What follows belongs to an exercise in optimizing a design on an open flow for small area, a short achievable clock period and few clock cycles per item; a production flow would make more cautious choices.
Where RTL was checked, it was by simulation tests only, not by an equivalence proof against the original.
Some runs may be left out. An edit can pass the tests and still lose a function that they never use.
The RTL of runs 3 and 6 to 8 was laid out without a check of its function.

**Run 1: wires after detailed routing**

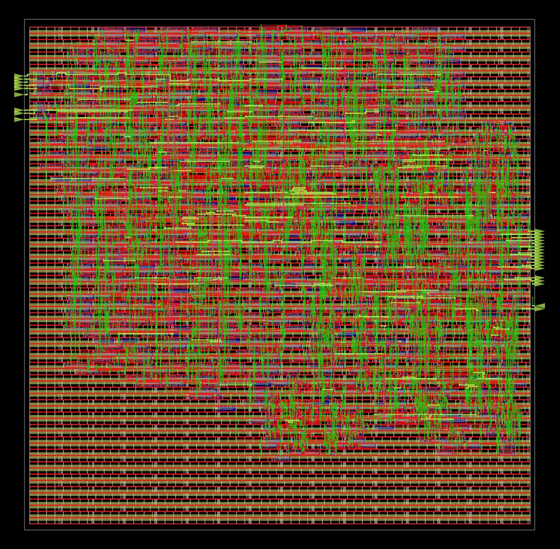
**Run 1: signal wires on met3**

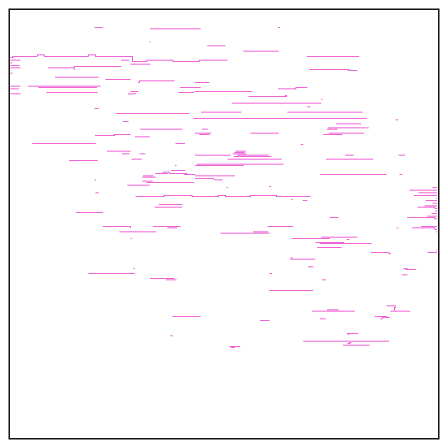
**Run 1: finished layout with every layer on**

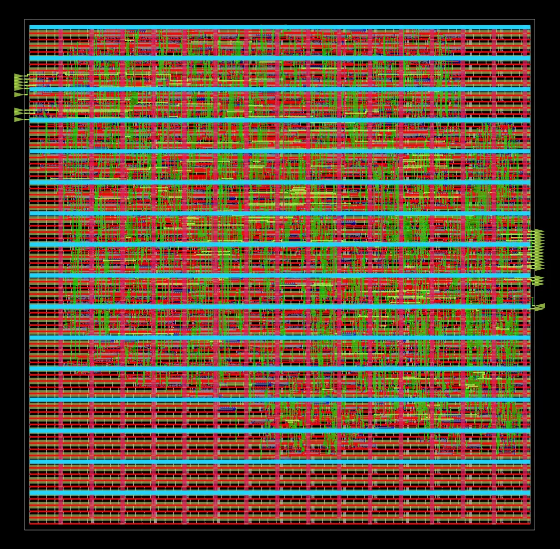
**Run 1: logic cells by family**

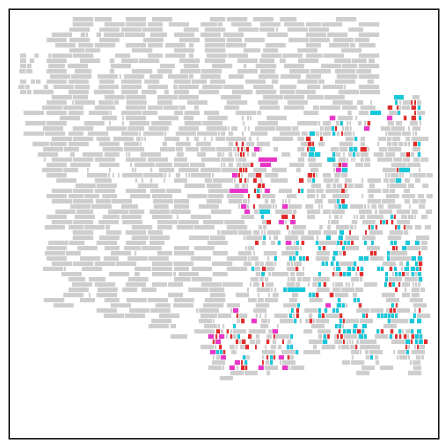
## flow/design.v

```verilog
module LASER (
input CLK,
input RST,
input [3:0] X,
input [3:0] Y,
output reg [3:0] C1X,
output reg [3:0] C1Y,
output reg [3:0] C2X,
output reg [3:0] C2Y,
output reg DONE);
parameter LFSR_WIDTH = 10;
parameter [LFSR_WIDTH-1:0] threshold = 10'd150;
reg [LFSR_WIDTH-1:0] q;  
wire feedback;  
assign feedback = q[9] ^ q[6];
always @(posedge CLK) begin
    if (RST)
        q <= 10'h1;  
    else
        q <= {q[LFSR_WIDTH-2:0], feedback};  
end
wire [3:0] step;
assign step = (q[5])? 4'b0001: 4'b0010;   
reg [1:0] current_state;
reg [1:0] next_state;
parameter  INIT = 0;
parameter READ = 1;
parameter WALK = 2;
parameter OUTPUT = 3;
reg [5:0] cover_prev;  
reg [5:0] cover_current;  
reg [5:0] cover_max;  
reg [5:0] cnt;  
reg [3:0] corX [39:0];  
reg [3:0] corY [39:0];
reg [3:0] x1, y1, x2, y2;  
reg [3:0] tmpX1, tmpY1, tmpX2, tmpY2; 
reg [3:0] dx1, dy1, dx2, dy2;
reg [19:0] round;  
parameter MAX_ROUND = 20'd2000;
parameter [5:0] LAST = 6'd41;  
always @(posedge CLK) begin
  if (current_state == INIT) begin
    corX[cnt] <= X;
    corY[cnt] <= Y;
  end
  if (current_state == READ || next_state == READ) begin
    corX[cnt] <= X;
    corY[cnt] <= Y;
  end
end
always @(*) begin
  if (cnt == 6'd0 || cnt == LAST || next_state == READ || RST) begin
    dx1 = 4'd0; dy1 = 4'd0;
    dx2 = 4'd0; dy2 = 4'd0;
  end
  else if (next_state == WALK) begin
    dx1 = (tmpX1 > corX[cnt-6'd1])? tmpX1 - corX[cnt-6'd1] : corX[cnt-6'd1] - tmpX1;
    dy1 = (tmpY1 > corY[cnt-6'd1])? tmpY1 - corY[cnt-6'd1] : corY[cnt-6'd1] - tmpY1;
    dx2 = (tmpX2 > corX[cnt-6'd1])? tmpX2 - corX[cnt-6'd1] : corX[cnt-6'd1] - tmpX2;
    dy2 = (tmpY2 > corY[cnt-6'd1])? tmpY2 - corY[cnt-6'd1] : corY[cnt-6'd1] - tmpY2;
  end
  else begin
    dx1 = 4'd0; dy1 = 4'd0;
    dx2 = 4'd0; dy2 = 4'd0;
  end
end
always @(posedge CLK) begin
  if (RST)
    current_state <= INIT;
  else
    current_state <= next_state;
end
always @(*) begin
  case (current_state)
    INIT:
      next_state = (RST)? INIT: READ;
    READ:
      next_state = (cnt == 6'd39)? WALK: READ;
    WALK:  
      next_state = (round == MAX_ROUND)? OUTPUT: WALK;
    OUTPUT:
      next_state = INIT;
    default:
      next_state = INIT;
  endcase
end
always @(posedge CLK) begin
  if (RST)
    round <= 0;
  else if (current_state == OUTPUT)
    round <= 0;
  else if (current_state == WALK) begin
    if (cnt == LAST)
      round <= round + 1;
  end
end
always @(posedge CLK) begin
  if (RST) begin
    tmpX2 <= 4'd7; 
  end
  else if (current_state == OUTPUT) begin
    tmpX2 <= 4'd7;
  end
  else if (current_state == WALK && cnt == 6'd0) begin  
    if (q[5]) tmpX2 <= (x2+step < 16)? x2+step : 15; 
    else      tmpX2 <= (x2 > step) ? x2-step : 0;  
  end
end
always @(posedge CLK) begin
  if (RST) begin
    tmpY2 <= 4'd7;
  end
  else if (current_state == OUTPUT) begin
    tmpY2 <= 4'd7;
  end
  else if (current_state == WALK && cnt == 6'd0) begin  
    if (q[9]) tmpY2 <= (y2+step < 16)? y2+step : 15;
    else      tmpY2 <= (y2 > step)? y2-step : 0;  
  end
end
always @(posedge CLK) begin
  if (RST) begin
    tmpX1 <= 4'd7;
  end
  else if (current_state == OUTPUT) begin
    tmpX1 <= 4'd7;
  end
  else if (current_state == WALK && cnt == 6'd0) begin  
    if (q[0]) tmpX1 <= (x1+step < 16)? x1+step : 15;  
    else      tmpX1 <= (x1 > step)? x1-step : 0; 
  end
end
always @(posedge CLK) begin
  if (RST) begin
    tmpY1 <= 4'd7;
  end
  else if (current_state == OUTPUT) begin
    tmpY1 <= 4'd7;
  end
  else if (current_state == WALK && cnt == 6'd0) begin  
    if (q[3]) tmpY1 <= (y1+step < 16)? y1+step : 15; 
    else      tmpY1 <= (y1 > step)? y1-step : 0;  
  end
end
always @(posedge CLK) begin
  if (RST) begin
    x1 <= 4'd0; y1 <= 4'd0;
    x2 <= 4'd8; y2 <= 4'd8;
  end
  else if (current_state == OUTPUT) begin
    x1 <= 4'd0; y1 <= 4'd0;
    x2 <= 4'd8; y2 <= 4'd8;
  end
  else if (current_state == WALK) begin
    if (cnt == LAST) begin
      if(cover_current > cover_prev) begin
        x1 <= tmpX1; y1 <= tmpY1;
        x2 <= tmpX2; y2 <= tmpY2;
      end
      else begin  
        if (q < threshold) begin  
          x1 <= tmpX1; y1 <= tmpY1;
          x2 <= tmpX2; y2 <= tmpY2;
        end
      end
    end
  end
end
always @(posedge CLK) begin
  if (RST)
    cover_prev <= 6'd0;
  else if (current_state == OUTPUT)
    cover_prev <= 6'd0;
  else if (current_state == WALK) begin
    if(cnt == LAST) begin  
      if(cover_current > cover_prev)
        cover_prev <= cover_current;
      else begin  
        if (q < threshold)   
          cover_prev <= cover_current;
      end
    end
  end
end
always @(posedge CLK) begin
  if(RST)
    cover_current <= 6'd0;
  else if(next_state == OUTPUT)   
    cover_current <= 6'd0;
  else if(current_state == WALK) begin
    if(cnt > 0) begin
      if (cnt == LAST)
        cover_current <= 6'd0;
      else begin
        cover_current <= cover_current +
        ((dx1 + dy1 <= 4) || (dx1 == 3 && dy1 == 2) || (dx1 == 2 && dy1 == 3) ||
         (dx2 + dy2 <= 4) || (dx2 == 3 && dy2 == 2) || (dx2 == 2 && dy2 == 3));        
      end
    end
    else 
      cover_current <= 6'd0;
  end
  else
    cover_current <= 6'd0;
end
always @(posedge CLK) begin
  if(RST)
    cover_max <= 6'd0;
  else if(current_state == WALK) begin
    if(cnt == LAST) begin  
      if(cover_current > cover_max)
        cover_max <= cover_current;
    end
  end
  else if(current_state == OUTPUT)
    cover_max <= 0;
  else
    cover_max <= 0;
end
always @(posedge CLK) begin
  if (RST)
    cnt <= 0;
  else if (current_state == OUTPUT || next_state == OUTPUT)
    cnt <= 0;
  else if (next_state == READ)  
    cnt <= cnt + 1;
  else if (current_state == WALK) begin
      cnt <= (cnt == LAST)? 0: cnt+1;
  end
  else
    cnt <= 0;
end
always @(posedge CLK) begin
  if (RST) begin
    C1X <= 4'd7; C1Y <= 4'd7;
    C2X <= 4'd7; C2Y <= 4'd7;
  end
  else if (current_state == WALK) begin
    if(cnt == LAST) begin
      if(cover_current > cover_max) begin
        C1X <= tmpX1; C1Y <= tmpY1;
        C2X <= tmpX2; C2Y <= tmpY2;
      end
    end
  end
end
always @(posedge CLK) begin
  if(RST)
    DONE <= 1'b0;
  else if (next_state == OUTPUT)
    DONE <= 1'b1;
  else
    DONE <= 1'b0;
end
endmodule
```

## flow/constraint.sdc

```tcl
create_clock -name core_clock -period 6.0 [get_ports {CLK}]
set_input_delay 1.2000 -clock core_clock [delete_from_list [all_inputs] [get_ports {CLK}]]
set_output_delay 1.2000 -clock core_clock [all_outputs]
set_load 0.01 [all_outputs]
```

## flow/run.sh

```bash
#!/bin/bash
# synth_recipe.tcl (not shown) runs the flow's synth.tcl, then flattens the netlist and writes it again
# the make line also repeats each setting of config.mk as NAME=value (left out here)
make -C /OpenROAD-flow-scripts/flow DESIGN_CONFIG=/design/flow/config.mk WORK_HOME=/design/flow/orfs CLKGATE_MAP_FILE= SYNTH_SCRIPT=/design/flow/synth_recipe.tcl finish
```

## flow/config.mk

```make
export PLATFORM = sky130hd
export DESIGN_NAME = LASER
export DESIGN_NICKNAME = LASER
export VERILOG_FILES = /design/flow/design.v
export SDC_FILE = /design/flow/constraint.sdc
export NUM_CORES = 4
export LEC_CHECK = 0
export CAP_MARGIN = 20
export CORE_MARGIN = 2
export CORE_UTILIZATION = 40
export SLEW_MARGIN = 20
```

==> run_results.csv, run 1 <==
group,metric,value,unit
logic_synthesis,synth-simple-area-share,8.61,%
logic_synthesis,ys_async_sr_fraction,0,%
timing,hold_viol,0,
detailed_routing,wl_met1,19400,um
timing,layout_min_cycle_time,5850,ps
logic_synthesis,synth_fa_ha_area_share,6.53,%
logic_synthesis,synth_nets,1463,
worst_setup_path,crit_path_start_kind,"flop",
clock_tree,clock-sinks,425,
worst_setup_path,timing.rr.start,"cnt[0]$_SDFF_PP0_",
logic_synthesis,synth_compound_area_share,6.15,%
global_routing,antenna_found_initial,0,
logic_synthesis,synthDominantCellAreaShare,49.7,%
detailed_routing,first_pass_iters,5,
cells_and_area,fin_cells,2090,
worst_setup_path,required,6460,ps
worst_setup_path,worstPathArrival,6310,ps
hold_path,hold_path_class,"reg -> reg",
timing,rsz0062_at_grt,"yes",
clock_tree,clk_pin_slew,60,ps
worst_setup_path,r2r-end,"cover_current[5]$_SDFF_PP0_",
clock_tree,cts-htree-levels,2,
clock_tree,insertion_delay,580,ps
timing,max_slew.worst_pin.slew,1070,ps
worst_setup_path,worst-r2r-cell-count,27,
cells_and_area,drive_gt1_share,20.2,%
global_routing,grt_max_degree,49,
placed_design,place_hpwl,28200,um
placed_design,gp_congestion,0.879,
floorplanning,coreArea,47700,um2
global_routing,track_usage,17.1,%
timing,fmax,171,MHz
timing,hold-worst-slack,457,ps
timing,max_slew_margin,28.4,%
worst_setup_path,r2r_slack,150,ps
clock_tree,holdBufCountCts,0,
timing,finalSetupViolCount,0,
logic_synthesis,synth_cells,1363,
timing,skew,20.5,ps
logic_synthesis,synth_common_cells,"320 x edfxtp_1, 127 x nor2_1, 105 x dfxtp_1, 96 x mux4_2",
floorplanning,start_util,40.5,%
flow_run,drv_cap,0,
worst_setup_path,critPathLaunch,"cnt[0]$_SDFF_PP0_",
global_routing,grt_pass1_vias,11429,
worst_setup_path,critPathCaptureType,"flop",
logic_synthesis,synth.most_common_cell,"edfxtp_1",
logic_synthesis,synth_area,19300,um2
logic_synthesis,synthMuxAreaShare,13.9,%
logic_synthesis,ys.flop_type,"edfxtp_1",
logic_synthesis,yosysTopAreaCell,"edfxtp_1",
clock_tree,clock_path_buffers,3,
detailed_routing,met2_length,20800,um
placed_design,io_buffers,26,
logic_synthesis,netlist-cell-type-count,57,
worst_setup_path,path_class,"reg -> reg",
detailed_routing,drc,0,
global_routing,overflow,0,
logic_synthesis,synth_edf_count,320,
logic_synthesis,synth.yosys.warnings,1,
clock_tree,cts_tree,"built",
cells_and_area,area_growth,16.6,%
detailed_routing,antenna_left,0,
timing,period_share,97.5,%
cells_and_area,final_nets,1539,
worst_setup_path,critical_path.max_fanout,7,
logic_synthesis,syn_area_per_cell,14.2,um2
detailed_routing,via_per_inst,5.45,
floorplanning,die-area,50100,um2
global_routing,grt_pass1_wl,66300,um
run_status,status,"finished clean",
logic_synthesis,synth-seq-area-share,60.6,%
detailed_routing,drtIter0Drc,932,
clock_tree,cts_made_buffers,45,
logic_synthesis,synth_seq_cells,425,
logic_synthesis,synth_xor_area_share,1.44,%
Testbench counts for the RTL of run 1, summed over its fixed seeds: cycles 5,378,688, items 64.
## Picture notes: 'wires after detailed routing'
Routed WL per cell: 20.7 um
highest routed layer: met4
met3 WL post-DR: 2090 um
Vias: 11397

## Picture notes: 'signal wires on met3'
wire length on this layer	2090 um
longest straight run	90.6 um
nets with wire on the layer	112
share of all routed wire	4.9%
main direction	horizontal
met3 Resource Use GR: 2.77%
DRT Wirelength: 43200 um

## Picture notes: 'finished layout with every layer on'
utilization after layout: 47.2%
Final Cell Area: 22500 um2
num ports: 27
row cnt: 80
die span in x: 224 um

## Picture notes: 'logic cells by family'
family	colour	cells
NAND gates	red	146
inverting AOI/OAI gates	cyan	168
XOR/XNOR gates	magenta	31

run 1: flip-flops by register name (all words and copies together), names as in the netlist, 4 cells and up:
signal         count
C1X                4
C1Y                4
C2X                4
C2Y                4
cnt                6
corX             160
corY             160
cover_current      6
cover_max          6
cover_prev         6
q                 10
round             20
tmpX1              4
tmpX2              4
tmpY1              4
tmpY2              4
x1                 4
x2                 4
y1                 4
y2                 4
run 1: what timing repair did:
action | 4_1_cts | 5_1_grt
endpoints found under the setup margin | 0 | 6
resized for setup | 0 | 64
buffers inserted | 0 | 29
run 1: per-stage QoR:
step                      instance area, um2  setup WS [ps]  setup TNS (ps)
after floorplan                        19400           3.92               0
after global placement                 20500            102               0
after detailed placement               20500           43.0               0
after CTS                              21900           28.6               0
after global routing                   22500          -89.7            -152
final                                  22500            153               0
run 1: layer usage:
metal | global-route usage (%) | vias up
met5 | 0 | -
met3 | 2.77 | 61
met2 | 27.9 | 279
met4 | 5.16 | 0
li1 | - | 5297
met1 | 23.8 | 5760
run 1: cell usage in the layout, fill, tap and decap left out, types with 6 or more instances in the layout:
master	instances
xor2_1	17
mux2i_1	27
clkbuf_16	48
nand2_1	71
o211ai_1	16
xnor2_1	11
nor2b_1	21
nand3b_1	7
o21ai_0	51
clkinv_1	6
a211o_1	13
clkdlybuf4s50_1	26
inv_1	62
a21o_1	9
mux2i_2	6
mux4_2	96
clkbuf_1	7
ha_1	64
a31oi_1	6
nand4_1	8
clkinv_2	8
dfxtp_1	104
buf_4	53
and3_1	9
edfxtp_1	320
buf_12	6
fa_1	15
a21oi_1	67
nor3_1	7
or3_1	7
mux2i_4	7
nor2_1	125
nand3_1	44
mux2_2	7
nand2b_1	13
run 1: area by class of cell:
class                      instances  area, um2
clock buffer                      54       1180
sequential                       425      11700
multi-input combinational        810       7400
antenna                            1       2.50
inverter                          65        246
tap                              615        769
clock inverter                    28        298
timing repair buffer              92        918
fill                            4106      25200
run 1: cell families after synthesis:
family                   after synthesis
AND/OR/NAND/NOR                      345
AO/OA/AOI/OAI                        197
flip-flops                           425
buffers and inverters                128
multiplexers                         147
adder cells (fa/ha/maj)               90
XOR/XNOR                              31
run 1: critical path: stages, from the launching register on:
cell	delay (ps)
dfxtp_4	430
inv_4	50
ha_4	360
buf_12	150
buf_12	100
buf_4	100
mux4_2	350
mux4_2	500
mux2i_2	240
mux2i_2	200
fa_2	420
nor2b_2	150
o21ai_2	100
a21oi_4	220
mux2i_2	290
nand3_2	120
inv_2	110
fa_1	410
o22ai_1	120
a21oi_1	60
nor4_1	330
a21oi_1	90
o211ai_2	110
ha_2	240
nand3_1	130
nor2_2	150
xnor2_1	130
nor2_1	60
run 1: how the worst min path moves through the flow:
stage	from	to	slack, ps	cells past startpoint
2_1_floorplan	q[4]$_SDFF_PP0_	q[5]$_SDFF_PP0_	430	1
4_1_cts	C1X[3]$_SDFFE_PP0P_	C1X[3]$_SDFFE_PP0P_	460	2
5_1_grt	q[2]$_SDFF_PP0_	q[3]$_SDFF_PP0_	480	1
6_report	C1X[3]$_SDFFE_PP0P_	C1X[3]$_SDFFE_PP0P_	460	2
3_5_place_dp	C1X[1]$_SDFFE_PP1P_	C1X[1]$_SDFFE_PP1P_	450	1
3_3_place_gp	q[4]$_SDFF_PP0_	q[5]$_SDFF_PP0_	440	1
**Run 1: routed metal per tile**

The die is cut into 22 by 22 equal tiles; dark purple is low, yellow is high, scaled to the fullest tile. Values are wire area over tile area, all layers added.
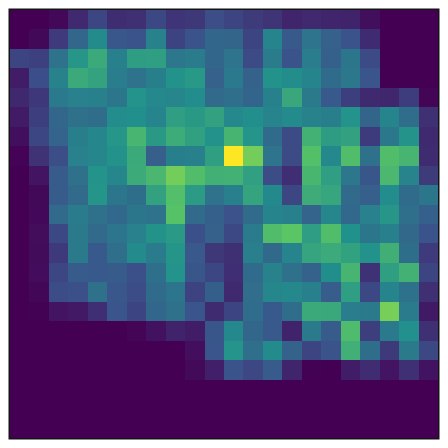

## Run 2: what changed since run 1
==> flow/design.v (replaced) <==
module LASER (
input CLK,
input RST,
input [3:0] X,
input [3:0] Y,
output reg [3:0] C1X,
output reg [3:0] C1Y,
output reg [3:0] C2X,
output reg [3:0] C2Y,
output reg DONE);
localparam [10:0] NREAD  = 11'd40;
localparam [10:0] LASTC  = 11'd2040;    
function [9:0] lfsr_step;
  input [9:0] v;
  input integer n;
  integer k;
  begin
    lfsr_step = v;
    for (k = 0; k < n; k = k + 1)
      lfsr_step = {lfsr_step[8:0], lfsr_step[9] ^ lfsr_step[6]};
  end
endfunction
reg  [9:0]  V;
reg  [10:0] cnt;
wire        rd    = (cnt < NREAD);
wire        last  = (cnt == LASTC);
wire [9:0]  V1    = lfsr_step(V, 1);
wire [9:0]  V2    = lfsr_step(V, 2);
wire [9:0]  V42   = lfsr_step(V, 42);
wire [9:0]  VD    = lfsr_step(V, 41);      
wire [9:0]  Vn    = rd ? V1 : last ? V2 : V42;
wire        rnd_acc = (VD < 10'd150);
always @(posedge CLK) begin
  if (RST) begin
    V   <= 10'h1;
    cnt <= 11'd0;
  end else begin
    V   <= Vn;
    cnt <= last ? 11'd0 : cnt + 11'd1;
  end
end
always @(posedge CLK) begin
  if (RST) DONE <= 1'b0;
  else     DONE <= (cnt == LASTC - 11'd1);
end
reg [7:0] P [0:39];
integer i;
always @(posedge CLK) begin
  P[0] <= rd ? {X, Y} : P[39];
  for (i = 1; i < 40; i = i + 1)
    P[i] <= P[i-1];
end
reg [3:0] x1, y1, x2, y2;          
reg [3:0] t1x, t1y, t2x, t2y;      
reg [5:0] prev, best;
function [3:0] mv;
  input [3:0] b;
  input       up;
  input       s1;                  
  reg   [4:0] sum;
  begin
    if (up) begin
      sum = {1'b0, b} + (s1 ? 5'd1 : 5'd2);
      mv  = sum[4] ? 4'd15 : sum[3:0];
    end else begin
      sum = {1'b0, b} - (s1 ? 5'd1 : 5'd2);
      mv  = sum[4] ? 4'd0 : sum[3:0];
    end
  end
endfunction
function cov1;
  input [3:0] px, py, cx, cy;
  reg   [3:0] dx, dy;
  begin
    dx = (px > cx) ? px - cx : cx - px;
    dy = (py > cy) ? py - cy : cy - py;
    cov1 = ({1'b0, dx} + {1'b0, dy} <= 5'd4) || (dx == 4'd3 && dy == 4'd2) || (dx == 4'd2 && dy == 4'd3);
  end
endfunction
reg [5:0] cov;
integer j;
always @(*) begin
  cov = 6'd0;
  for (j = 0; j < 40; j = j + 1)
    cov = cov + (cov1(P[j][7:4], P[j][3:0], t1x, t1y) | cov1(P[j][7:4], P[j][3:0], t2x, t2y));
end
wire accept = (cov > prev) | rnd_acc;
wire better = (cov > best);
wire [3:0] bx1 = rd ? 4'd0 : accept ? t1x : x1;
wire [3:0] by1 = rd ? 4'd0 : accept ? t1y : y1;
wire [3:0] bx2 = rd ? 4'd8 : accept ? t2x : x2;
wire [3:0] by2 = rd ? 4'd8 : accept ? t2y : y2;
always @(posedge CLK) begin
  x1 <= bx1; y1 <= by1; x2 <= bx2; y2 <= by2;
  t1x <= mv(bx1, Vn[0], Vn[5]);
  t1y <= mv(by1, Vn[3], Vn[5]);
  t2x <= mv(bx2, Vn[5], Vn[5]);
  t2y <= mv(by2, Vn[9], Vn[5]);
  if (rd) begin
    prev <= 6'd0;
    best <= 6'd0;
  end else begin
    if (accept) prev <= cov;
    if (better) best <= cov;
  end
end
always @(posedge CLK) begin
  if (RST) begin
    C1X <= 4'd7; C1Y <= 4'd7;
    C2X <= 4'd7; C2Y <= 4'd7;
  end else if (!rd && !last && better) begin
    C1X <= t1x; C1Y <= t1y;
    C2X <= t2x; C2Y <= t2y;
  end
end
endmodule
**Run 2: routed metal per tile**

The die is cut into 20 by 20 equal tiles; dark purple is low, yellow is high, scaled to the fullest tile. Values are wire area over tile area, all layers added.
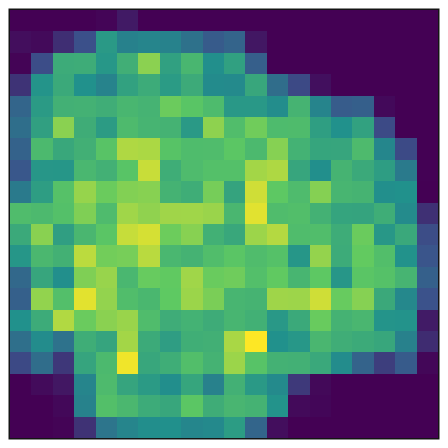
nearly empty tiles	18%
densest ninth of the die	middle
fullest tile	0.42
mean over tiles	0.20
Routed WL per cell: 18.5 um
Vias: 56491

**Run 2: pin placement**

Pins as bars across the die edge, other pins in grey.
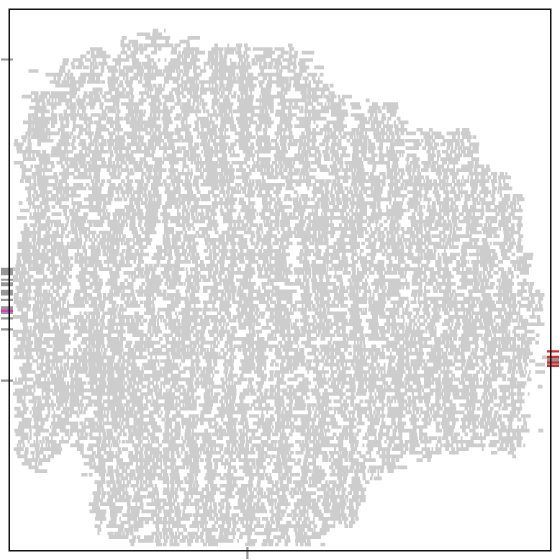
port	colour	pins	direction	edge
X	red	4	input	right
DONE	magenta	1	output	left
die span in x: 400 um
die height: 400 um

**Run 2: wires after detailed routing**

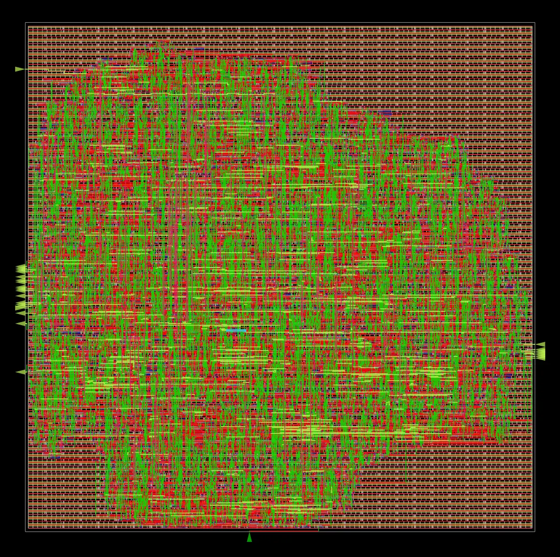
met3 WL post-DR: 10000 um
DRT Wirelength: 203000 um

**Run 2: signal wires on met3**

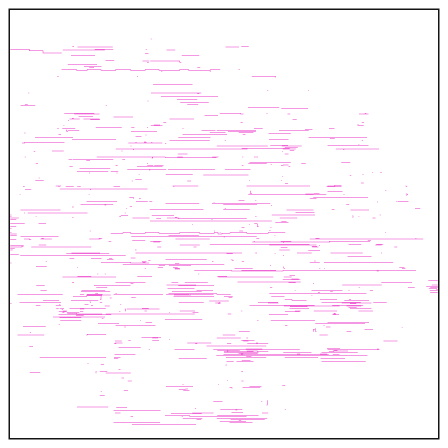
main direction	horizontal
longest straight run	141 um
met3 Resource Use GR: 3.39%

==> run_results.csv, run 2 <==
group,metric,value,unit
run_status,status,"failed layout checks",
run_status,violations,"setup timing",
timing,layout_min_cycle_time,11090,ps
logic_synthesis,synth_edf_count,0,
floorplanning,die-area,160000,um2
timing,max_slew.worst_pin.slew,1080,ps
worst_setup_path,r2r_slack,-5090,ps
cells_and_area,regMostFlops,"P",
hold_path,hold_end,"P[34][6]$_DFF_P_",
floorplanning,ios,27,
worst_setup_path,r2r-end,"t1y[2]$_DFF_P_",
logic_synthesis,synth_nets,8545,
floorplanning,coreArea,156000,um2
worst_setup_path,cp_slowest_stage_delay,560,ps
logic_synthesis,syn_area_per_cell,9.48,um2
timing,hold_viol,0,
timing,setup_ws,-5090,ps
worst_setup_path,required,6600,ps
detailed_routing,antenna_left,0,
cells_and_area,top_regs,"P (320), cnt (11), V (10)",
logic_synthesis,synth.most_common_cell,"ha_1",
floorplanning,start_util,40.2,%
placed_design,io_buffers,26,
floorplanning,rows,145,
logic_synthesis,synthDominantCellAreaShare,29.5,%
cells_and_area,final_common_cell,"buf_4",
logic_synthesis,netlist-cell-type-count,68,
hold_path,min_from,"P[33][6]$_DFF_P_",
worst_setup_path,critical_path.max_fanout,5,
global_routing,overflow,0,
clock_tree,root_buffer,"clkbuf_16",
logic_synthesis,synth_seq_cells,402,
timing,slew_viol_final,0,
clock_tree,cts_made_buffers,55,
global_routing,top_usage_layer,"met2",
timing,fmax,90.2,MHz
hold_path,hold_path_class,"reg -> reg",
clock_tree,clock_path_buffers,3,
cells_and_area,num_antenna_cells,0,
cells_and_area,drive_gt1_share,29.0,%
logic_synthesis,synth_cells,6624,
global_routing,grt_pass1_wl,321000,um
worst_setup_path,cpMaxStageDelayCell,"fa_2",
global_routing,antenna_found_initial,5,
worst_setup_path,worst-path-buf-inv,12,
logic_synthesis,synth.yosys.warnings,2,
worst_setup_path,timing.rr.start,"t1x[0]$_DFF_P_",
global_routing,use_met2,42.8,%
worst_setup_path,worst-r2r-cell-count,51,
logic_synthesis,yosysTopAreaCell,"ha_1",
cells_and_area,final-seq-area,8090,um2
cells_and_area,filler_cell_count,13755,
global_routing,grt_max_degree,45,
timing,rsz0062_at_grt,"yes",
timing,finalSetupViolCount,60,
detailed_routing,drtIter0Drc,2645,
placed_design,gp_congestion,0.927,
logic_synthesis,ys.flop_type,"dfxtp_1",
logic_synthesis,ys_async_sr_fraction,0,%
worst_setup_path,critPathCaptureType,"flop",
placed_design,pre_cts_slack,-5060,ps
placed_design,place_hpwl,165000,um
cells_and_area,final_nets,10821,
global_routing,grt_pass1_vias,59866,
logic_synthesis,synthTopCellsByArea,"ha_1 29%, fa_1 14%, dfxtp_1 13%, mux2i_1 8.1%, a21o_1 6.7%",
logic_synthesis,synth-seq-area-share,12.8,%
detailed_routing,drc,0,
cells_and_area,multi_input_area,51600,um2
flow_run,drv_cap,0,
cells_and_area,design_area,86400,um2
worst_setup_path,path_class,"reg -> reg",
detailed_routing,via_per_inst,5.13,
clock_tree,cts_tree,"built",
logic_synthesis,synth_common_cells,"1480 x ha_1, 1110 x inv_1, 651 x a21oi_1, 564 x a21o_1, 510 x mux2i_1",
timing,skew,40.7,ps
global_routing,track_usage,25.3,%
worst_setup_path,crit_family,"adder cells",
logic_synthesis,synth_area,62800,um2
cells_and_area,area_growth,37.7,%
clock_tree,clk_pin_slew,70,ps
clock_tree,clock-sinks,402,
worst_setup_path,crit_path_start_kind,"flop",
hold_path,hold-path-cell-count,0,
global_routing,met1_usage,33.1,%
cells_and_area,layout_common_cells,"2127 x buf_4, 1456 x ha_1, 1072 x inv_1",
cells_and_area,largest_register_ffs,320,
timing,period_share,185,%
worst_setup_path,worstPathArrival,11690,ps
timing,max_slew_margin,28.3,%
clock_tree,cts-htree-levels,2,
placed_design,placed_cell_area,82900,um2
clock_tree,holdBufCountCts,0,
clock_tree,insertion_delay,710,ps
detailed_routing,first_pass_iters,5,
Testbench counts for the RTL of run 2, summed over its fixed seeds: cycles 130,624, items 64.
-- run 2: cell count changes in the layout (fill, tap and decap cells not counted), moves of 230 or more --
cell,change
ha_1,+1392
fa_1,+396
inv_1,+1010
edfxtp_1,-320
xnor2_1,+257
xor2_1,+230
dfxtp_1,+286
buf_4,+2074
mux2i_1,+450
a21oi_1,+562
a21o_1,+555
-- run 2: final cells by class --
cell class / instances / share of cell area, %
clock buffers: 72 / 1.78
well taps: 2058 / 2.98
clock inverters: 32 / 0.498
inverters: 1110 / 4.88
flip-flops and latches: 402 / 9.36
multi-input cells: 5083 / 59.7
repair buffers: 2248 / 20.8
-- run 2: cells by family after synthesis --
group           count (synthesis)  share of synthesized area [%]
simple gates                  537                           4.64
xor+xnor                      526                           7.46
fa+ha+maj                    1912                           43.3
flops                         402                           12.8
buf+inv                      1139                           6.91
mux                           520                           8.36
compound gates               1588                           16.6
-- run 2: how the worst max path moves through the flow --
| stage | start | endpoint | slack (ps) | cells after the start |
|---|---|---|---|---|
| 2_1_floorplan | t1x[1]$_DFF_P_ | t1y[2]$_DFF_P_ | -6940 | 47 |
| 3_3_place_gp | t1y[0]$_DFF_P_ | t2x[0]$_DFF_P_ | -4930 | 50 |
| 3_5_place_dp | t1y[0]$_DFF_P_ | t1y[0]$_DFF_P_ | -5060 | 50 |
| 4_1_cts | t1y[0]$_DFF_P_ | t1y[2]$_DFF_P_ | -4860 | 51 |
| 5_1_grt | t1y[0]$_DFF_P_ | t1x[0]$_DFF_P_ | -5490 | 53 |
| 6_report | t1x[0]$_DFF_P_ | t1y[2]$_DFF_P_ | -5090 | 51 |
-- run 2: per-layer routing --
layer,up-vias,share of wire [%]
met1,27406,45
met2,1068,46
met5,-,0.0064
li1,27657,-
met4,2,3.7
met3,358,4.9
-- run 2: metrics by stage --
step | setup TNS, ps | utilization (%) | hold slack [ps] | instances
2_1_floorplan | -362430 | - | 358 | 6624
3_3_place_gp | -249000 | 53.2 | 392 | 10835
3_5_place_dp | -256390 | 53.2 | 387 | 10835
4_1_cts | -247880 | 55.1 | 397 | 10986
5_1_grt | -284420 | 55.4 | 405 | 11005
6_report | -260970 | 55.4 | 397 | 11005
-- run 2: repair_timing --
item | in CTS | in global routing
gates cloned | 2 | 2
setup endpoints to repair | 60 | 60
hold endpoints to repair | 0 | 0
pin swaps | 61 | 45
resized for setup | 143 | 80
buffers inserted | 48 | 22
==> run 3: a larger rewrite; changed files in full <==
==> flow/design.v <==
module LASER (
input CLK,
input RST,
input [3:0] X,
input [3:0] Y,
output reg [3:0] C1X,
output reg [3:0] C1Y,
output reg [3:0] C2X,
output reg [3:0] C2Y,
output reg DONE);
localparam [12:0] NREAD  = 13'd40;
localparam [12:0] LASTC  = 13'd4040;    
function [9:0] lfsr_step;
  input [9:0] v;
  input integer n;
  integer k;
  begin
    lfsr_step = v;
    for (k = 0; k < n; k = k + 1)
      lfsr_step = {lfsr_step[8:0], lfsr_step[9] ^ lfsr_step[6]};
  end
endfunction
reg  [9:0]  V;
reg  [12:0] cnt;
wire        ph1   = cnt[0];              
wire        rd    = (cnt < NREAD);
wire        last  = (cnt == LASTC);
wire [9:0]  V1    = lfsr_step(V, 1);
wire [9:0]  V2    = lfsr_step(V, 2);
wire [9:0]  V42   = lfsr_step(V, 42);
wire [9:0]  VD    = lfsr_step(V, 41);      
wire [9:0]  Vn    = rd ? V1 : last ? V2 : ph1 ? V42 : V;
wire        rnd_acc = (VD < 10'd150);
always @(posedge CLK) begin
  if (RST) begin
    V   <= 10'h1;
    cnt <= 13'd0;
  end else begin
    V   <= Vn;
    cnt <= last ? 13'd0 : cnt + 13'd1;
  end
end
always @(posedge CLK) begin
  if (RST) DONE <= 1'b0;
  else     DONE <= (cnt == LASTC - 13'd1);
end
reg [7:0] P [0:39];
integer i;
always @(posedge CLK) begin
  P[0] <= rd ? {X, Y} : P[39];
  for (i = 1; i < 40; i = i + 1)
    P[i] <= P[i-1];
end
reg [3:0] x1, y1, x2, y2;          
reg [3:0] t1x, t1y, t2x, t2y;      
reg [5:0] prev, best;
function [3:0] mv;
  input [3:0] b;
  input       up;
  input       s1;                  
  reg   [4:0] sum;
  begin
    if (up) begin
      sum = {1'b0, b} + (s1 ? 5'd1 : 5'd2);
      mv  = sum[4] ? 4'd15 : sum[3:0];
    end else begin
      sum = {1'b0, b} - (s1 ? 5'd1 : 5'd2);
      mv  = sum[4] ? 4'd0 : sum[3:0];
    end
  end
endfunction
function [3:0] cls;
  input [3:0] p, c;
  reg [4:0] d, k;
  integer b;
  begin
    k[0] = 1'b1;
    for (b = 0; b < 4; b = b + 1) begin
      d[b]   = p[b] ^ ~c[b] ^ k[b];
      k[b+1] = (p[b] & ~c[b]) | (p[b] & k[b]) | (~c[b] & k[b]);
    end
    d[4] = ~k[4];
    cls[0] = ~|d;
    cls[1] = (~d[4] & ~d[3] & ~d[2] & ~(d[1] & d[0])) | (d[4] & d[3] & d[2] & d[1]);
    cls[2] = (~d[4] & ~d[3] & ~d[2]) | (d[4] & d[3] & d[2] & (d[1] | d[0]));
    cls[3] = (~d[4] & ~d[3] & (~d[2] | ~(d[1] | d[0]))) | (d[4] & d[3] & d[2]);
  end
endfunction
function cov1;
  input [3:0] px, py, cx, cy;
  reg [3:0] a, b;
  begin
    a = cls(px, cx);
    b = cls(py, cy);
    cov1 = (a[3] & b[0]) | (a[2] & b[1]) | (a[1] & b[2]) | (a[0] & b[3]);
  end
endfunction
reg [39:0] hit;
integer j;
always @(*)
  for (j = 0; j < 40; j = j + 1)
    hit[j] = cov1(P[j][7:4], P[j][3:0], t1x, t1y) | cov1(P[j][7:4], P[j][3:0], t2x, t2y);
wire [5:0] ca, cb;
wire cs1 = hit[0] ^ hit[1] ^ hit[2];
wire cs2 = (hit[0] & hit[1]) | (hit[0] & hit[2]) | (hit[1] & hit[2]);
wire cs3 = hit[3] ^ hit[4] ^ hit[5];
wire cs4 = (hit[3] & hit[4]) | (hit[3] & hit[5]) | (hit[4] & hit[5]);
wire cs5 = hit[6] ^ hit[7] ^ hit[8];
wire cs6 = (hit[6] & hit[7]) | (hit[6] & hit[8]) | (hit[7] & hit[8]);
wire cs7 = hit[9] ^ hit[10] ^ hit[11];
wire cs8 = (hit[9] & hit[10]) | (hit[9] & hit[11]) | (hit[10] & hit[11]);
wire cs9 = hit[12] ^ hit[13] ^ hit[14];
wire cs10 = (hit[12] & hit[13]) | (hit[12] & hit[14]) | (hit[13] & hit[14]);
wire cs11 = hit[15] ^ hit[16] ^ hit[17];
wire cs12 = (hit[15] & hit[16]) | (hit[15] & hit[17]) | (hit[16] & hit[17]);
wire cs13 = hit[18] ^ hit[19] ^ hit[20];
wire cs14 = (hit[18] & hit[19]) | (hit[18] & hit[20]) | (hit[19] & hit[20]);
wire cs15 = hit[21] ^ hit[22] ^ hit[23];
wire cs16 = (hit[21] & hit[22]) | (hit[21] & hit[23]) | (hit[22] & hit[23]);
wire cs17 = hit[24] ^ hit[25] ^ hit[26];
wire cs18 = (hit[24] & hit[25]) | (hit[24] & hit[26]) | (hit[25] & hit[26]);
wire cs19 = hit[27] ^ hit[28] ^ hit[29];
wire cs20 = (hit[27] & hit[28]) | (hit[27] & hit[29]) | (hit[28] & hit[29]);
wire cs21 = hit[30] ^ hit[31] ^ hit[32];
wire cs22 = (hit[30] & hit[31]) | (hit[30] & hit[32]) | (hit[31] & hit[32]);
wire cs23 = hit[33] ^ hit[34] ^ hit[35];
wire cs24 = (hit[33] & hit[34]) | (hit[33] & hit[35]) | (hit[34] & hit[35]);
wire cs25 = hit[36] ^ hit[37] ^ hit[38];
wire cs26 = (hit[36] & hit[37]) | (hit[36] & hit[38]) | (hit[37] & hit[38]);
wire cs27 = cs1 ^ cs3 ^ cs5;
wire cs28 = (cs1 & cs3) | (cs1 & cs5) | (cs3 & cs5);
wire cs29 = cs7 ^ cs9 ^ cs11;
wire cs30 = (cs7 & cs9) | (cs7 & cs11) | (cs9 & cs11);
wire cs31 = cs13 ^ cs15 ^ cs17;
wire cs32 = (cs13 & cs15) | (cs13 & cs17) | (cs15 & cs17);
wire cs33 = cs19 ^ cs21 ^ cs23;
wire cs34 = (cs19 & cs21) | (cs19 & cs23) | (cs21 & cs23);
wire cs35 = cs2 ^ cs4 ^ cs6;
wire cs36 = (cs2 & cs4) | (cs2 & cs6) | (cs4 & cs6);
wire cs37 = cs8 ^ cs10 ^ cs12;
wire cs38 = (cs8 & cs10) | (cs8 & cs12) | (cs10 & cs12);
wire cs39 = cs14 ^ cs16 ^ cs18;
wire cs40 = (cs14 & cs16) | (cs14 & cs18) | (cs16 & cs18);
wire cs41 = cs20 ^ cs22 ^ cs24;
wire cs42 = (cs20 & cs22) | (cs20 & cs24) | (cs22 & cs24);
wire cs43 = pr0 ^ pr1 ^ pr2;
wire cs44 = (pr0 & pr1) | (pr0 & pr2) | (pr1 & pr2);
wire cs45 = pr3 ^ pr4 ^ pr5;
wire cs46 = (pr3 & pr4) | (pr3 & pr5) | (pr4 & pr5);
wire cs47 = pr6 ^ pr7 ^ pr8;
wire cs48 = (pr6 & pr7) | (pr6 & pr8) | (pr7 & pr8);
wire cs49 = pr9 ^ pr10 ^ pr11;
wire cs50 = (pr9 & pr10) | (pr9 & pr11) | (pr10 & pr11);
wire cs51 = pr12 ^ pr13 ^ pr14;
wire cs52 = (pr12 & pr13) | (pr12 & pr14) | (pr13 & pr14);
wire cs53 = pr15 ^ pr16 ^ pr17;
wire cs54 = (pr15 & pr16) | (pr15 & pr17) | (pr16 & pr17);
wire cs55 = cs44 ^ cs46 ^ cs47;
wire cs56 = (cs44 & cs46) | (cs44 & cs47) | (cs46 & cs47);
wire cs57 = cs48 ^ cs50 ^ cs52;
wire cs58 = (cs48 & cs50) | (cs48 & cs52) | (cs50 & cs52);
wire cs59 = cs55 ^ cs49 ^ cs51;
wire cs60 = (cs55 & cs49) | (cs55 & cs51) | (cs49 & cs51);
wire cs61 = cs56 ^ cs57 ^ cs53;
wire cs62 = (cs56 & cs57) | (cs56 & cs53) | (cs57 & cs53);
wire cs63 = cs60 ^ cs61 ^ pr18;
wire cs64 = (cs60 & cs61) | (cs60 & pr18) | (cs61 & pr18);
wire cs65 = cs62 ^ cs58 ^ cs54;
wire cs66 = (cs62 & cs58) | (cs62 & cs54) | (cs58 & cs54);
reg pr0;
reg pr1;
reg pr2;
reg pr3;
reg pr4;
reg pr5;
reg pr6;
reg pr7;
reg pr8;
reg pr9;
reg pr10;
reg pr11;
reg pr12;
reg pr13;
reg pr14;
reg pr15;
reg pr16;
reg pr17;
reg pr18;
always @(posedge CLK) begin
  pr0 <= cs27;
  pr1 <= cs29;
  pr2 <= cs31;
  pr3 <= cs33;
  pr4 <= cs25;
  pr5 <= hit[39];
  pr6 <= cs28;
  pr7 <= cs30;
  pr8 <= cs32;
  pr9 <= cs34;
  pr10 <= cs35;
  pr11 <= cs37;
  pr12 <= cs39;
  pr13 <= cs41;
  pr14 <= cs26;
  pr15 <= cs36;
  pr16 <= cs38;
  pr17 <= cs40;
  pr18 <= cs42;
end
assign ca = {1'b0, cs66, cs64, cs63, cs59, cs43};
assign cb = {1'b0, 1'b0, cs65, 1'b0, 1'b0, cs45};
wire [5:0] cov = ca + cb;
function gt3;
  input [5:0] a, b, r;
  reg [5:0] s, k;
  reg [6:0] t;
  begin
    s = a ^ b ^ ~r;
    k = (a & b) | (a & ~r) | (b & ~r);
    t = {1'b0, s} + {k, 1'b0};
    gt3 = t[6];
  end
endfunction
wire accept = gt3(ca, cb, prev) | rnd_acc;
wire better = gt3(ca, cb, best);
wire [3:0] ix1 = rd ? 4'd0 : x1;
wire [3:0] iy1 = rd ? 4'd0 : y1;
wire [3:0] ix2 = rd ? 4'd8 : x2;
wire [3:0] iy2 = rd ? 4'd8 : y2;
wire [15:0] cand_x = {mv(ix1, Vn[0], Vn[5]), mv(iy1, Vn[3], Vn[5]), mv(ix2, Vn[5], Vn[5]), mv(iy2, Vn[9], Vn[5])};
wire [15:0] cand_t = {mv(t1x, Vn[0], Vn[5]), mv(t1y, Vn[3], Vn[5]), mv(t2x, Vn[5], Vn[5]), mv(t2y, Vn[9], Vn[5])};
wire        dec    = ph1 & ~rd & accept;
always @(posedge CLK) begin
  if (rd) begin
    x1 <= 4'd0; y1 <= 4'd0; x2 <= 4'd8; y2 <= 4'd8;
  end else if (dec) begin
    x1 <= t1x; y1 <= t1y; x2 <= t2x; y2 <= t2y;
  end
  if (rd || ph1)
    {t1x, t1y, t2x, t2y} <= dec ? cand_t : cand_x;
  if (rd) begin
    prev <= 6'd0;
    best <= 6'd0;
  end else if (ph1) begin
    if (accept) prev <= cov;
    if (better) best <= cov;
  end
end
always @(posedge CLK) begin
  if (RST) begin
    C1X <= 4'd7; C1Y <= 4'd7;
    C2X <= 4'd7; C2Y <= 4'd7;
  end else if (!rd && !last && ph1 && better) begin
    C1X <= t1x; C1Y <= t1y;
    C2X <= t2x; C2Y <= t2y;
  end
end
endmodule
**Run 3: wires after detailed routing**

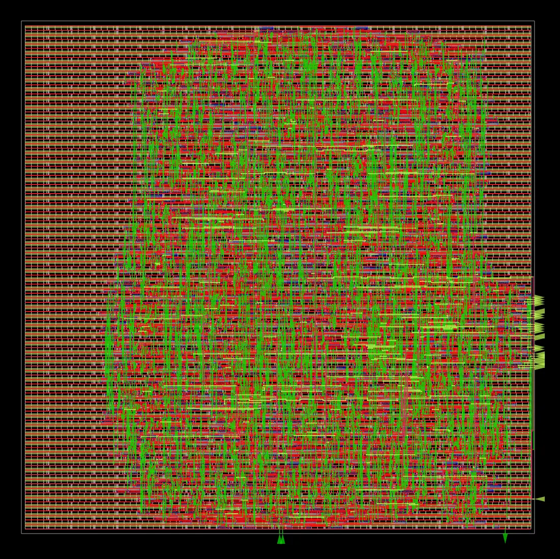
DRT Wirelength: 91700 um
total track usage: 20.0%
Routed WL per cell: 17.3 um
Metal-1 WL: 43200 um

**Run 3: pin placement**

Pins as bars across the die edge, other pins in grey.
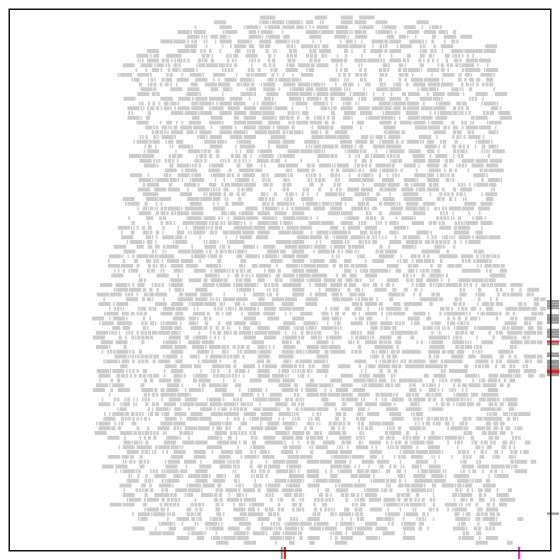
port	colour	pins	direction	edge
DONE	magenta	1	output	bottom
X	red	4	input	3 right, 1 bottom
all pins by edge	24 right, 3 bottom
port bufs: 26
die span in x: 308 um
die height: 308 um

==> run_results.csv, run 3 <==
group,metric,value,unit
logic_synthesis,synthTopCellsByArea,"fa_1 29%, dfxtp_1 22%, inv_1 8.0%, ha_1 7.4%, o21ai_0 3.8%",
placed_design,placed_cell_area,38800,um2
cells_and_area,filler_cell_count,8674,
worst_setup_path,required,6380,ps
detailed_routing,antenna_left,0,
global_routing,antenna_found_initial,0,
clock_tree,clock_path_buffers,3,
global_routing,overflow,0,
flow_run,drv_cap,0,
logic_synthesis,synth_cells,3988,
timing,skew,27.8,ps
cells_and_area,layout_common_cells,"775 x inv_1, 531 x fa_1, 407 x dfxtp_1",
global_routing,grt_pass1_vias,26883,
clock_tree,clk_pin_slew,60,ps
logic_synthesis,synth-seq-area-share,23.4,%
logic_synthesis,synth_common_cells,"782 x inv_1, 531 x fa_1, 407 x dfxtp_1, 282 x o21ai_0, 256 x nor2_1",
worst_setup_path,critical_path.max_fanout,29,
clock_tree,insertion_delay,630,ps
hold_path,min_from,"P[17][0]$_DFF_P_",
timing,slew_viol_final,0,
logic_synthesis,synth.yosys.warnings,2,
cells_and_area,largest_register_ffs,320,
clock_tree,cts_made_buffers,51,
placed_design,gp_congestion,0.847,
timing,period_share,87.0,%
floorplanning,coreArea,91500,um2
logic_synthesis,synth_area,36900,um2
timing,setup_tns,0,ps
logic_synthesis,yosysTopAreaCell,"fa_1",
worst_setup_path,worstPathArrival,5600,ps
cells_and_area,fin_cells,5288,
cells_and_area,regMostFlops,"P",
clock_tree,holdBufCountCts,0,
logic_synthesis,ys.flop_type,"dfxtp_1",
clock_tree,clock-sinks,423,
logic_synthesis,netlist-cell-type-count,90,
logic_synthesis,ys_async_sr_fraction,0,%
clock_tree,root_buffer,"clkbuf_16",
worst_setup_path,r2r_slack,780,ps
hold_path,hold_path_class,"reg -> reg",
floorplanning,ios,27,
run_status,status,"finished clean",
worst_setup_path,critPathLaunch,"pr9$_DFF_P_",
logic_synthesis,synth_edf_count,16,
clock_tree,cts_setup_buffers,0,
placed_design,place_hpwl,68100,um
timing,hold_viol,0,
detailed_routing,drtIter0Drc,1336,
clock_tree,cts_resized,0,
timing,fmax,192,MHz
cells_and_area,final-seq-area,8630,um2
cells_and_area,area_growth,10.3,%
global_routing,grt_max_degree,49,
detailed_routing,drc,0,
detailed_routing,first_pass_iters,5,
global_routing,grt_pass1_wl,149000,um
logic_synthesis,synth_nets,4747,
logic_synthesis,syn_area_per_cell,9.24,um2
worst_setup_path,endpoint,"t2y[3]$_DFFE_PP_",
timing,hold-worst-slack,348,ps
timing,max_slew.worst_pin.slew,1060,ps
placed_design,dp.cells,5195,
cells_and_area,top_regs,"P (320), cnt (13), V (10)",
logic_synthesis,synth_seq_cells,423,
cells_and_area,drive_gt1_share,4.88,%
cells_and_area,final_nets,4821,
detailed_routing,via_per_inst,5.08,
timing,max_slew_margin,29.1,%
worst_setup_path,r2r-end,"t2y[3]$_DFFE_PP_",
worst_setup_path,worst-r2r-cell-count,16,
floorplanning,rows,111,
worst_setup_path,timing.rr.start,"pr9$_DFF_P_",
floorplanning,start_util,40.3,%
logic_synthesis,synth.most_common_cell,"inv_1",
clock_tree,cts-htree-levels,2,
timing,finalSetupViolCount,0,
worst_setup_path,critPathCaptureType,"flop",
cells_and_area,final_common_cell,"inv_1",
worst_setup_path,crit_path_start_kind,"flop",
logic_synthesis,synthDominantCellAreaShare,28.8,%
timing,rsz0062_at_grt,"no",
worst_setup_path,path_class,"reg -> reg",
timing,layout_min_cycle_time,5220,ps
clock_tree,cts_tree,"built",
cells_and_area,multi_input_area,25000,um2
**Run 3: routed metal per tile**

The die is cut into 31 by 31 equal tiles; dark purple is low, yellow is high, scaled to the fullest tile. Values are wire area over tile area, all layers added.
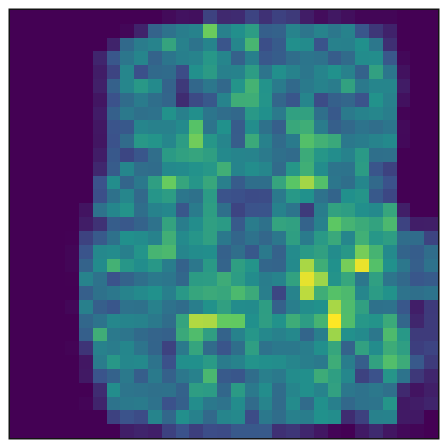
tiles over half the peak	19%
nearly empty tiles	24%
mean over tiles	0.15
fullest tile	0.49
Vias: 26861

**Run 3: finished layout with every layer on**

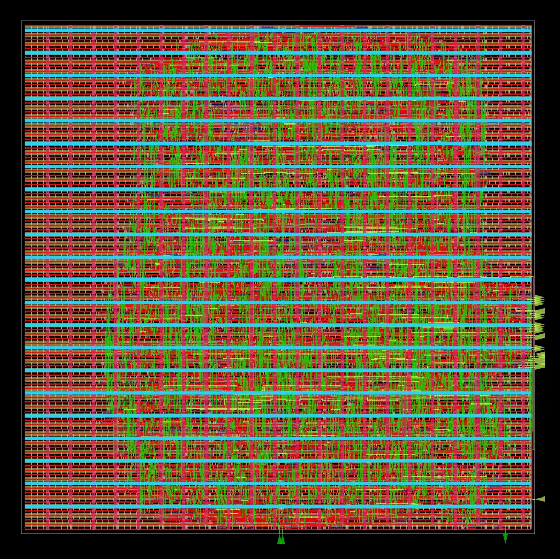
die area: 94600 um2
utilization after layout: 44.4%
Final Cell Area: 40700 um2

run 3: worst max-delay path, cell delays in order, from the launching register on:
cell,delay [ps]
dfxtp_1,320
fa_1,450
fa_1,520
inv_1,60
fa_1,500
inv_1,50
fa_1,430
fa_1,450
ha_1,300
and3_1,150
a221oi_1,70
o21ai_0,310
a22oi_2,140
buf_4,280
nor2_2,520
o211ai_1,180
a31o_1,250
run 3: routing by layer:
metal / vias up / global-route usage, % / share of wire, %
met5: - / 0 / 0
met4: 0 / 4.00 / 1.7
met3: 102 / 2.13 / 3.4
met2: 383 / 34.2 / 48
met1: 13187 / 27.6 / 47
li1: 13189 / - / -
run 3: logic make-up after synthesis:
logic type      count (synthesis)  share of synthesized area [%]
flops                         423                           23.4
buf+inv                       841                           8.79
compound gates                737                           11.9
mux                            99                           2.87
fa+ha+maj                     749                           36.2
xor+xnor                       37                          0.991
simple gates                 1102                           15.8
run 3: through the flow:
stage	setup WS, ps	util (%)
after CTS	769	44.4
after detailed placement	749	42.4
after global placement	852	42.4
after floorplan	639	-
final	780	44.4
after global routing	489	44.4
run 3: how the worst min path moves through the flow:
stage          slack, ps               end  cells past startpoint
2_1_floorplan        330  P[10][0]$_DFF_P_                      0
3_3_place_gp         330  P[28][0]$_DFF_P_                      0
3_5_place_dp         330  P[23][3]$_DFF_P_                      0
4_1_cts              350  P[18][0]$_DFF_P_                      0
5_1_grt              350  P[28][0]$_DFF_P_                      0
6_report             350  P[18][0]$_DFF_P_                      0
run 3: cell type report:
class	count	share of cell area, %
diodes	1	0.00615
clock buffers	66	3.53
clock inverters	26	0.938
inverters	783	7.28
multi-input cells	2724	61.5
flip-flops and latches	423	21.2
well taps	1186	3.65
repair buffers	79	1.90
## Run 4: what changed since run 3
--- a/flow/design.v
+++ b/flow/design.v
@@ -143,30 +143,30 @@
 wire cs40 = (cs14 & cs16) | (cs14 & cs18) | (cs16 & cs18);
 wire cs41 = cs20 ^ cs22 ^ cs24;
 wire cs42 = (cs20 & cs22) | (cs20 & cs24) | (cs22 & cs24);
-wire cs43 = pr0 ^ pr1 ^ pr2;
-wire cs44 = (pr0 & pr1) | (pr0 & pr2) | (pr1 & pr2);
-wire cs45 = pr3 ^ pr4 ^ pr5;
-wire cs46 = (pr3 & pr4) | (pr3 & pr5) | (pr4 & pr5);
-wire cs47 = pr6 ^ pr7 ^ pr8;
-wire cs48 = (pr6 & pr7) | (pr6 & pr8) | (pr7 & pr8);
-wire cs49 = pr9 ^ pr10 ^ pr11;
-wire cs50 = (pr9 & pr10) | (pr9 & pr11) | (pr10 & pr11);
-wire cs51 = pr12 ^ pr13 ^ pr14;
-wire cs52 = (pr12 & pr13) | (pr12 & pr14) | (pr13 & pr14);
-wire cs53 = pr15 ^ pr16 ^ pr17;
-wire cs54 = (pr15 & pr16) | (pr15 & pr17) | (pr16 & pr17);
-wire cs55 = cs44 ^ cs46 ^ cs47;
-wire cs56 = (cs44 & cs46) | (cs44 & cs47) | (cs46 & cs47);
-wire cs57 = cs48 ^ cs50 ^ cs52;
-wire cs58 = (cs48 & cs50) | (cs48 & cs52) | (cs50 & cs52);
-wire cs59 = cs55 ^ cs49 ^ cs51;
-wire cs60 = (cs55 & cs49) | (cs55 & cs51) | (cs49 & cs51);
-wire cs61 = cs56 ^ cs57 ^ cs53;
-wire cs62 = (cs56 & cs57) | (cs56 & cs53) | (cs57 & cs53);
-wire cs63 = cs60 ^ cs61 ^ pr18;
-wire cs64 = (cs60 & cs61) | (cs60 & pr18) | (cs61 & pr18);
-wire cs65 = cs62 ^ cs58 ^ cs54;
-wire cs66 = (cs62 & cs58) | (cs62 & cs54) | (cs58 & cs54);
+wire cs43 = cs27 ^ cs29 ^ cs31;
+wire cs44 = (cs27 & cs29) | (cs27 & cs31) | (cs29 & cs31);
+wire cs45 = cs33 ^ cs25 ^ hit[39];
+wire cs46 = (cs33 & cs25) | (cs33 & hit[39]) | (cs25 & hit[39]);
+wire cs47 = cs28 ^ cs30 ^ cs32;
+wire cs48 = (cs28 & cs30) | (cs28 & cs32) | (cs30 & cs32);
+wire cs49 = cs34 ^ cs35 ^ cs37;
+wire cs50 = (cs34 & cs35) | (cs34 & cs37) | (cs35 & cs37);
+wire cs51 = cs39 ^ cs41 ^ cs26;
+wire cs52 = (cs39 & cs41) | (cs39 & cs26) | (cs41 & cs26);
+wire cs53 = cs36 ^ cs38 ^ cs40;
+wire cs54 = (cs36 & cs38) | (cs36 & cs40) | (cs38 & cs40);
+wire cs55 = pr2 ^ pr3 ^ pr4;
+wire cs56 = (pr2 & pr3) | (pr2 & pr4) | (pr3 & pr4);
+wire cs57 = pr7 ^ pr8 ^ pr9;
+wire cs58 = (pr7 & pr8) | (pr7 & pr9) | (pr8 & pr9);
+wire cs59 = cs55 ^ pr5 ^ pr6;
+wire cs60 = (cs55 & pr5) | (cs55 & pr6) | (pr5 & pr6);
+wire cs61 = cs56 ^ cs57 ^ pr10;
+wire cs62 = (cs56 & cs57) | (cs56 & pr10) | (cs57 & pr10);
+wire cs63 = cs60 ^ cs61 ^ pr11;
+wire cs64 = (cs60 & cs61) | (cs60 & pr11) | (cs61 & pr11);
+wire cs65 = cs62 ^ cs58 ^ pr12;
+wire cs66 = (cs62 & cs58) | (cs62 & pr12) | (cs58 & pr12);
 reg pr0;
 reg pr1;
 reg pr2;
@@ -180,35 +180,23 @@
 reg pr10;
 reg pr11;
 reg pr12;
-reg pr13;
-reg pr14;
-reg pr15;
-reg pr16;
-reg pr17;
-reg pr18;
-always @(posedge CLK) begin
-  pr0 <= cs27;
-  pr1 <= cs29;
-  pr2 <= cs31;
-  pr3 <= cs33;
-  pr4 <= cs25;
-  pr5 <= hit[39];
-  pr6 <= cs28;
-  pr7 <= cs30;
-  pr8 <= cs32;
-  pr9 <= cs34;
-  pr10 <= cs35;
-  pr11 <= cs37;
-  pr12 <= cs39;
-  pr13 <= cs41;
-  pr14 <= cs26;
-  pr15 <= cs36;
-  pr16 <= cs38;
-  pr17 <= cs40;
-  pr18 <= cs42;
-end
-assign ca = {1'b0, cs66, cs64, cs63, cs59, cs43};
-assign cb = {1'b0, 1'b0, cs65, 1'b0, 1'b0, cs45};
+always @(posedge CLK) begin
+  pr0 <= cs43;
+  pr1 <= cs45;
+  pr2 <= cs44;
+  pr3 <= cs46;
+  pr4 <= cs47;
+  pr5 <= cs49;
+  pr6 <= cs51;
+  pr7 <= cs48;
+  pr8 <= cs50;
+  pr9 <= cs52;
+  pr10 <= cs53;
+  pr11 <= cs42;
+  pr12 <= cs54;
+end
+assign ca = {1'b0, cs66, cs64, cs63, cs59, pr0};
+assign cb = {1'b0, 1'b0, cs65, 1'b0, 1'b0, pr1};
 wire [5:0] cov = ca + cb;
 function gt3;
   input [5:0] a, b, r;
--- a/flow/config.mk
+++ b/flow/config.mk
@@ -8,4 +8,5 @@
 export CAP_MARGIN = 20
 export CORE_MARGIN = 2
 export CORE_UTILIZATION = 40
+export SETUP_SLACK_MARGIN = 1.5
 export SLEW_MARGIN = 20
==> run_results.csv, run 4 <==
group,metric,value,unit
cells_and_area,largest_register_ffs,320,
worst_setup_path,required,6510,ps
detailed_routing,drtIter0Drc,1703,
timing,skew,31.4,ps
cells_and_area,filler_cell_count,8592,
worst_setup_path,crit_family,"adder cells",
timing,rsz0062_at_grt,"yes",
placed_design,dp.cells,5188,
run_status,status,"finished clean",
logic_synthesis,yosysTopAreaCell,"fa_1",
logic_synthesis,synth_common_cells,"808 x inv_1, 531 x fa_1, 401 x dfxtp_1, 292 x nor2_1",
global_routing,overflow,0,
floorplanning,coreArea,91200,um2
detailed_routing,dr_wl_met3,4520,um
cells_and_area,multi_input_area,25500,um2
clock_tree,holdBufCountCts,0,
clock_tree,clock-sinks,417,
floorplanning,ios,27,
global_routing,antenna_found_initial,2,
worst_setup_path,worstPathArrival,5150,ps
logic_synthesis,synthTopCellsByArea,"fa_1 29%, dfxtp_1 22%, inv_1 8.3%, ha_1 7.4%, nor2_1 3.0%",
logic_synthesis,synth-seq-area-share,23.2,%
global_routing,grt_max_degree,52,
logic_synthesis,synth_edf_count,16,
logic_synthesis,synthDominantCellAreaShare,29.0,%
clock_tree,cts-htree-levels,2,
worst_setup_path,worst-r2r-cell-count,14,
hold_path,hold_path_class,"reg -> reg",
cells_and_area,final_nets,4899,
placed_design,place_hpwl,65800,um
worst_setup_path,endpoint,"pr0$_DFF_P_",
global_routing,grt_pass1_vias,27262,
logic_synthesis,synth_cells,3982,
detailed_routing,first_pass_iters,6,
detailed_routing,via_per_inst,5.16,
clock_tree,insertion_delay,640,ps
worst_setup_path,cpMaxStageDelayCell,"fa_2",
timing,slew_viol_final,0,
logic_synthesis,netlist-cell-type-count,83,
logic_synthesis,synth_area,36700,um2
worst_setup_path,critical_path.max_fanout,41,
cells_and_area,regMostFlops,"P",
timing,finalSetupViolCount,0,
timing,setup_tns,0,ps
timing,hold_viol,0,
cells_and_area,area_growth,16.1,%
global_routing,grt_pass1_wl,155000,um
placed_design,gp_congestion,0.837,
cells_and_area,layout_common_cells,"784 x inv_1, 445 x fa_1, 401 x dfxtp_1",
logic_synthesis,ys_async_sr_fraction,0,%
detailed_routing,wl_met1,45700,um
worst_setup_path,r2r_slack,1360,ps
floorplanning,start_util,40.2,%
timing,max_slew.worst_pin.slew,955,ps
detailed_routing,met2_length,48000,um
logic_synthesis,synth_nets,4741,
cells_and_area,post-route-util,46.7,%
detailed_routing,drc,0,
clock_tree,clock_path_buffers,3,
detailed_routing,highest_layer,"met5",
cells_and_area,final-seq-area,8510,um2
logic_synthesis,ys.flop_type,"dfxtp_1",
timing,period_share,77.4,%
clock_tree,clk_pin_slew,60,ps
worst_setup_path,cp_slowest_stage_delay,640,ps
clock_tree,cts_tree,"built",
Testbench counts for the RTL of run 4, summed over its fixed seeds: cycles 258,624, items 64.
run 4: changes by cell type after synthesis, sizes merged, moves of 19 or more:
| cell | change |
|---|---|
| a21oi | +30 |
| nor2 | +34 |
| inv | +28 |
| nand2 | -32 |
| nand3 | -19 |
| o21ai | -58 |
| nor3 | +50 |
| nand3b | -33 |
run 4: area by class of cell:
class | count | share of cell area (%)
tap | 1186 | 3.48
multi-input combinational | 2702 | 59.9
timing repair buffer | 156 | 4.76
inverter | 810 | 7.20
clock buffer | 77 | 3.68
clock inverter | 21 | 0.923
sequential | 417 | 20.0
antenna | 2 | 0.0118
run 4: repair_timing:
action,CTS,global route
gates resized for setup,70,83
hold endpoints to repair,0,0
pin swaps,32,42
buffers inserted,40,24
cloned,11,8
setup endpoints to repair,15,27
run 4: kinds of logic (layout without fill, tap and decap cells):
kind of cell             count (synthesis)  count (layout)  synth area share, %
AND/OR/NAND/NOR                       1075            1075                 15.1
buffers and inverters                  863            1064                 8.99
XOR/XNOR                                45              45                 1.07
flip-flops                             417             417                 23.2
AO/OA/AOI/OAI                          720             720                 12.0
adder cells (fa/ha/maj)                749             749                 36.4
multiplexers                           113             113                 3.21
other                                    0               2                    0
run 4: worst reg2reg max path, delay by kind of cell (launching register included):
kind | cells | cell delay, ps
AOI/OAI and AO/OA | 3 | 490
DFF | 1 | 390
buffers and inverters | 4 | 470
adders and majority gates | 6 | 3100
and+or+nand+nor | 1 | 70
run 4: worst min path at each step:
stage                                 from          endpoint  slack, ps  depth (start not counted)
after global placement    P[35][0]$_DFF_P_  P[36][0]$_DFF_P_        340                          0
after floorplan            P[9][0]$_DFF_P_  P[10][0]$_DFF_P_        330                          0
after detailed placement  P[35][6]$_DFF_P_  P[36][6]$_DFF_P_        340                          0
after CTS                 P[31][4]$_DFF_P_  P[32][4]$_DFF_P_        320                          0
after global routing      P[31][4]$_DFF_P_  P[32][4]$_DFF_P_        330                          0
final                     P[31][4]$_DFF_P_  P[32][4]$_DFF_P_        320                          0
run 4: per-layer routing:
layer  global-route usage (%)  vias to the layer above
met4                     4.58                        2
met1                     29.4                    13713
li1                         -                    13369
met2                     35.9                      515
met3                     2.38                      131
met5                        0                        -
run 4: through the flow:
step / hold WS [ps] / setup slack (ps) / cell area, um2
2_1_floorplan: 331 / 686 / 36900
3_3_place_gp: 337 / 936 / 38900
3_5_place_dp: 337 / 836 / 38900
4_1_cts: 316 / 1360 / 41900
5_1_grt: 326 / 1190 / 42600
6_report: 323 / 1360 / 42600
**Run 4: pin placement**

Pins as bars across the die edge, other pins in grey.
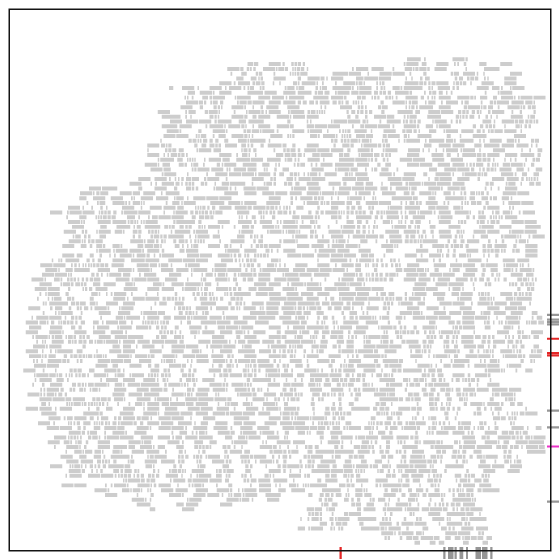
port	colour	pins	direction	edge
X	red	4	input	3 right, 1 bottom
DONE	magenta	1	output	right
all pins by edge	16 bottom, 11 right
die span in x: 307 um
die height: 307 um

**Run 4: routed metal per tile**

The die is cut into 31 by 31 equal tiles; dark purple is low, yellow is high, scaled to the fullest tile. Values are wire area over tile area, all layers added.
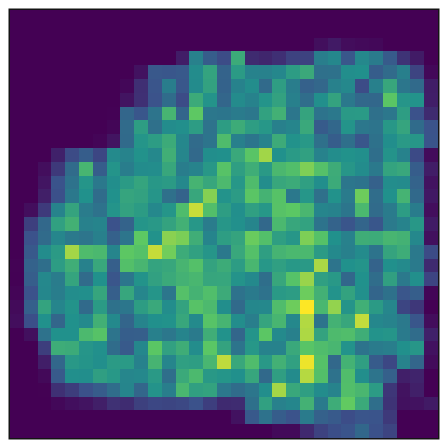
tiles over half the peak	33%
mean over tiles	0.17
fullest tile	0.49
emptiest ninth of the die	top left
Vias: 27730
total track usage: 21.2%
DRT Wirelength: 101000 um
Routed WL per cell: 18.8 um

**Run 4: finished layout with every layer on**

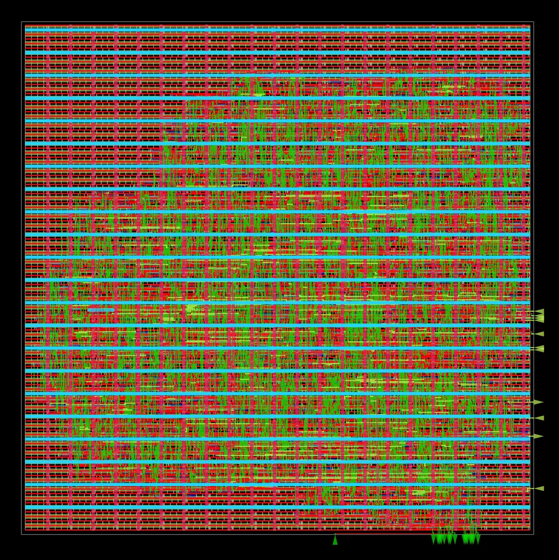
final non-filler cell total: 5371
row cnt: 111
Final Cell Area: 42600 um2
die area: 94100 um2

**Run 4: logic cells by family**

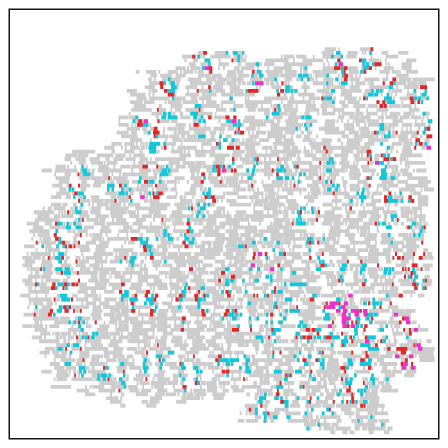
family	colour	cells
NAND gates	red	389
XOR/XNOR gates	magenta	45
inverting AOI/OAI gates	cyan	688
commonest non-fill, non-tap cell in the layout: inv_1
fraction of area in multi-input gates: 59.9%

## Run 5: what changed since run 4
--- a/flow/config.mk
+++ b/flow/config.mk
@@ -8,5 +8,4 @@
 export CAP_MARGIN = 20
 export CORE_MARGIN = 2
 export CORE_UTILIZATION = 40
-export SETUP_SLACK_MARGIN = 1.5
 export SLEW_MARGIN = 20
==> run_results.csv, run 5 <==
group,metric,value,unit
clock_tree,cts-htree-levels,2,
floorplanning,coreArea,91200,um2
cells_and_area,num_antenna_cells,0,
floorplanning,die_w,307,um
timing,skew,38.9,ps
logic_synthesis,synth_nets,4741,
cells_and_area,regMostFlops,"P",
cells_and_area,final_common_cell,"inv_1",
timing,hold_viol,0,
cells_and_area,area_growth,10.7,%
logic_synthesis,netlist-cell-type-count,83,
logic_synthesis,synth-simple-area-share,15.1,%
global_routing,antenna_found_initial,1,
detailed_routing,wl_per_cell,17.3,um
logic_synthesis,synthTopCellsByArea,"fa_1 29%, dfxtp_1 22%, inv_1 8.3%, ha_1 7.4%, nor2_1 3.0%",
global_routing,grt_max_degree,48,
timing,slew_viol_final,0,
logic_synthesis,synth_cells,3982,
detailed_routing,via_per_inst,5.07,
worst_setup_path,required,6490,ps
clock_tree,insertion_delay,640,ps
worst_setup_path,cpMaxStageDelayCell,"fa_1",
logic_synthesis,synth.yosys.warnings,2,
flow_run,drv_cap,0,
logic_synthesis,synth_top_family_by_area,"adder cells",
global_routing,track_usage,20.0,%
global_routing,overflow,0,
placed_design,place_hpwl,67700,um
worst_setup_path,worstPathArrival,5520,ps
timing,hold-worst-slack,348,ps
timing,max_slew.worst_pin.slew,984,ps
timing,setup_tns,0,ps
logic_synthesis,ys_async_sr_fraction,0,%
floorplanning,start_util,40.2,%
worst_setup_path,cp_slowest_stage_delay,610,ps
logic_synthesis,synthMuxAreaShare,3.21,%
detailed_routing,antenna_left,0,
logic_synthesis,synth_xor_area_share,1.07,%
logic_synthesis,synthDominantCellAreaShare,29.0,%
worst_setup_path,worst-path-buf-inv,3,
run_status,status,"finished clean",
logic_synthesis,synth_seq_cells,417,
logic_synthesis,synth_compound_area_share,12.0,%
floorplanning,die_y,307,um
global_routing,grt_pass1_wl,148000,um
worst_setup_path,cpMostUsedCell,"fa_1",
cells_and_area,final_nets,4824,
timing,rsz0062_at_grt,"no",
logic_synthesis,synth-seq-area-share,23.2,%
logic_synthesis,syn_area_per_cell,9.21,um2
placed_design,gp_congestion,0.836,
floorplanning,ios,27,
detailed_routing,drtIter0Drc,1491,
clock_tree,cts_tree,"built",
logic_synthesis,synth_fa_ha_area_share,36.4,%
logic_synthesis,synth_area,36700,um2
detailed_routing,first_pass_iters,6,
worst_setup_path,critPathCaptureType,"flop",
clock_tree,clock-sinks,417,
floorplanning,die-area,94100,um2
clock_tree,clock_path_buffers,3,
worst_setup_path,critical_path.max_fanout,19,
timing,period_share,83.9,%
logic_synthesis,yosysTopAreaCell,"fa_1",
cells_and_area,post-route-util,44.5,%
timing,finalSetupViolCount,0,
clock_tree,clk_pin_slew,60,ps
worst_setup_path,crit_family,"adder cells",
cells_and_area,layout_common_cells,"800 x inv_1, 531 x fa_1, 401 x dfxtp_1",
logic_synthesis,synth.most_common_cell,"inv_1",
worst_setup_path,crit_path_start_kind,"flop",
placed_design,io_buffers,26,
cells_and_area,drive_gt1_share,4.94,%
global_routing,grt_pass1_vias,26904,
clock_tree,root_buffer,"clkbuf_16",
timing,max_slew_margin,33.7,%
logic_synthesis,synth_edf_count,16,
logic_synthesis,ys.flop_type,"dfxtp_1",
floorplanning,rows,111,
clock_tree,cts_resized,0,
detailed_routing,drc,0,
clock_tree,cts_setup_buffers,0,
cells_and_area,largest_register_ffs,320,
clock_tree,holdBufCountCts,0,
logic_synthesis,synth_common_cells,"808 x inv_1, 531 x fa_1, 401 x dfxtp_1, 292 x nor2_1",
hold_path,hold_path_class,"reg -> reg",
-- run 5: final timing paths --
| check | startpoint | to | slack [ps] | depth (start not counted) |
|---|---|---|---|---|
| worst min-delay path | P[31][4]$_DFF_P_ | P[32][4]$_DFF_P_ | 350 | 0 |
| worst max register to register | t1x[1]$_DFFE_PP_ | pr0$_DFF_P_ | 970 | 15 |
| worst max-delay path | t1x[1]$_DFFE_PP_ | pr0$_DFF_P_ | 970 | 15 |
| worst min register to register | P[31][4]$_DFF_P_ | P[32][4]$_DFF_P_ | 350 | 0 |
-- run 5: per-layer routing --
layer,track usage (%),up-vias,wire length [um]
met5,0,-,0
met4,5.52,0,2460
met1,27.9,13022,43300
li1,-,13201,-
met2,32.7,486,42200
met3,2.47,140,3560
-- run 5: per-stage QoR --
stage,std cells,worst slack (ps),instance area [um2]
6_report,5295,969,40600
5_1_grt,5295,691,40600
4_1_cts,5295,970,40600
3_5_place_dp,5195,989,38800
3_3_place_gp,5194,1070,38800
2_1_floorplan,3982,412,36700
-- run 5: area by class of cell --
type	instances	area, um2
Fill cell	8741	50600
Clock buffer	73	1520
Clock inverter	27	324
Tap cell	1186	1480
Multi-Input combinational cell	2702	24900
Inverter	810	3060
Sequential cell	417	8510
Timing Repair Buffer	80	848
-- run 5: kinds of logic after synthesis --
kind of cell	after synthesis
DFF	417
xor gates and xnor gates	45
buffers and inverters	863
adders and majority gates	749
and+or+nand+nor	1075
muxes	113
AOI/OAI and AO/OA	720
**Run 5: pin placement**

Pins as bars across the die edge, other pins in grey.
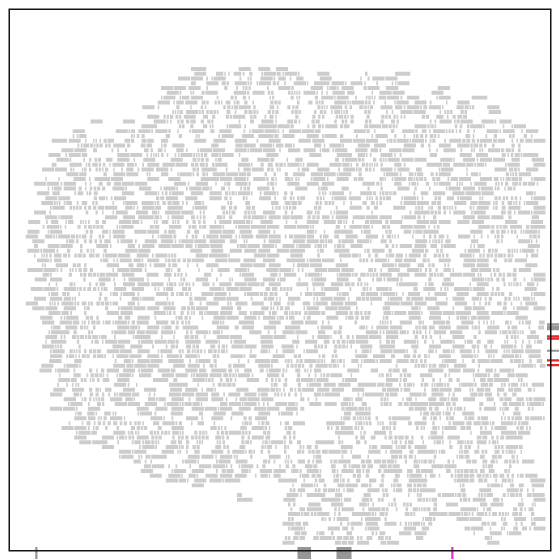
port	colour	pins	direction	edge
X	red	4	input	right
DONE	magenta	1	output	bottom
all pins by edge	19 bottom, 8 right

**Run 5: wires after detailed routing**

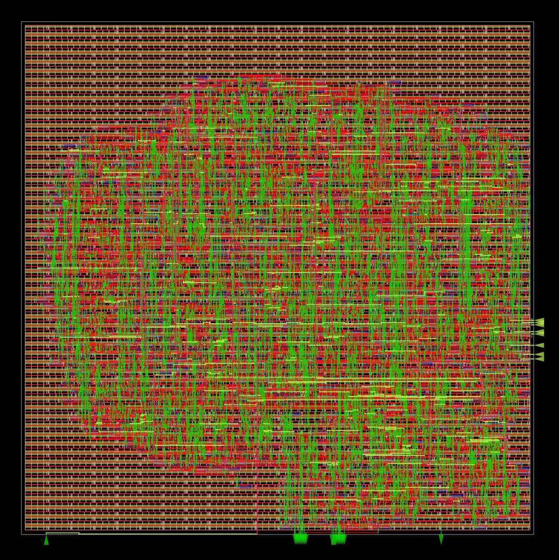
Metal-1 WL: 43300 um
DRT Wirelength: 91600 um
Vias: 26849

**Run 5: signal wires on met3**

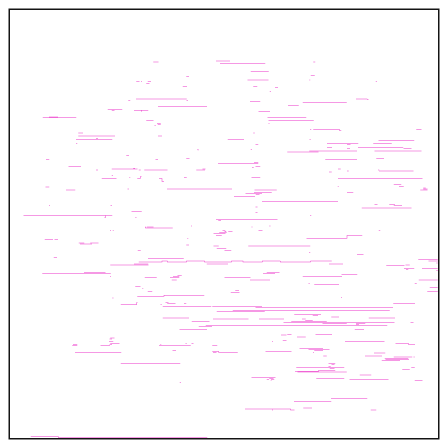
share of all routed wire	3.9%
longest straight run	130 um
wire length on this layer	3560 um
nets with wire on the layer	176
main direction	horizontal

**Run 5: logic cells by family**

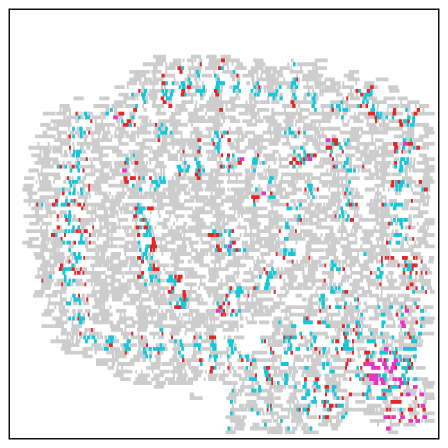
family	colour	cells
NAND gates	red	389
inverting AOI/OAI gates	cyan	688
XOR/XNOR gates	magenta	45

**Run 5: finished layout with every layer on**

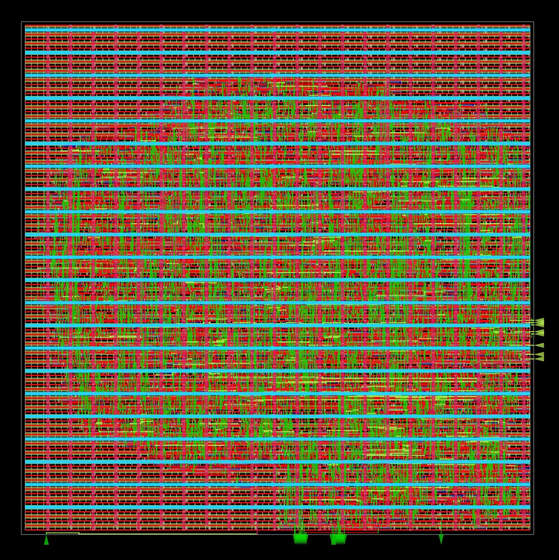

--- run 6 (changed files replaced; the others as in run 5) ---
==> flow/design.v <==
module LASER (
input CLK,
input RST,
input [3:0] X,
input [3:0] Y,
output reg [3:0] C1X,
output reg [3:0] C1Y,
output reg [3:0] C2X,
output reg [3:0] C2Y,
output reg DONE);
localparam [5:0]  NREAD  = 6'd40;       
localparam [10:0] NROUND = 11'd2000;
localparam [15:0] INIT   = {4'd0, 4'd0, 4'd8, 4'd8};
localparam NG = 5;                      
function [9:0] lfsr_step;
  input [9:0] v;
  input integer n;
  integer k;
  begin
    lfsr_step = v;
    for (k = 0; k < n; k = k + 1)
      lfsr_step = {lfsr_step[8:0], lfsr_step[9] ^ lfsr_step[6]};
  end
endfunction
function [3:0] mv;
  input [3:0] b;
  input       up;
  input       st1;                 
  reg   [4:0] sum;
  begin
    if (up) begin
      sum = {1'b0, b} + (st1 ? 5'd1 : 5'd2);
      mv  = sum[4] ? 4'd15 : sum[3:0];
    end else begin
      sum = {1'b0, b} - (st1 ? 5'd1 : 5'd2);
      mv  = sum[4] ? 4'd0 : sum[3:0];
    end
  end
endfunction
function [15:0] mv4;
  input [15:0] b;
  input [9:0]  q;
  begin
    mv4 = {mv(b[15:12], q[0], q[5]), mv(b[11:8], q[3], q[5]),
           mv(b[7:4],   q[5], q[5]), mv(b[3:0],  q[9], q[5])};
  end
endfunction
function [3:0] cls;
  input [3:0] p, c;
  reg [4:0] d, k;
  integer b;
  begin
    k[0] = 1'b1;
    for (b = 0; b < 4; b = b + 1) begin
      d[b]   = p[b] ^ ~c[b] ^ k[b];
      k[b+1] = (p[b] & ~c[b]) | (p[b] & k[b]) | (~c[b] & k[b]);
    end
    d[4] = ~k[4];
    cls[0] = ~|d;
    cls[1] = (~d[4] & ~d[3] & ~d[2] & ~(d[1] & d[0])) | (d[4] & d[3] & d[2] & d[1]);
    cls[2] = (~d[4] & ~d[3] & ~d[2]) | (d[4] & d[3] & d[2] & (d[1] | d[0]));
    cls[3] = (~d[4] & ~d[3] & (~d[2] | ~(d[1] | d[0]))) | (d[4] & d[3] & d[2]);
  end
endfunction
function cov1;
  input [3:0] px, py, cx, cy;
  reg [3:0] a, b;
  begin
    a = cls(px, cx);
    b = cls(py, cy);
    cov1 = (a[3] & b[0]) | (a[2] & b[1]) | (a[1] & b[2]) | (a[0] & b[3]);
  end
endfunction
function cov2;
  input [7:0]  p;
  input [15:0] t;
  begin
    cov2 = cov1(p[7:4], p[3:0], t[15:12], t[11:8]) | cov1(p[7:4], p[3:0], t[7:4], t[3:0]);
  end
endfunction
function gt3;
  input [5:0] a, b, r;
  reg [5:0] s, k;
  reg [6:0] t;
  begin
    s = a ^ b ^ ~r;
    k = (a & b) | (a & ~r) | (b & ~r);
    t = {1'b0, s} + {k, 1'b0};
    gt3 = t[6];
  end
endfunction
reg  [5:0]  cnt;                        
reg  [10:0] rc;                         
reg  [10:0] cr;                         
reg  [9:0]  V;                          
reg         fin4;                       
wire        rd    = (cnt < NREAD);
wire        s1    = ~rd & ~DONE & (rc < NROUND);    
wire [9:0]  V1    = lfsr_step(V, 1);
wire [9:0]  V42   = lfsr_step(V, 42);
wire        rndS  = (lfsr_step(V, 41) < 10'd150);  
reg  [15:0] T2, T3;
reg         r2, r3, v2, v3;
reg  [9:0]  V2;
wire        gt;                         
wire        fin3 = v3 & (cr == NROUND - 11'd1);     
wire        mp   = v3 & ~r3 & gt & ~fin3;           
always @(posedge CLK) begin
  if (RST) begin
    cnt  <= 6'd0;
    fin4 <= 1'b0;
    DONE <= 1'b0;
  end else begin
    cnt  <= DONE ? 6'd0 : rd ? cnt + 6'd1 : cnt;
    fin4 <= fin3;
    DONE <= fin4;
  end
end
always @(posedge CLK) begin
  if (RST)
    V <= 10'h1;
  else if (rd | fin3 | fin4)
    V <= V1;
  else if (mp)
    V <= V2;
  else if (s1)
    V <= V42;
end
always @(posedge CLK) begin
  if (rd) begin
    rc <= 11'd0;
    cr <= 11'd0;
    v2 <= 1'b0;
    v3 <= 1'b0;
  end else begin
    if (mp)
      rc <= cr + 11'd1;
    else if (s1)
      rc <= rc + 11'd1;
    if (v3)
      cr <= cr + 11'd1;
    v2 <= s1 & ~mp;
    v3 <= v2 & ~mp;
  end
  T2 <= Km; r2 <= rndS; V2 <= V;
  T3 <= T2; r3 <= r2;
end
reg [7:0] P [0:39];
integer i;
always @(posedge CLK) begin
  P[0] <= rd ? {X, Y} : P[39];
  for (i = 1; i < 40; i = i + 1)
    P[i] <= P[i-1];
end
reg  [15:0] Km;
reg  [15:0] Kg [0:NG-1];
reg  [15:0] XP;                         
wire [15:0] Kfl = mv4(T3, V2);          
wire [15:0] Kxp = mv4(XP, V42);         
wire [15:0] Ki  = mv4(INIT, V1);
integer g;
always @(posedge CLK) begin
  if (rd) begin
    Km <= Ki;
    for (g = 0; g < NG; g = g + 1) Kg[g] <= Ki;
    XP <= INIT;
  end else if (mp) begin
    Km <= Kfl;
    for (g = 0; g < NG; g = g + 1) Kg[g] <= Kfl;
    XP <= T3;
  end else if (s1) begin
    Km <= rndS ? mv4(Km, V42) : Kxp;
    for (g = 0; g < NG; g = g + 1) Kg[g] <= rndS ? mv4(Kg[g], V42) : Kxp;
    if (rndS) XP <= Km;
  end
end
reg [39:0] hit;
integer j;
always @(posedge CLK)
  for (j = 0; j < 40; j = j + 1)
    hit[j] <= cov2(P[j], Kg[j / 8]);
wire [5:0] ca, cb;
wire cs1 = hit[0] ^ hit[1] ^ hit[2];
wire cs2 = (hit[0] & hit[1]) | (hit[0] & hit[2]) | (hit[1] & hit[2]);
wire cs3 = hit[3] ^ hit[4] ^ hit[5];
wire cs4 = (hit[3] & hit[4]) | (hit[3] & hit[5]) | (hit[4] & hit[5]);
wire cs5 = hit[6] ^ hit[7] ^ hit[8];
wire cs6 = (hit[6] & hit[7]) | (hit[6] & hit[8]) | (hit[7] & hit[8]);
wire cs7 = hit[9] ^ hit[10] ^ hit[11];
wire cs8 = (hit[9] & hit[10]) | (hit[9] & hit[11]) | (hit[10] & hit[11]);
wire cs9 = hit[12] ^ hit[13] ^ hit[14];
wire cs10 = (hit[12] & hit[13]) | (hit[12] & hit[14]) | (hit[13] & hit[14]);
wire cs11 = hit[15] ^ hit[16] ^ hit[17];
wire cs12 = (hit[15] & hit[16]) | (hit[15] & hit[17]) | (hit[16] & hit[17]);
wire cs13 = hit[18] ^ hit[19] ^ hit[20];
wire cs14 = (hit[18] & hit[19]) | (hit[18] & hit[20]) | (hit[19] & hit[20]);
wire cs15 = hit[21] ^ hit[22] ^ hit[23];
wire cs16 = (hit[21] & hit[22]) | (hit[21] & hit[23]) | (hit[22] & hit[23]);
wire cs17 = hit[24] ^ hit[25] ^ hit[26];
wire cs18 = (hit[24] & hit[25]) | (hit[24] & hit[26]) | (hit[25] & hit[26]);
wire cs19 = hit[27] ^ hit[28] ^ hit[29];
wire cs20 = (hit[27] & hit[28]) | (hit[27] & hit[29]) | (hit[28] & hit[29]);
wire cs21 = hit[30] ^ hit[31] ^ hit[32];
wire cs22 = (hit[30] & hit[31]) | (hit[30] & hit[32]) | (hit[31] & hit[32]);
wire cs23 = hit[33] ^ hit[34] ^ hit[35];
wire cs24 = (hit[33] & hit[34]) | (hit[33] & hit[35]) | (hit[34] & hit[35]);
wire cs25 = hit[36] ^ hit[37] ^ hit[38];
wire cs26 = (hit[36] & hit[37]) | (hit[36] & hit[38]) | (hit[37] & hit[38]);
wire cs27 = cs1 ^ cs3 ^ cs5;
wire cs28 = (cs1 & cs3) | (cs1 & cs5) | (cs3 & cs5);
wire cs29 = cs7 ^ cs9 ^ cs11;
wire cs30 = (cs7 & cs9) | (cs7 & cs11) | (cs9 & cs11);
wire cs31 = cs13 ^ cs15 ^ cs17;
wire cs32 = (cs13 & cs15) | (cs13 & cs17) | (cs15 & cs17);
wire cs33 = cs19 ^ cs21 ^ cs23;
wire cs34 = (cs19 & cs21) | (cs19 & cs23) | (cs21 & cs23);
wire cs35 = cs2 ^ cs4 ^ cs6;
wire cs36 = (cs2 & cs4) | (cs2 & cs6) | (cs4 & cs6);
wire cs37 = cs8 ^ cs10 ^ cs12;
wire cs38 = (cs8 & cs10) | (cs8 & cs12) | (cs10 & cs12);
wire cs39 = cs14 ^ cs16 ^ cs18;
wire cs40 = (cs14 & cs16) | (cs14 & cs18) | (cs16 & cs18);
wire cs41 = cs20 ^ cs22 ^ cs24;
wire cs42 = (cs20 & cs22) | (cs20 & cs24) | (cs22 & cs24);
wire cs43 = cs27 ^ cs29 ^ cs31;
wire cs44 = (cs27 & cs29) | (cs27 & cs31) | (cs29 & cs31);
wire cs45 = cs33 ^ cs25 ^ hit[39];
wire cs46 = (cs33 & cs25) | (cs33 & hit[39]) | (cs25 & hit[39]);
wire cs47 = cs28 ^ cs30 ^ cs32;
wire cs48 = (cs28 & cs30) | (cs28 & cs32) | (cs30 & cs32);
wire cs49 = cs34 ^ cs35 ^ cs37;
wire cs50 = (cs34 & cs35) | (cs34 & cs37) | (cs35 & cs37);
wire cs51 = cs39 ^ cs41 ^ cs26;
wire cs52 = (cs39 & cs41) | (cs39 & cs26) | (cs41 & cs26);
wire cs53 = cs36 ^ cs38 ^ cs40;
wire cs54 = (cs36 & cs38) | (cs36 & cs40) | (cs38 & cs40);
wire cs55 = cs44 ^ cs46 ^ cs47;
wire cs56 = (cs44 & cs46) | (cs44 & cs47) | (cs46 & cs47);
wire cs57 = cs48 ^ cs50 ^ cs52;
wire cs58 = (cs48 & cs50) | (cs48 & cs52) | (cs50 & cs52);
wire cs59 = pr2 ^ pr3 ^ pr4;
wire cs60 = (pr2 & pr3) | (pr2 & pr4) | (pr3 & pr4);
wire cs61 = pr5 ^ pr6 ^ pr7;
wire cs62 = (pr5 & pr6) | (pr5 & pr7) | (pr6 & pr7);
wire cs63 = cs60 ^ cs61 ^ pr8;
wire cs64 = (cs60 & cs61) | (cs60 & pr8) | (cs61 & pr8);
wire cs65 = cs62 ^ pr9 ^ pr10;
wire cs66 = (cs62 & pr9) | (cs62 & pr10) | (pr9 & pr10);
reg pr0;
reg pr1;
reg pr2;
reg pr3;
reg pr4;
reg pr5;
reg pr6;
reg pr7;
reg pr8;
reg pr9;
reg pr10;
always @(posedge CLK) begin
  pr0 <= cs43;
  pr1 <= cs45;
  pr2 <= cs55;
  pr3 <= cs49;
  pr4 <= cs51;
  pr5 <= cs56;
  pr6 <= cs57;
  pr7 <= cs53;
  pr8 <= cs42;
  pr9 <= cs58;
  pr10 <= cs54;
end
assign ca = {1'b0, cs66, cs64, cs63, cs59, pr0};
assign cb = {1'b0, 1'b0, cs65, 1'b0, 1'b0, pr1};
reg  [5:0] prev, best;
wire [5:0] cov = ca + cb;
assign     gt  = gt3(ca, cb, prev);
wire       dec = r3 | gt;
reg  [5:0]  cov4;                       
reg  [15:0] t4;
reg         v4;
always @(posedge CLK) begin
  if (rd)
    prev <= 6'd0;
  else if (v3 & dec)
    prev <= cov;
  cov4 <= cov;
  t4   <= T3;
  v4   <= v3 & ~rd;
end
always @(posedge CLK) begin
  if (rd)
    best <= 6'd0;
  else if (v4 && cov4 > best)
    best <= cov4;
end
always @(posedge CLK) begin
  if (RST) begin
    C1X <= 4'd7; C1Y <= 4'd7;
    C2X <= 4'd7; C2Y <= 4'd7;
  end else if (v4 && cov4 > best) begin
    {C1X, C1Y, C2X, C2Y} <= t4;
  end
end
endmodule
==> flow/config.mk <==
export PLATFORM = sky130hd
export DESIGN_NAME = LASER
export DESIGN_NICKNAME = LASER
export VERILOG_FILES = /design/flow/design.v
export SDC_FILE = /design/flow/constraint.sdc
export NUM_CORES = 4
export LEC_CHECK = 0
export CAP_MARGIN = 20
export CORE_MARGIN = 2
export CORE_UTILIZATION = 40
export SETUP_SLACK_MARGIN = 2.5
export SLEW_MARGIN = 20
**Run 6: finished layout with every layer on**

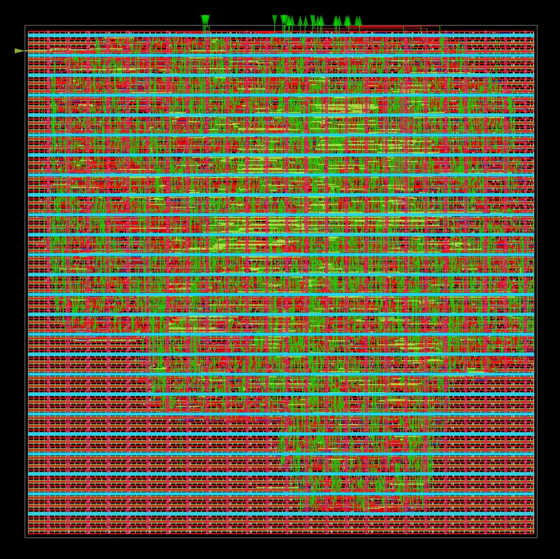
Final Cell Area: 54500 um2
die height: 350 um
DRT Wirelength: 133000 um
die span in x: 350 um

**Run 6: signal wires on met3**

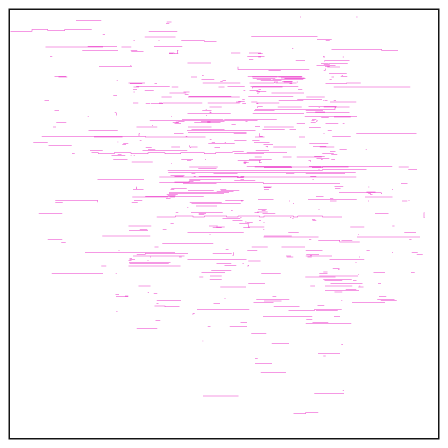
main direction	horizontal
longest straight run	161 um
share of all routed wire	5.6%

**Run 6: wires after detailed routing**

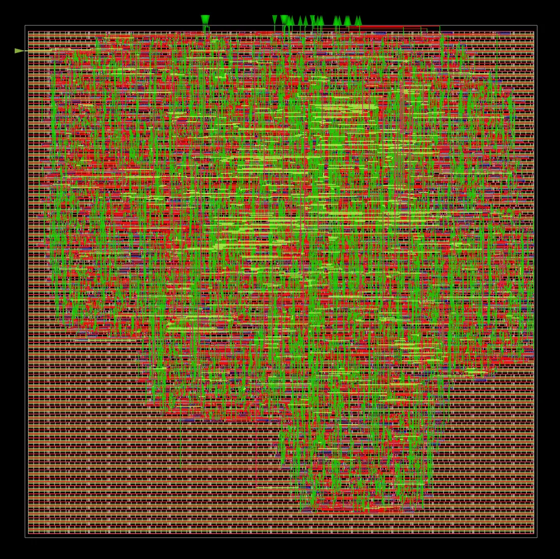
met2 WL: 62100 um
Vias: 36215
Routed WL per cell: 19.5 um
total track usage: 21.8%

**Run 6: pin placement**

Pins as bars across the die edge, other pins in grey.
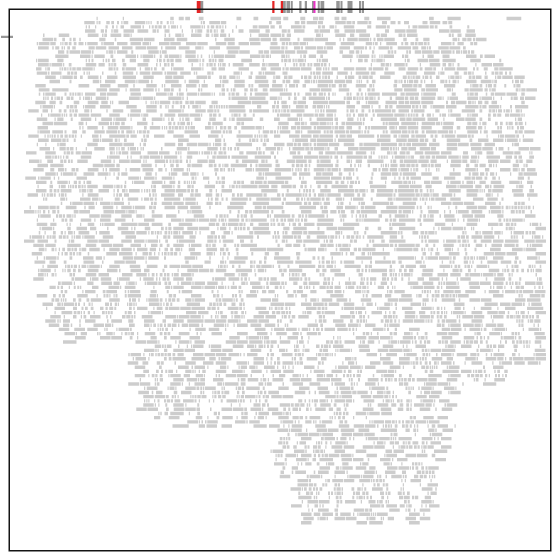
port	colour	pins	direction	edge
X	red	4	input	top
DONE	magenta	1	output	top
all pins by edge	26 top, 1 left

==> run_results.csv, run 6 <==
group,metric,value,unit
cells_and_area,regMostFlops,"P",
logic_synthesis,synth.yosys.warnings,3,
timing,skew,27.6,ps
worst_setup_path,worstPathCellList,"fa_2 > inv_2 > fa_1 > inv_2 > fa_1 > ha_1 > nor2_1 > o21a_1 > a31oi_4 > buf_6 > nand2b_4 > buf_12 > nand2_4 > a21oi_1 > or2_2",
detailed_routing,wl_met1,59800,um
detailed_routing,highest_layer,"met4",
global_routing,overflow,0,
clock_tree,clock-sinks,620,
detailed_routing,via_per_inst,5.32,
timing,setup_tns,0,ps
global_routing,grt_pass1_wl,206000,um
logic_synthesis,synth_top_family_by_area,"adder cells",
run_status,status,"finished clean",
timing,period_share,63.4,%
cells_and_area,multi_input_area,31500,um2
worst_setup_path,critPathCaptureType,"flop",
logic_synthesis,synthDominantCellAreaShare,24.0,%
cells_and_area,drive_gt1_share,7.17,%
clock_tree,clock_path_buffers,3,
worst_setup_path,cp_slowest_stage_delay,410,ps
floorplanning,start_util,40.4,%
clock_tree,insertion_delay,660,ps
detailed_routing,drc,0,
logic_synthesis,synth-seq-area-share,28.0,%
timing,max_slew.worst_pin.slew,1160,ps
logic_synthesis,synth_cells,5072,
timing,layout_min_cycle_time,3800,ps
global_routing,grt_max_degree,65,
logic_synthesis,ys.flop_type,"dfxtp_1",
worst_setup_path,path_class,"reg -> reg",
worst_setup_path,required,6410,ps
global_routing,grt_pass1_vias,35632,
logic_synthesis,synth_edf_count,96,
floorplanning,coreArea,118000,um2
worst_setup_path,cpMaxStageDelayCell,"fa_1",
detailed_routing,dr_wl_met3,7420,um
cells_and_area,final-seq-area,13400,um2
placed_design,placed_cell_area,50000,um2
logic_synthesis,synth_area,47800,um2
flow_run,drv_cap,0,
logic_synthesis,synth_fa_ha_area_share,31.8,%
worst_setup_path,timing.rr.start,"pr7$_DFF_P_",
clock_tree,root_buffer,"clkbuf_16",
logic_synthesis,synth_xor_area_share,1.52,%
clock_tree,cts-htree-levels,3,
placed_design,gp_congestion,0.858,
clock_tree,cts_made_buffers,77,
logic_synthesis,synth_compound_area_share,13.7,%
timing,hold_viol,0,
logic_synthesis,synthMuxAreaShare,2.57,%
cells_and_area,filler_cell_count,11113,
detailed_routing,antenna_left,0,
clock_tree,clk_pin_slew,60,ps
logic_synthesis,yosysTopAreaCell,"fa_1",
placed_design,place_hpwl,92500,um
cells_and_area,final_common_cell,"inv_1",
logic_synthesis,ys_async_sr_fraction,0,%
worst_setup_path,crit_path_start_kind,"flop",
logic_synthesis,synth_common_cells,"916 x inv_1, 573 x fa_1, 524 x dfxtp_1, 402 x o21ai_0, 314 x nor2_1",
worst_setup_path,critical_path.max_fanout,24,
detailed_routing,first_pass_iters,5,
cells_and_area,top_regs,"P (320), Kg (80), hit (40)",
logic_synthesis,synth_nets,5951,
floorplanning,ios,27,
cells_and_area,final_nets,6088,
floorplanning,rows,126,
floorplanning,die-area,122000,um2
worst_setup_path,crit_family,"adder cells",
hold_path,min_from,"T2[0]$_DFF_P_",
logic_synthesis,synth-simple-area-share,14.4,%
cells_and_area,num_antenna_cells,0,
logic_synthesis,synthTopCellsByArea,"fa_1 24%, dfxtp_1 22%, ha_1 7.8%, inv_1 7.2%, edfxtp_1 6.0%",
logic_synthesis,synth.most_common_cell,"inv_1",
clock_tree,cts_tree,"built",
logic_synthesis,syn_area_per_cell,9.42,um2
timing,hold-worst-slack,323,ps
worst_setup_path,critPathLaunch,"pr7$_DFF_P_",
logic_synthesis,netlist-cell-type-count,78,
worst_setup_path,worstPathArrival,4210,ps
global_routing,antenna_found_initial,3,
cells_and_area,largest_register_ffs,320,
timing,slew_viol_final,0,
detailed_routing,drtIter0Drc,2671,
placed_design,io_buffers,26,
cells_and_area,layout_common_cells,"912 x inv_1, 569 x fa_1, 519 x dfxtp_1",
worst_setup_path,worst-path-buf-inv,4,
timing,finalSetupViolCount,0,
clock_tree,holdBufCountCts,0,
hold_path,hold_path_class,"reg -> reg",
logic_synthesis,synth_seq_cells,620,
timing,max_slew_margin,22.4,%
timing,rsz0062_at_grt,"yes",
cells_and_area,area_growth,14.2,%
timing,fmax,263,MHz
-- run 6: cell types whose count changed in the layout (fill, tap and decap cells not counted), moves of 33 or more --
| cell | before | now |
|---|---|---|
| a21oi_1 | 217 | 173 |
| o21ai_0 | 218 | 359 |
| inv_1 | 800 | 912 |
| dfxtp_1 | 401 | 519 |
| nand2_1 | 195 | 283 |
| nand3_1 | 66 | 100 |
| a211oi_1 | 12 | 45 |
| edfxtp_1 | 16 | 96 |
| ha_1 | 218 | 293 |
| nor2b_1 | 168 | 215 |
| fa_1 | 531 | 569 |
-- run 6: what timing repair did --
item,4_1_cts,5_1_grt
endpoints found under the hold margin,0,0
setup buffers,32,29
endpoints found under the setup margin,231,234
resized for setup,102,91
gates cloned,12,9
pin swaps,25,25
-- run 6: through the flow --
stage | cells | util (%) | setup slack [ps]
after floorplan | 5072 | - | 2480
after global placement | 6582 | 42.3 | 1440
after detailed placement | 6582 | 42.3 | 1360
after CTS | 6766 | 45.4 | 2280
after global routing | 6806 | 46.1 | 2110
final | 6806 | 46.1 | 2200
-- run 6: final timing paths --
kind / endpoint / slack [ps] / depth (start not counted)
min: T3[0]$_DFF_P_ / 320 / 0
max: Kg[2][12]$_DFFE_PP_ / 2200 / 15
max reg2reg: Kg[2][12]$_DFFE_PP_ / 2200 / 15
min reg2reg: T3[0]$_DFF_P_ / 320 / 0
-- run 6: per-layer routing --
layer,up-vias,GRT usage [%]
met5,-,0
met4,0,5.96
met3,183,2.96
met2,956,35.8
met1,17766,30.1
li1,17310,-
-- run 6: cells by family (layout without fill, tap and decap cells) --
group,Yosys count,count (layout)
xor gates and xnor gates,70,70
muxes,117,117
and+or+nand+nor,1331,1346
DFF,620,620
AOI/OAI and AO/OA,1061,1061
buffers and inverters,1004,1187
adders and majority gates,869,869
-- run 6: layout make-up --
type / count / area share (%)
Clock buffer: 107 / 4.27
Inverter: 918 / 6.36
Sequential cell: 620 / 24.5
Timing Repair Buffer: 129 / 2.74
Multi-Input combinational cell: 3463 / 57.7
Tap cell: 1536 / 3.52
Clock inverter: 33 / 0.879
## Run 7: what changed since run 6
--- a/flow/config.mk
+++ b/flow/config.mk
@@ -8,5 +8,5 @@
 export CAP_MARGIN = 20
 export CORE_MARGIN = 2
 export CORE_UTILIZATION = 40
-export SETUP_SLACK_MARGIN = 2.5
+export SETUP_SLACK_MARGIN = 3.0
 export SLEW_MARGIN = 20
**Run 7: signal wires on met3**

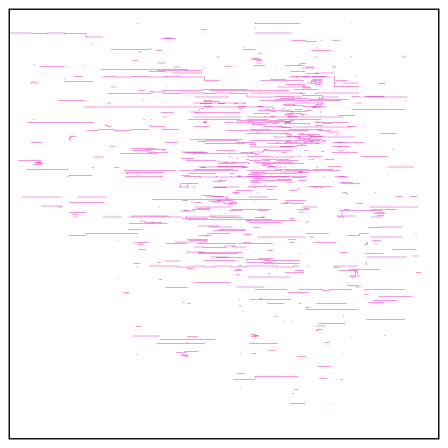
share of all routed wire	6.2%
wire length on this layer	8430 um
longest straight run	155 um
main direction	horizontal
Vias: 37202
DRT Wirelength: 136000 um

**Run 7: finished layout with every layer on**

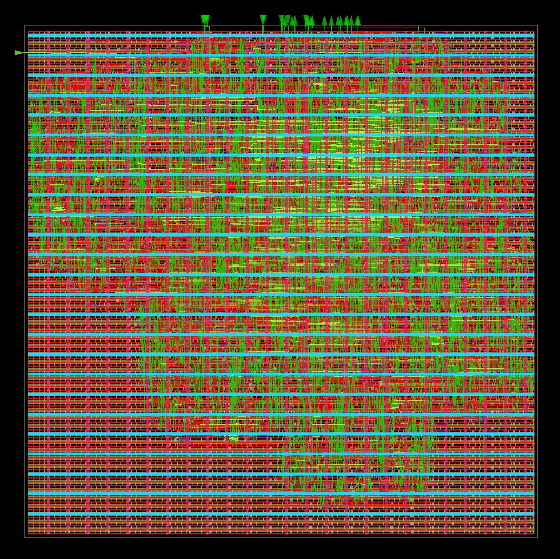
die area: 122000 um2
final non-filler cell total: 6937

**Run 7: routed metal per tile**

The die is cut into 35 by 35 equal tiles; dark purple is low, yellow is high, scaled to the fullest tile. Values are wire area over tile area, all layers added.
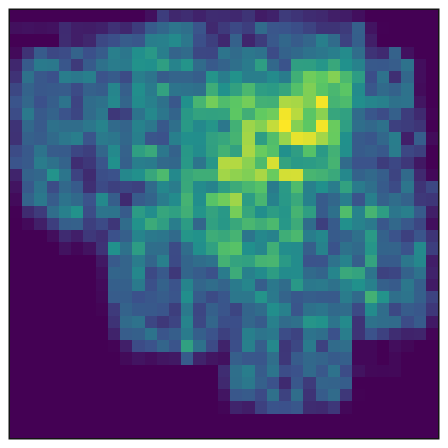
emptiest ninth of the die	bottom left
mean over tiles	0.18
nearly empty tiles	24%
total track usage: 22.3%
Routed WL per cell: 19.7 um

**Run 7: wires after detailed routing**

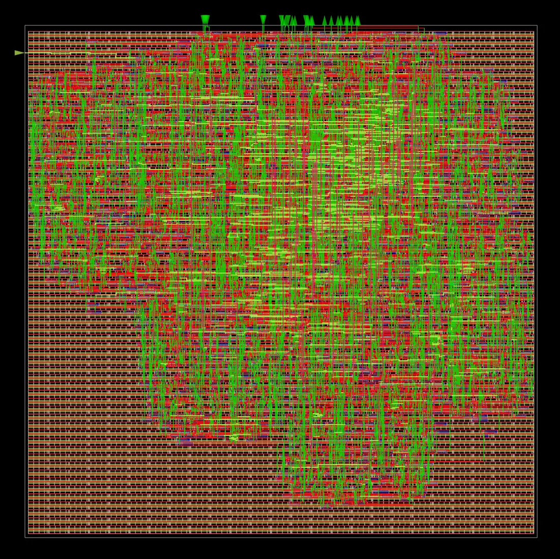
met2 WL: 63900 um
Metal-1 WL: 58800 um

==> run_results.csv, run 7 <==
group,metric,value,unit
run_status,status,"finished clean",
timing,setup_tns,0,ps
cells_and_area,multi_input_area,31800,um2
timing,skew,46.7,ps
clock_tree,cts-htree-levels,3,
clock_tree,clock_path_buffers,3,
placed_design,pre_cts_slack,1660,ps
timing,period_share,63.3,%
detailed_routing,first_pass_iters,7,
worst_setup_path,worstPathArrival,4210,ps
worst_setup_path,crit_cells,16,
logic_synthesis,synth_edf_count,96,
clock_tree,root_buffer,"clkbuf_16",
placed_design,placed_cell_area,50100,um2
detailed_routing,antenna_left,0,
detailed_routing,drtIter0Drc,2666,
cells_and_area,layout_common_cells,"891 x inv_1, 568 x fa_1, 515 x dfxtp_1",
worst_setup_path,required,6410,ps
logic_synthesis,synth_cells,5072,
logic_synthesis,synth.most_common_cell,"inv_1",
global_routing,grt_pass1_vias,36588,
logic_synthesis,synthTopCellsByArea,"fa_1 24%, dfxtp_1 22%, ha_1 7.8%, inv_1 7.2%, edfxtp_1 6.0%",
worst_setup_path,critical_path.max_fanout,6,
logic_synthesis,synthDominantCellAreaShare,24.0,%
placed_design,place_hpwl,93500,um
hold_path,hold_path_class,"reg -> reg",
worst_setup_path,worstPathCellList,"fa_2 > inv_2 > fa_1 > inv_2 > fa_1 > ha_1 > nor2_1 > o21a_1 > a31oi_4 > nor2b_4 > buf_12 > buf_12 > buf_6 > o211ai_1 > o21ai_1 > a21oi_1",
flow_run,drv_cap,0,
cells_and_area,final_nets,6215,
hold_path,min_from,"T2[9]$_DFF_P_",
timing,finalSetupViolCount,0,
placed_design,gp_congestion,0.877,
cells_and_area,largest_register_ffs,320,
hold_path,hold_end,"T3[9]$_DFF_P_",
worst_setup_path,critPathCaptureType,"flop",
cells_and_area,drive_gt1_share,10.6,%
logic_synthesis,synth.yosys.warnings,3,
logic_synthesis,netlist-cell-type-count,78,
clock_tree,cts_made_buffers,77,
logic_synthesis,syn_area_per_cell,9.42,um2
cells_and_area,post-route-util,47.8,%
floorplanning,die_y,350,um
logic_synthesis,synth_nets,5951,
detailed_routing,via_per_inst,5.36,
global_routing,grt_max_degree,65,
cells_and_area,final_common_cell,"inv_1",
logic_synthesis,synth_common_cells,"916 x inv_1, 573 x fa_1, 524 x dfxtp_1, 402 x o21ai_0, 314 x nor2_1",
cells_and_area,design_area,56500,um2
timing,setup_ws,2200,ps
timing,fmax,263,MHz
hold_path,hold-path-cell-count,0,
floorplanning,coreArea,118000,um2
clock_tree,clock-sinks,620,
worst_setup_path,worst-r2r-cell-count,16,
floorplanning,ios,27,
timing,max_slew_margin,27.3,%
timing,max_slew.worst_pin.slew,1090,ps
worst_setup_path,r2r_slack,2200,ps
cells_and_area,area_growth,18.4,%
floorplanning,die_w,350,um
floorplanning,rows,126,
clock_tree,cts_tree,"built",
cells_and_area,filler_cell_count,10884,
worst_setup_path,worst-path-buf-inv,5,
logic_synthesis,synth-seq-area-share,28.0,%
placed_design,io_buffers,26,
clock_tree,clk_pin_slew,70,ps
timing,rsz0062_at_grt,"yes",
worst_setup_path,cp_slowest_stage_delay,410,ps
logic_synthesis,synth_area,47800,um2
logic_synthesis,synth_seq_cells,620,
logic_synthesis,ys.flop_type,"dfxtp_1",
global_routing,antenna_found_initial,5,
detailed_routing,drc,0,
worst_setup_path,path_class,"reg -> reg",
worst_setup_path,crit_family,"adder cells",
timing,layout_min_cycle_time,3800,ps
global_routing,overflow,0,
cells_and_area,regMostFlops,"P",
timing,hold-worst-slack,311,ps
timing,slew_viol_final,0,
logic_synthesis,yosysTopAreaCell,"fa_1",
worst_setup_path,cpMaxStageDelayCell,"fa_1",
global_routing,grt_pass1_wl,210000,um
cells_and_area,top_regs,"P (320), Kg (80), hit (40)",
floorplanning,start_util,40.4,%
timing,hold_viol,0,
worst_setup_path,crit_path_start_kind,"flop",
cells_and_area,final-seq-area,13400,um2
logic_synthesis,ys_async_sr_fraction,0,%
worst_setup_path,timing.rr.start,"pr5$_DFF_P_",
clock_tree,insertion_delay,680,ps
worst_setup_path,r2r-end,"Kg[2][2]$_DFFE_PP_",
-- run 7: cell counts after synthesis --
No cell type changed its count.
-- run 7: worst max-delay path by stage --
stage,end,from
2_1_floorplan,Kg[0][0]$_DFFE_PP_,pr5$_DFF_P_
3_3_place_gp,Kg[0][12]$_DFFE_PP_,pr5$_DFF_P_
3_5_place_dp,Kg[0][12]$_DFFE_PP_,pr5$_DFF_P_
4_1_cts,Kg[4][2]$_DFFE_PP_,pr5$_DFF_P_
5_1_grt,Kg[2][2]$_DFFE_PP_,pr5$_DFF_P_
6_report,Kg[2][2]$_DFFE_PP_,pr5$_DFF_P_
-- run 7: final cells by class --
class                      count  area share (%)
antenna                        1         0.00443
clock buffer                  99            3.79
clock inverter                44            1.11
inverter                     918            6.26
multi-input combinational   3469            56.3
sequential                   620            23.7
tap                         1536            3.40
timing repair buffer         250            5.50
-- run 7: cells by family (layout without fill, tap and decap cells) --
logic type                 Yosys count  after routing  share of synthesized area (%)
adders and majority gates          869            869                           31.8
xor gates and xnor gates            70             72                           1.52
DFF                                620            620                           28.0
muxes                              117            117                           2.57
and+or+nand+nor                   1331           1349                           14.4
AOI/OAI and AO/OA                 1061           1062                           13.7
other                                0              1                              0
buffers and inverters             1004           1311                           8.03
-- run 7: metal layers --
| metal | up-vias | share of wire, % | global-route usage, % |
|---|---|---|---|
| met4 | 0 | 3.8 | 8.15 |
| li1 | 17558 | - | - |
| met2 | 1134 | 47 | 36.8 |
| met3 | 272 | 6.2 | 2.92 |
| met5 | - | 0 | 0 |
| met1 | 18238 | 43 | 29.9 |
-- run 7: what timing repair did --
action / CTS / global route
setup buffers: 132 / 46
gates resized for setup: 168 / 101
pin swaps: 29 / 32
hold buffers: 0 / 0
gates cloned: 23 / 7
hold endpoints to repair: 0 / 0
setup endpoints to repair: 269 / 256
-- run 7: metrics by stage --
stage	instances
floorplan	5072
finish	6937
CTS	6879
detailed placement	6581
global route	6936
global placement	6581
## Run 8: what changed since run 7
--- a/flow/design.v
+++ b/flow/design.v
@@ -90,21 +90,29 @@
   end
 endfunction
 reg  [5:0]  cnt;                        
-reg  [10:0] rc;                         
+reg  [10:0] rcQ;                        
 reg  [10:0] cr;                         
-reg  [9:0]  V;                          
+reg  [9:0]  VQ, VF;                     
 reg         fin4;                       
+reg  [NG-1:0] flq;                      
+reg         flqm;                       
+wire [10:0] rc    = flqm ? cr : rcQ;
+wire [9:0]  V     = flqm ? VF : VQ;
 wire        rd    = (cnt < NREAD);
 wire        s1    = ~rd & ~DONE & (rc < NROUND);    
 wire [9:0]  V1    = lfsr_step(V, 1);
 wire [9:0]  V42   = lfsr_step(V, 42);
 wire        rndS  = (lfsr_step(V, 41) < 10'd150);  
 reg  [15:0] T2, T3;
-reg         r2, r3, v2, v3;
+reg         r2, r3, v2d, v3d;
 reg  [9:0]  V2;
+wire        v2   = v2d & ~flqm;
+wire        v3   = v3d & ~flqm;
 wire        gt;                         
-wire        fin3 = v3 & (cr == NROUND - 11'd1);     
-wire        mp   = v3 & ~r3 & gt & ~fin3;           
+wire        last = (cr == NROUND - 11'd1);
+wire        fin3 = v3 & last;           
+wire        mp   = v3 & ~r3 & gt & ~last;   
+integer g;
 always @(posedge CLK) begin
   if (RST) begin
     cnt  <= 6'd0;
@@ -115,32 +123,38 @@
     fin4 <= fin3;
     DONE <= fin4;
   end
+  if (RST | rd) begin
+    flqm <= 1'b0;
+    flq  <= {NG{1'b0}};
+  end else begin
+    flqm <= v3d & ~flqm & ~r3 & gt & ~last;
+    for (g = 0; g < NG; g = g + 1)
+      flq[g] <= v3d & ~flq[g] & ~r3 & gt & ~last;
+  end
 end
 always @(posedge CLK) begin
   if (RST)
-    V <= 10'h1;
+    VQ <= 10'h1;
   else if (rd | fin3 | fin4)
-    V <= V1;
-  else if (mp)
-    V <= V2;
+    VQ <= V1;
   else if (s1)
-    V <= V42;
+    VQ <= V42;
+  else
+    VQ <= V;
+  VF <= V2;
 end
 always @(posedge CLK) begin
   if (rd) begin
-    rc <= 11'd0;
-    cr <= 11'd0;
-    v2 <= 1'b0;
-    v3 <= 1'b0;
+    rcQ <= 11'd0;
+    cr  <= 11'd0;
+    v2d <= 1'b0;
+    v3d <= 1'b0;
   end else begin
-    if (mp)
-      rc <= cr + 11'd1;
-    else if (s1)
-      rc <= rc + 11'd1;
+    rcQ <= s1 ? rc + 11'd1 : rc;
     if (v3)
       cr <= cr + 11'd1;
-    v2 <= s1 & ~mp;
-    v3 <= v2 & ~mp;
+    v2d <= s1;
+    v3d <= v2;
   end
   T2 <= Km; r2 <= rndS; V2 <= V;
   T3 <= T2; r3 <= r2;
@@ -152,26 +166,33 @@
   for (i = 1; i < 40; i = i + 1)
     P[i] <= P[i-1];
 end
-reg  [15:0] Km;
-reg  [15:0] Kg [0:NG-1];
-reg  [15:0] XP;                         
-wire [15:0] Kfl = mv4(T3, V2);          
+reg  [15:0] KQm, KF;
+reg  [15:0] KQg [0:NG-1];
+reg  [15:0] XQ, XF;                     
+wire [15:0] Km  = flqm ? KF : KQm;
+wire [15:0] XP  = flqm ? XF : XQ;
 wire [15:0] Kxp = mv4(XP, V42);         
 wire [15:0] Ki  = mv4(INIT, V1);
-integer g;
+reg  [15:0] Kg [0:NG-1];
+integer h;
+always @(*)
+  for (h = 0; h < NG; h = h + 1)
+    Kg[h] = flq[h] ? KF : KQg[h];
 always @(posedge CLK) begin
+  KF <= mv4(T3, V2);                    
+  XF <= T3;
   if (rd) begin
-    Km <= Ki;
-    for (g = 0; g < NG; g = g + 1) Kg[g] <= Ki;
-    XP <= INIT;
-  end else if (mp) begin
-    Km <= Kfl;
-    for (g = 0; g < NG; g = g + 1) Kg[g] <= Kfl;
-    XP <= T3;
+    KQm <= Ki;
+    for (g = 0; g < NG; g = g + 1) KQg[g] <= Ki;
+    XQ <= INIT;
   end else if (s1) begin
-    Km <= rndS ? mv4(Km, V42) : Kxp;
-    for (g = 0; g < NG; g = g + 1) Kg[g] <= rndS ? mv4(Kg[g], V42) : Kxp;
-    if (rndS) XP <= Km;
+    KQm <= rndS ? mv4(Km, V42) : Kxp;
+    for (g = 0; g < NG; g = g + 1) KQg[g] <= rndS ? mv4(Kg[g], V42) : Kxp;
+    XQ <= rndS ? Km : XP;
+  end else begin
+    KQm <= Km;
+    for (g = 0; g < NG; g = g + 1) KQg[g] <= Kg[g];
+    XQ <= XP;
   end
 end
 reg [39:0] hit;
--- a/flow/config.mk
+++ b/flow/config.mk
@@ -8,5 +8,5 @@
 export CAP_MARGIN = 20
 export CORE_MARGIN = 2
 export CORE_UTILIZATION = 40
-export SETUP_SLACK_MARGIN = 3.0
+export SETUP_SLACK_MARGIN = 2.5
 export SLEW_MARGIN = 20
**Run 8: wires after detailed routing**

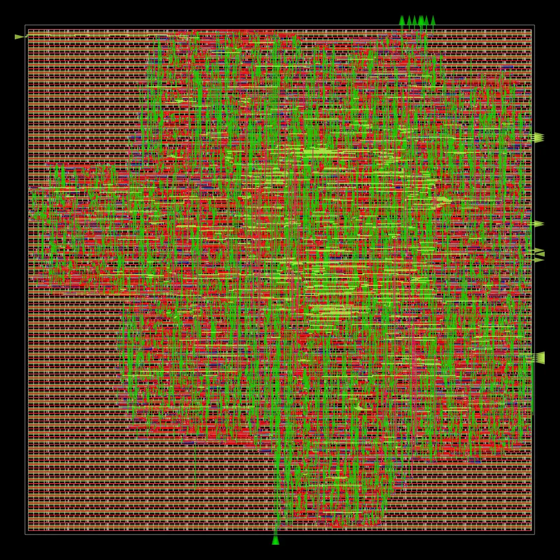
Metal-1 WL: 60800 um
Vias: 37692
Routed WL per cell: 18.6 um
DRT Wirelength: 134000 um
met3 WL post-DR: 6640 um

**Run 8: routed metal per tile**

The die is cut into 35 by 35 equal tiles; dark purple is low, yellow is high, scaled to the fullest tile. Values are wire area over tile area, all layers added.
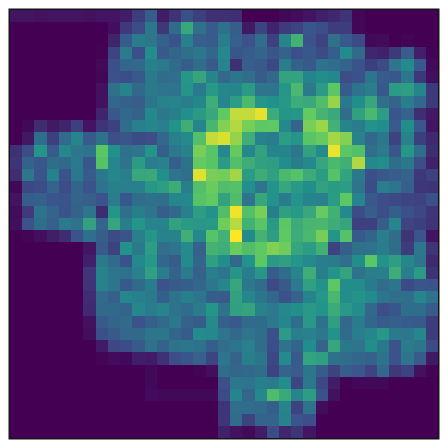
fullest tile	0.57
nearly empty tiles	23%
tiles over half the peak	18%

**Run 8: signal wires on met3**

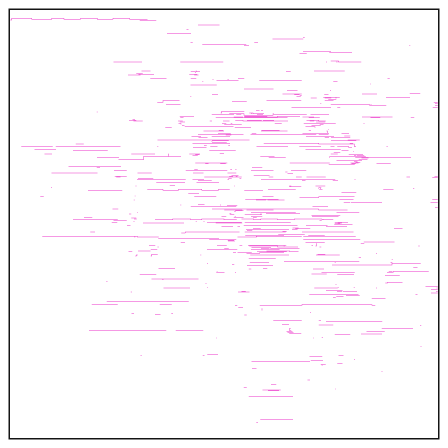
nets with wire on the layer	275
share of all routed wire	5.0%
main direction	horizontal

**Run 8: pin placement**

Pins as bars across the die edge, other pins in grey.
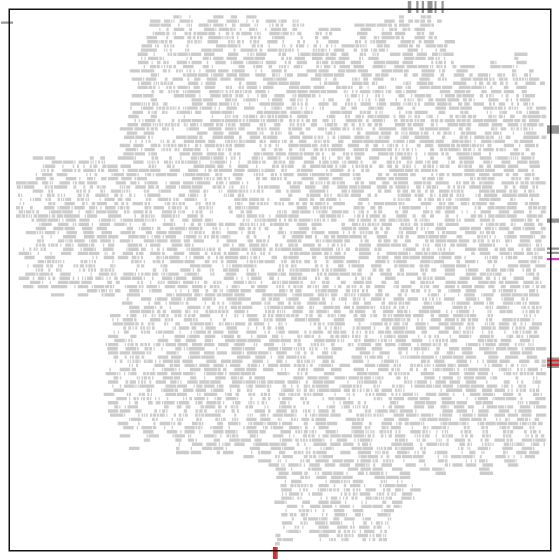
port	colour	pins	direction	edge
X	red	4	input	2 bottom, 2 right
DONE	magenta	1	output	right
all pins by edge	14 right, 9 top, 3 bottom, 1 left

==> run_results.csv, run 8 <==
group,metric,value,unit
cells_and_area,final_nets,6354,
worst_setup_path,crit_path_start_kind,"flop",
cells_and_area,largest_register_ffs,320,
hold_path,hold-path-cell-count,0,
logic_synthesis,netlist-cell-type-count,82,
global_routing,grt_pass1_wl,212000,um
cells_and_area,layout_common_cells,"908 x inv_1, 639 x dfxtp_1, 572 x fa_1",
worst_setup_path,worstPathArrival,3970,ps
global_routing,track_usage,21.5,%
clock_tree,clock-sinks,652,
logic_synthesis,synth_top_family_by_area,"adder cells",
logic_synthesis,synth.most_common_cell,"inv_1",
floorplanning,die-area,125000,um2
clock_tree,cts_made_buffers,82,
global_routing,grt_pass1_vias,37251,
global_routing,antenna_found_initial,1,
worst_setup_path,critPathCaptureType,"flop",
logic_synthesis,synth_cells,5306,
clock_tree,cts_tree,"built",
timing,period_share,56.5,%
logic_synthesis,syn_area_per_cell,9.24,um2
clock_tree,cts-htree-levels,3,
worst_setup_path,worstPathCellList,"xnor2_1 > mux2i_4 > xnor2_4 > buf_4 > buf_12 > ha_1 > inv_1 > fa_1 > or3_1 > nand2_1 > o21ai_0 > o21ai_0 > nand3_2 > o211ai_1",
worst_setup_path,worst-r2r-cell-count,14,
run_status,status,"finished clean",
worst_setup_path,critical_path.max_fanout,26,
cells_and_area,final_common_cell,"inv_1",
logic_synthesis,synth_seq_cells,652,
detailed_routing,first_pass_iters,5,
hold_path,hold_path_class,"reg -> reg",
floorplanning,coreArea,122000,um2
placed_design,gp_congestion,0.877,
timing,rsz0062_at_grt,"yes",
detailed_routing,via_per_inst,5.26,
logic_synthesis,synth_fa_ha_area_share,31.0,%
run 8: cell types whose count changed after synthesis, moves of 27 or more:
| cell | before | now |
|---|---|---|
| nor2_1 | 314 | 341 |
| mux2_2 | 24 | 63 |
| a21oi_1 | 179 | 232 |
| nand3_1 | 101 | 143 |
| dfxtp_1 | 524 | 652 |
| o21ai_0 | 402 | 329 |
| mux2i_1 | 91 | 160 |
| nand2_1 | 289 | 252 |
| edfxtp_1 | 96 | 0 |
| clkbuf_1 | 49 | 76 |
run 8: worst max path at each step:
| stage | end | slack [ps] | cells past startpoint |
|---|---|---|---|
| detailed placement | KQg[2][5]$_DFF_P_ | 1390 | 10 |
| CTS | hit[32]$_DFF_P_ | 2500 | 12 |
| floorplan | KQg[4][15]$_SDFF_PP0_ | 2440 | 18 |
| finish | KQg[4][4]$_DFF_P_ | 2610 | 14 |
| global placement | KQg[4][5]$_DFF_P_ | 1450 | 10 |
| global route | hit[32]$_DFF_P_ | 2450 | 12 |
run 8: routing by layer:
metal | GRT usage [%] | vias up | wire (um)
met5 | 0 | - | 0
met4 | 7.02 | 0 | 4070
met3 | 2.56 | 216 | 6640
met2 | 35.2 | 858 | 62200
met1 | 29.6 | 18422 | 60800
li1 | - | 18196 | -
run 8: cells by family (layout without fill, tap and decap cells):
logic type,after synthesis,after routing
XOR/XNOR,59,60
AND/OR/NAND/NOR,1332,1332
buffers and inverters,1065,1302
AO/OA/AOI/OAI,1101,1101
adder cells (fa/ha/maj),869,869
flip-flops,652,652
multiplexers,228,228
other,0,1
run 8: layout make-up:
type | instances | area [um2] | share of cell area [%]
Timing Repair Buffer | 201 | 2000 | 3.56
Clock buffer | 107 | 2310 | 4.10
Clock inverter | 46 | 616 | 1.09
Multi-Input combinational cell | 3590 | 32600 | 57.9
Antenna cell | 1 | 2.50 | 0.00445
Tap cell | 1625 | 2030 | 3.61
Sequential cell | 652 | 13100 | 23.2
Timing Repair inverter | 1 | 7.51 | 0.0133
Inverter | 947 | 3660 | 6.49

[separate check: timing with driven ports]
The results above use ideal ports. As a check the final layouts listed here were re-extracted and re-timed, cells and wires unchanged.
Step 1, drivers: a clkbuf_16 drives CLK and a buf_2 each remaining input, both assumed.
Step 2 also shifts input and output timing later by t, the mid clock arrival at the registers, as if the neighbouring blocks saw the same clock.
Three values: ideal, step 1, step 2; two values: the first two.
run | t (ns) | slack for setup (ns) | latest minus earliest clock arrival (ns)
run 1 | 0.627 | 0.153 / 0.153 / 0.153 | 0.021 / 0.021
run 2 | 0.780 | -5.090 / -5.090 / -5.090 | 0.043 / 0.043
run 3 | 0.675 | 0.780 / 0.780 / 0.780 | 0.032 / 0.033
run 4 | 0.694 | 1.358 / 1.358 / 1.358 | 0.034 / 0.035
run 5 | 0.674 | 0.969 / 0.969 / 0.969 | 0.042 / 0.042
run 6 | 0.730 | 2.196 / 2.196 / 2.196 | 0.035 / 0.035
run 7 | 0.736 | 2.200 / 2.200 / 2.200 | 0.048 / 0.048
run 8 | 0.728 | 2.612 / 2.612 / 2.612 | 0.052 / 0.051
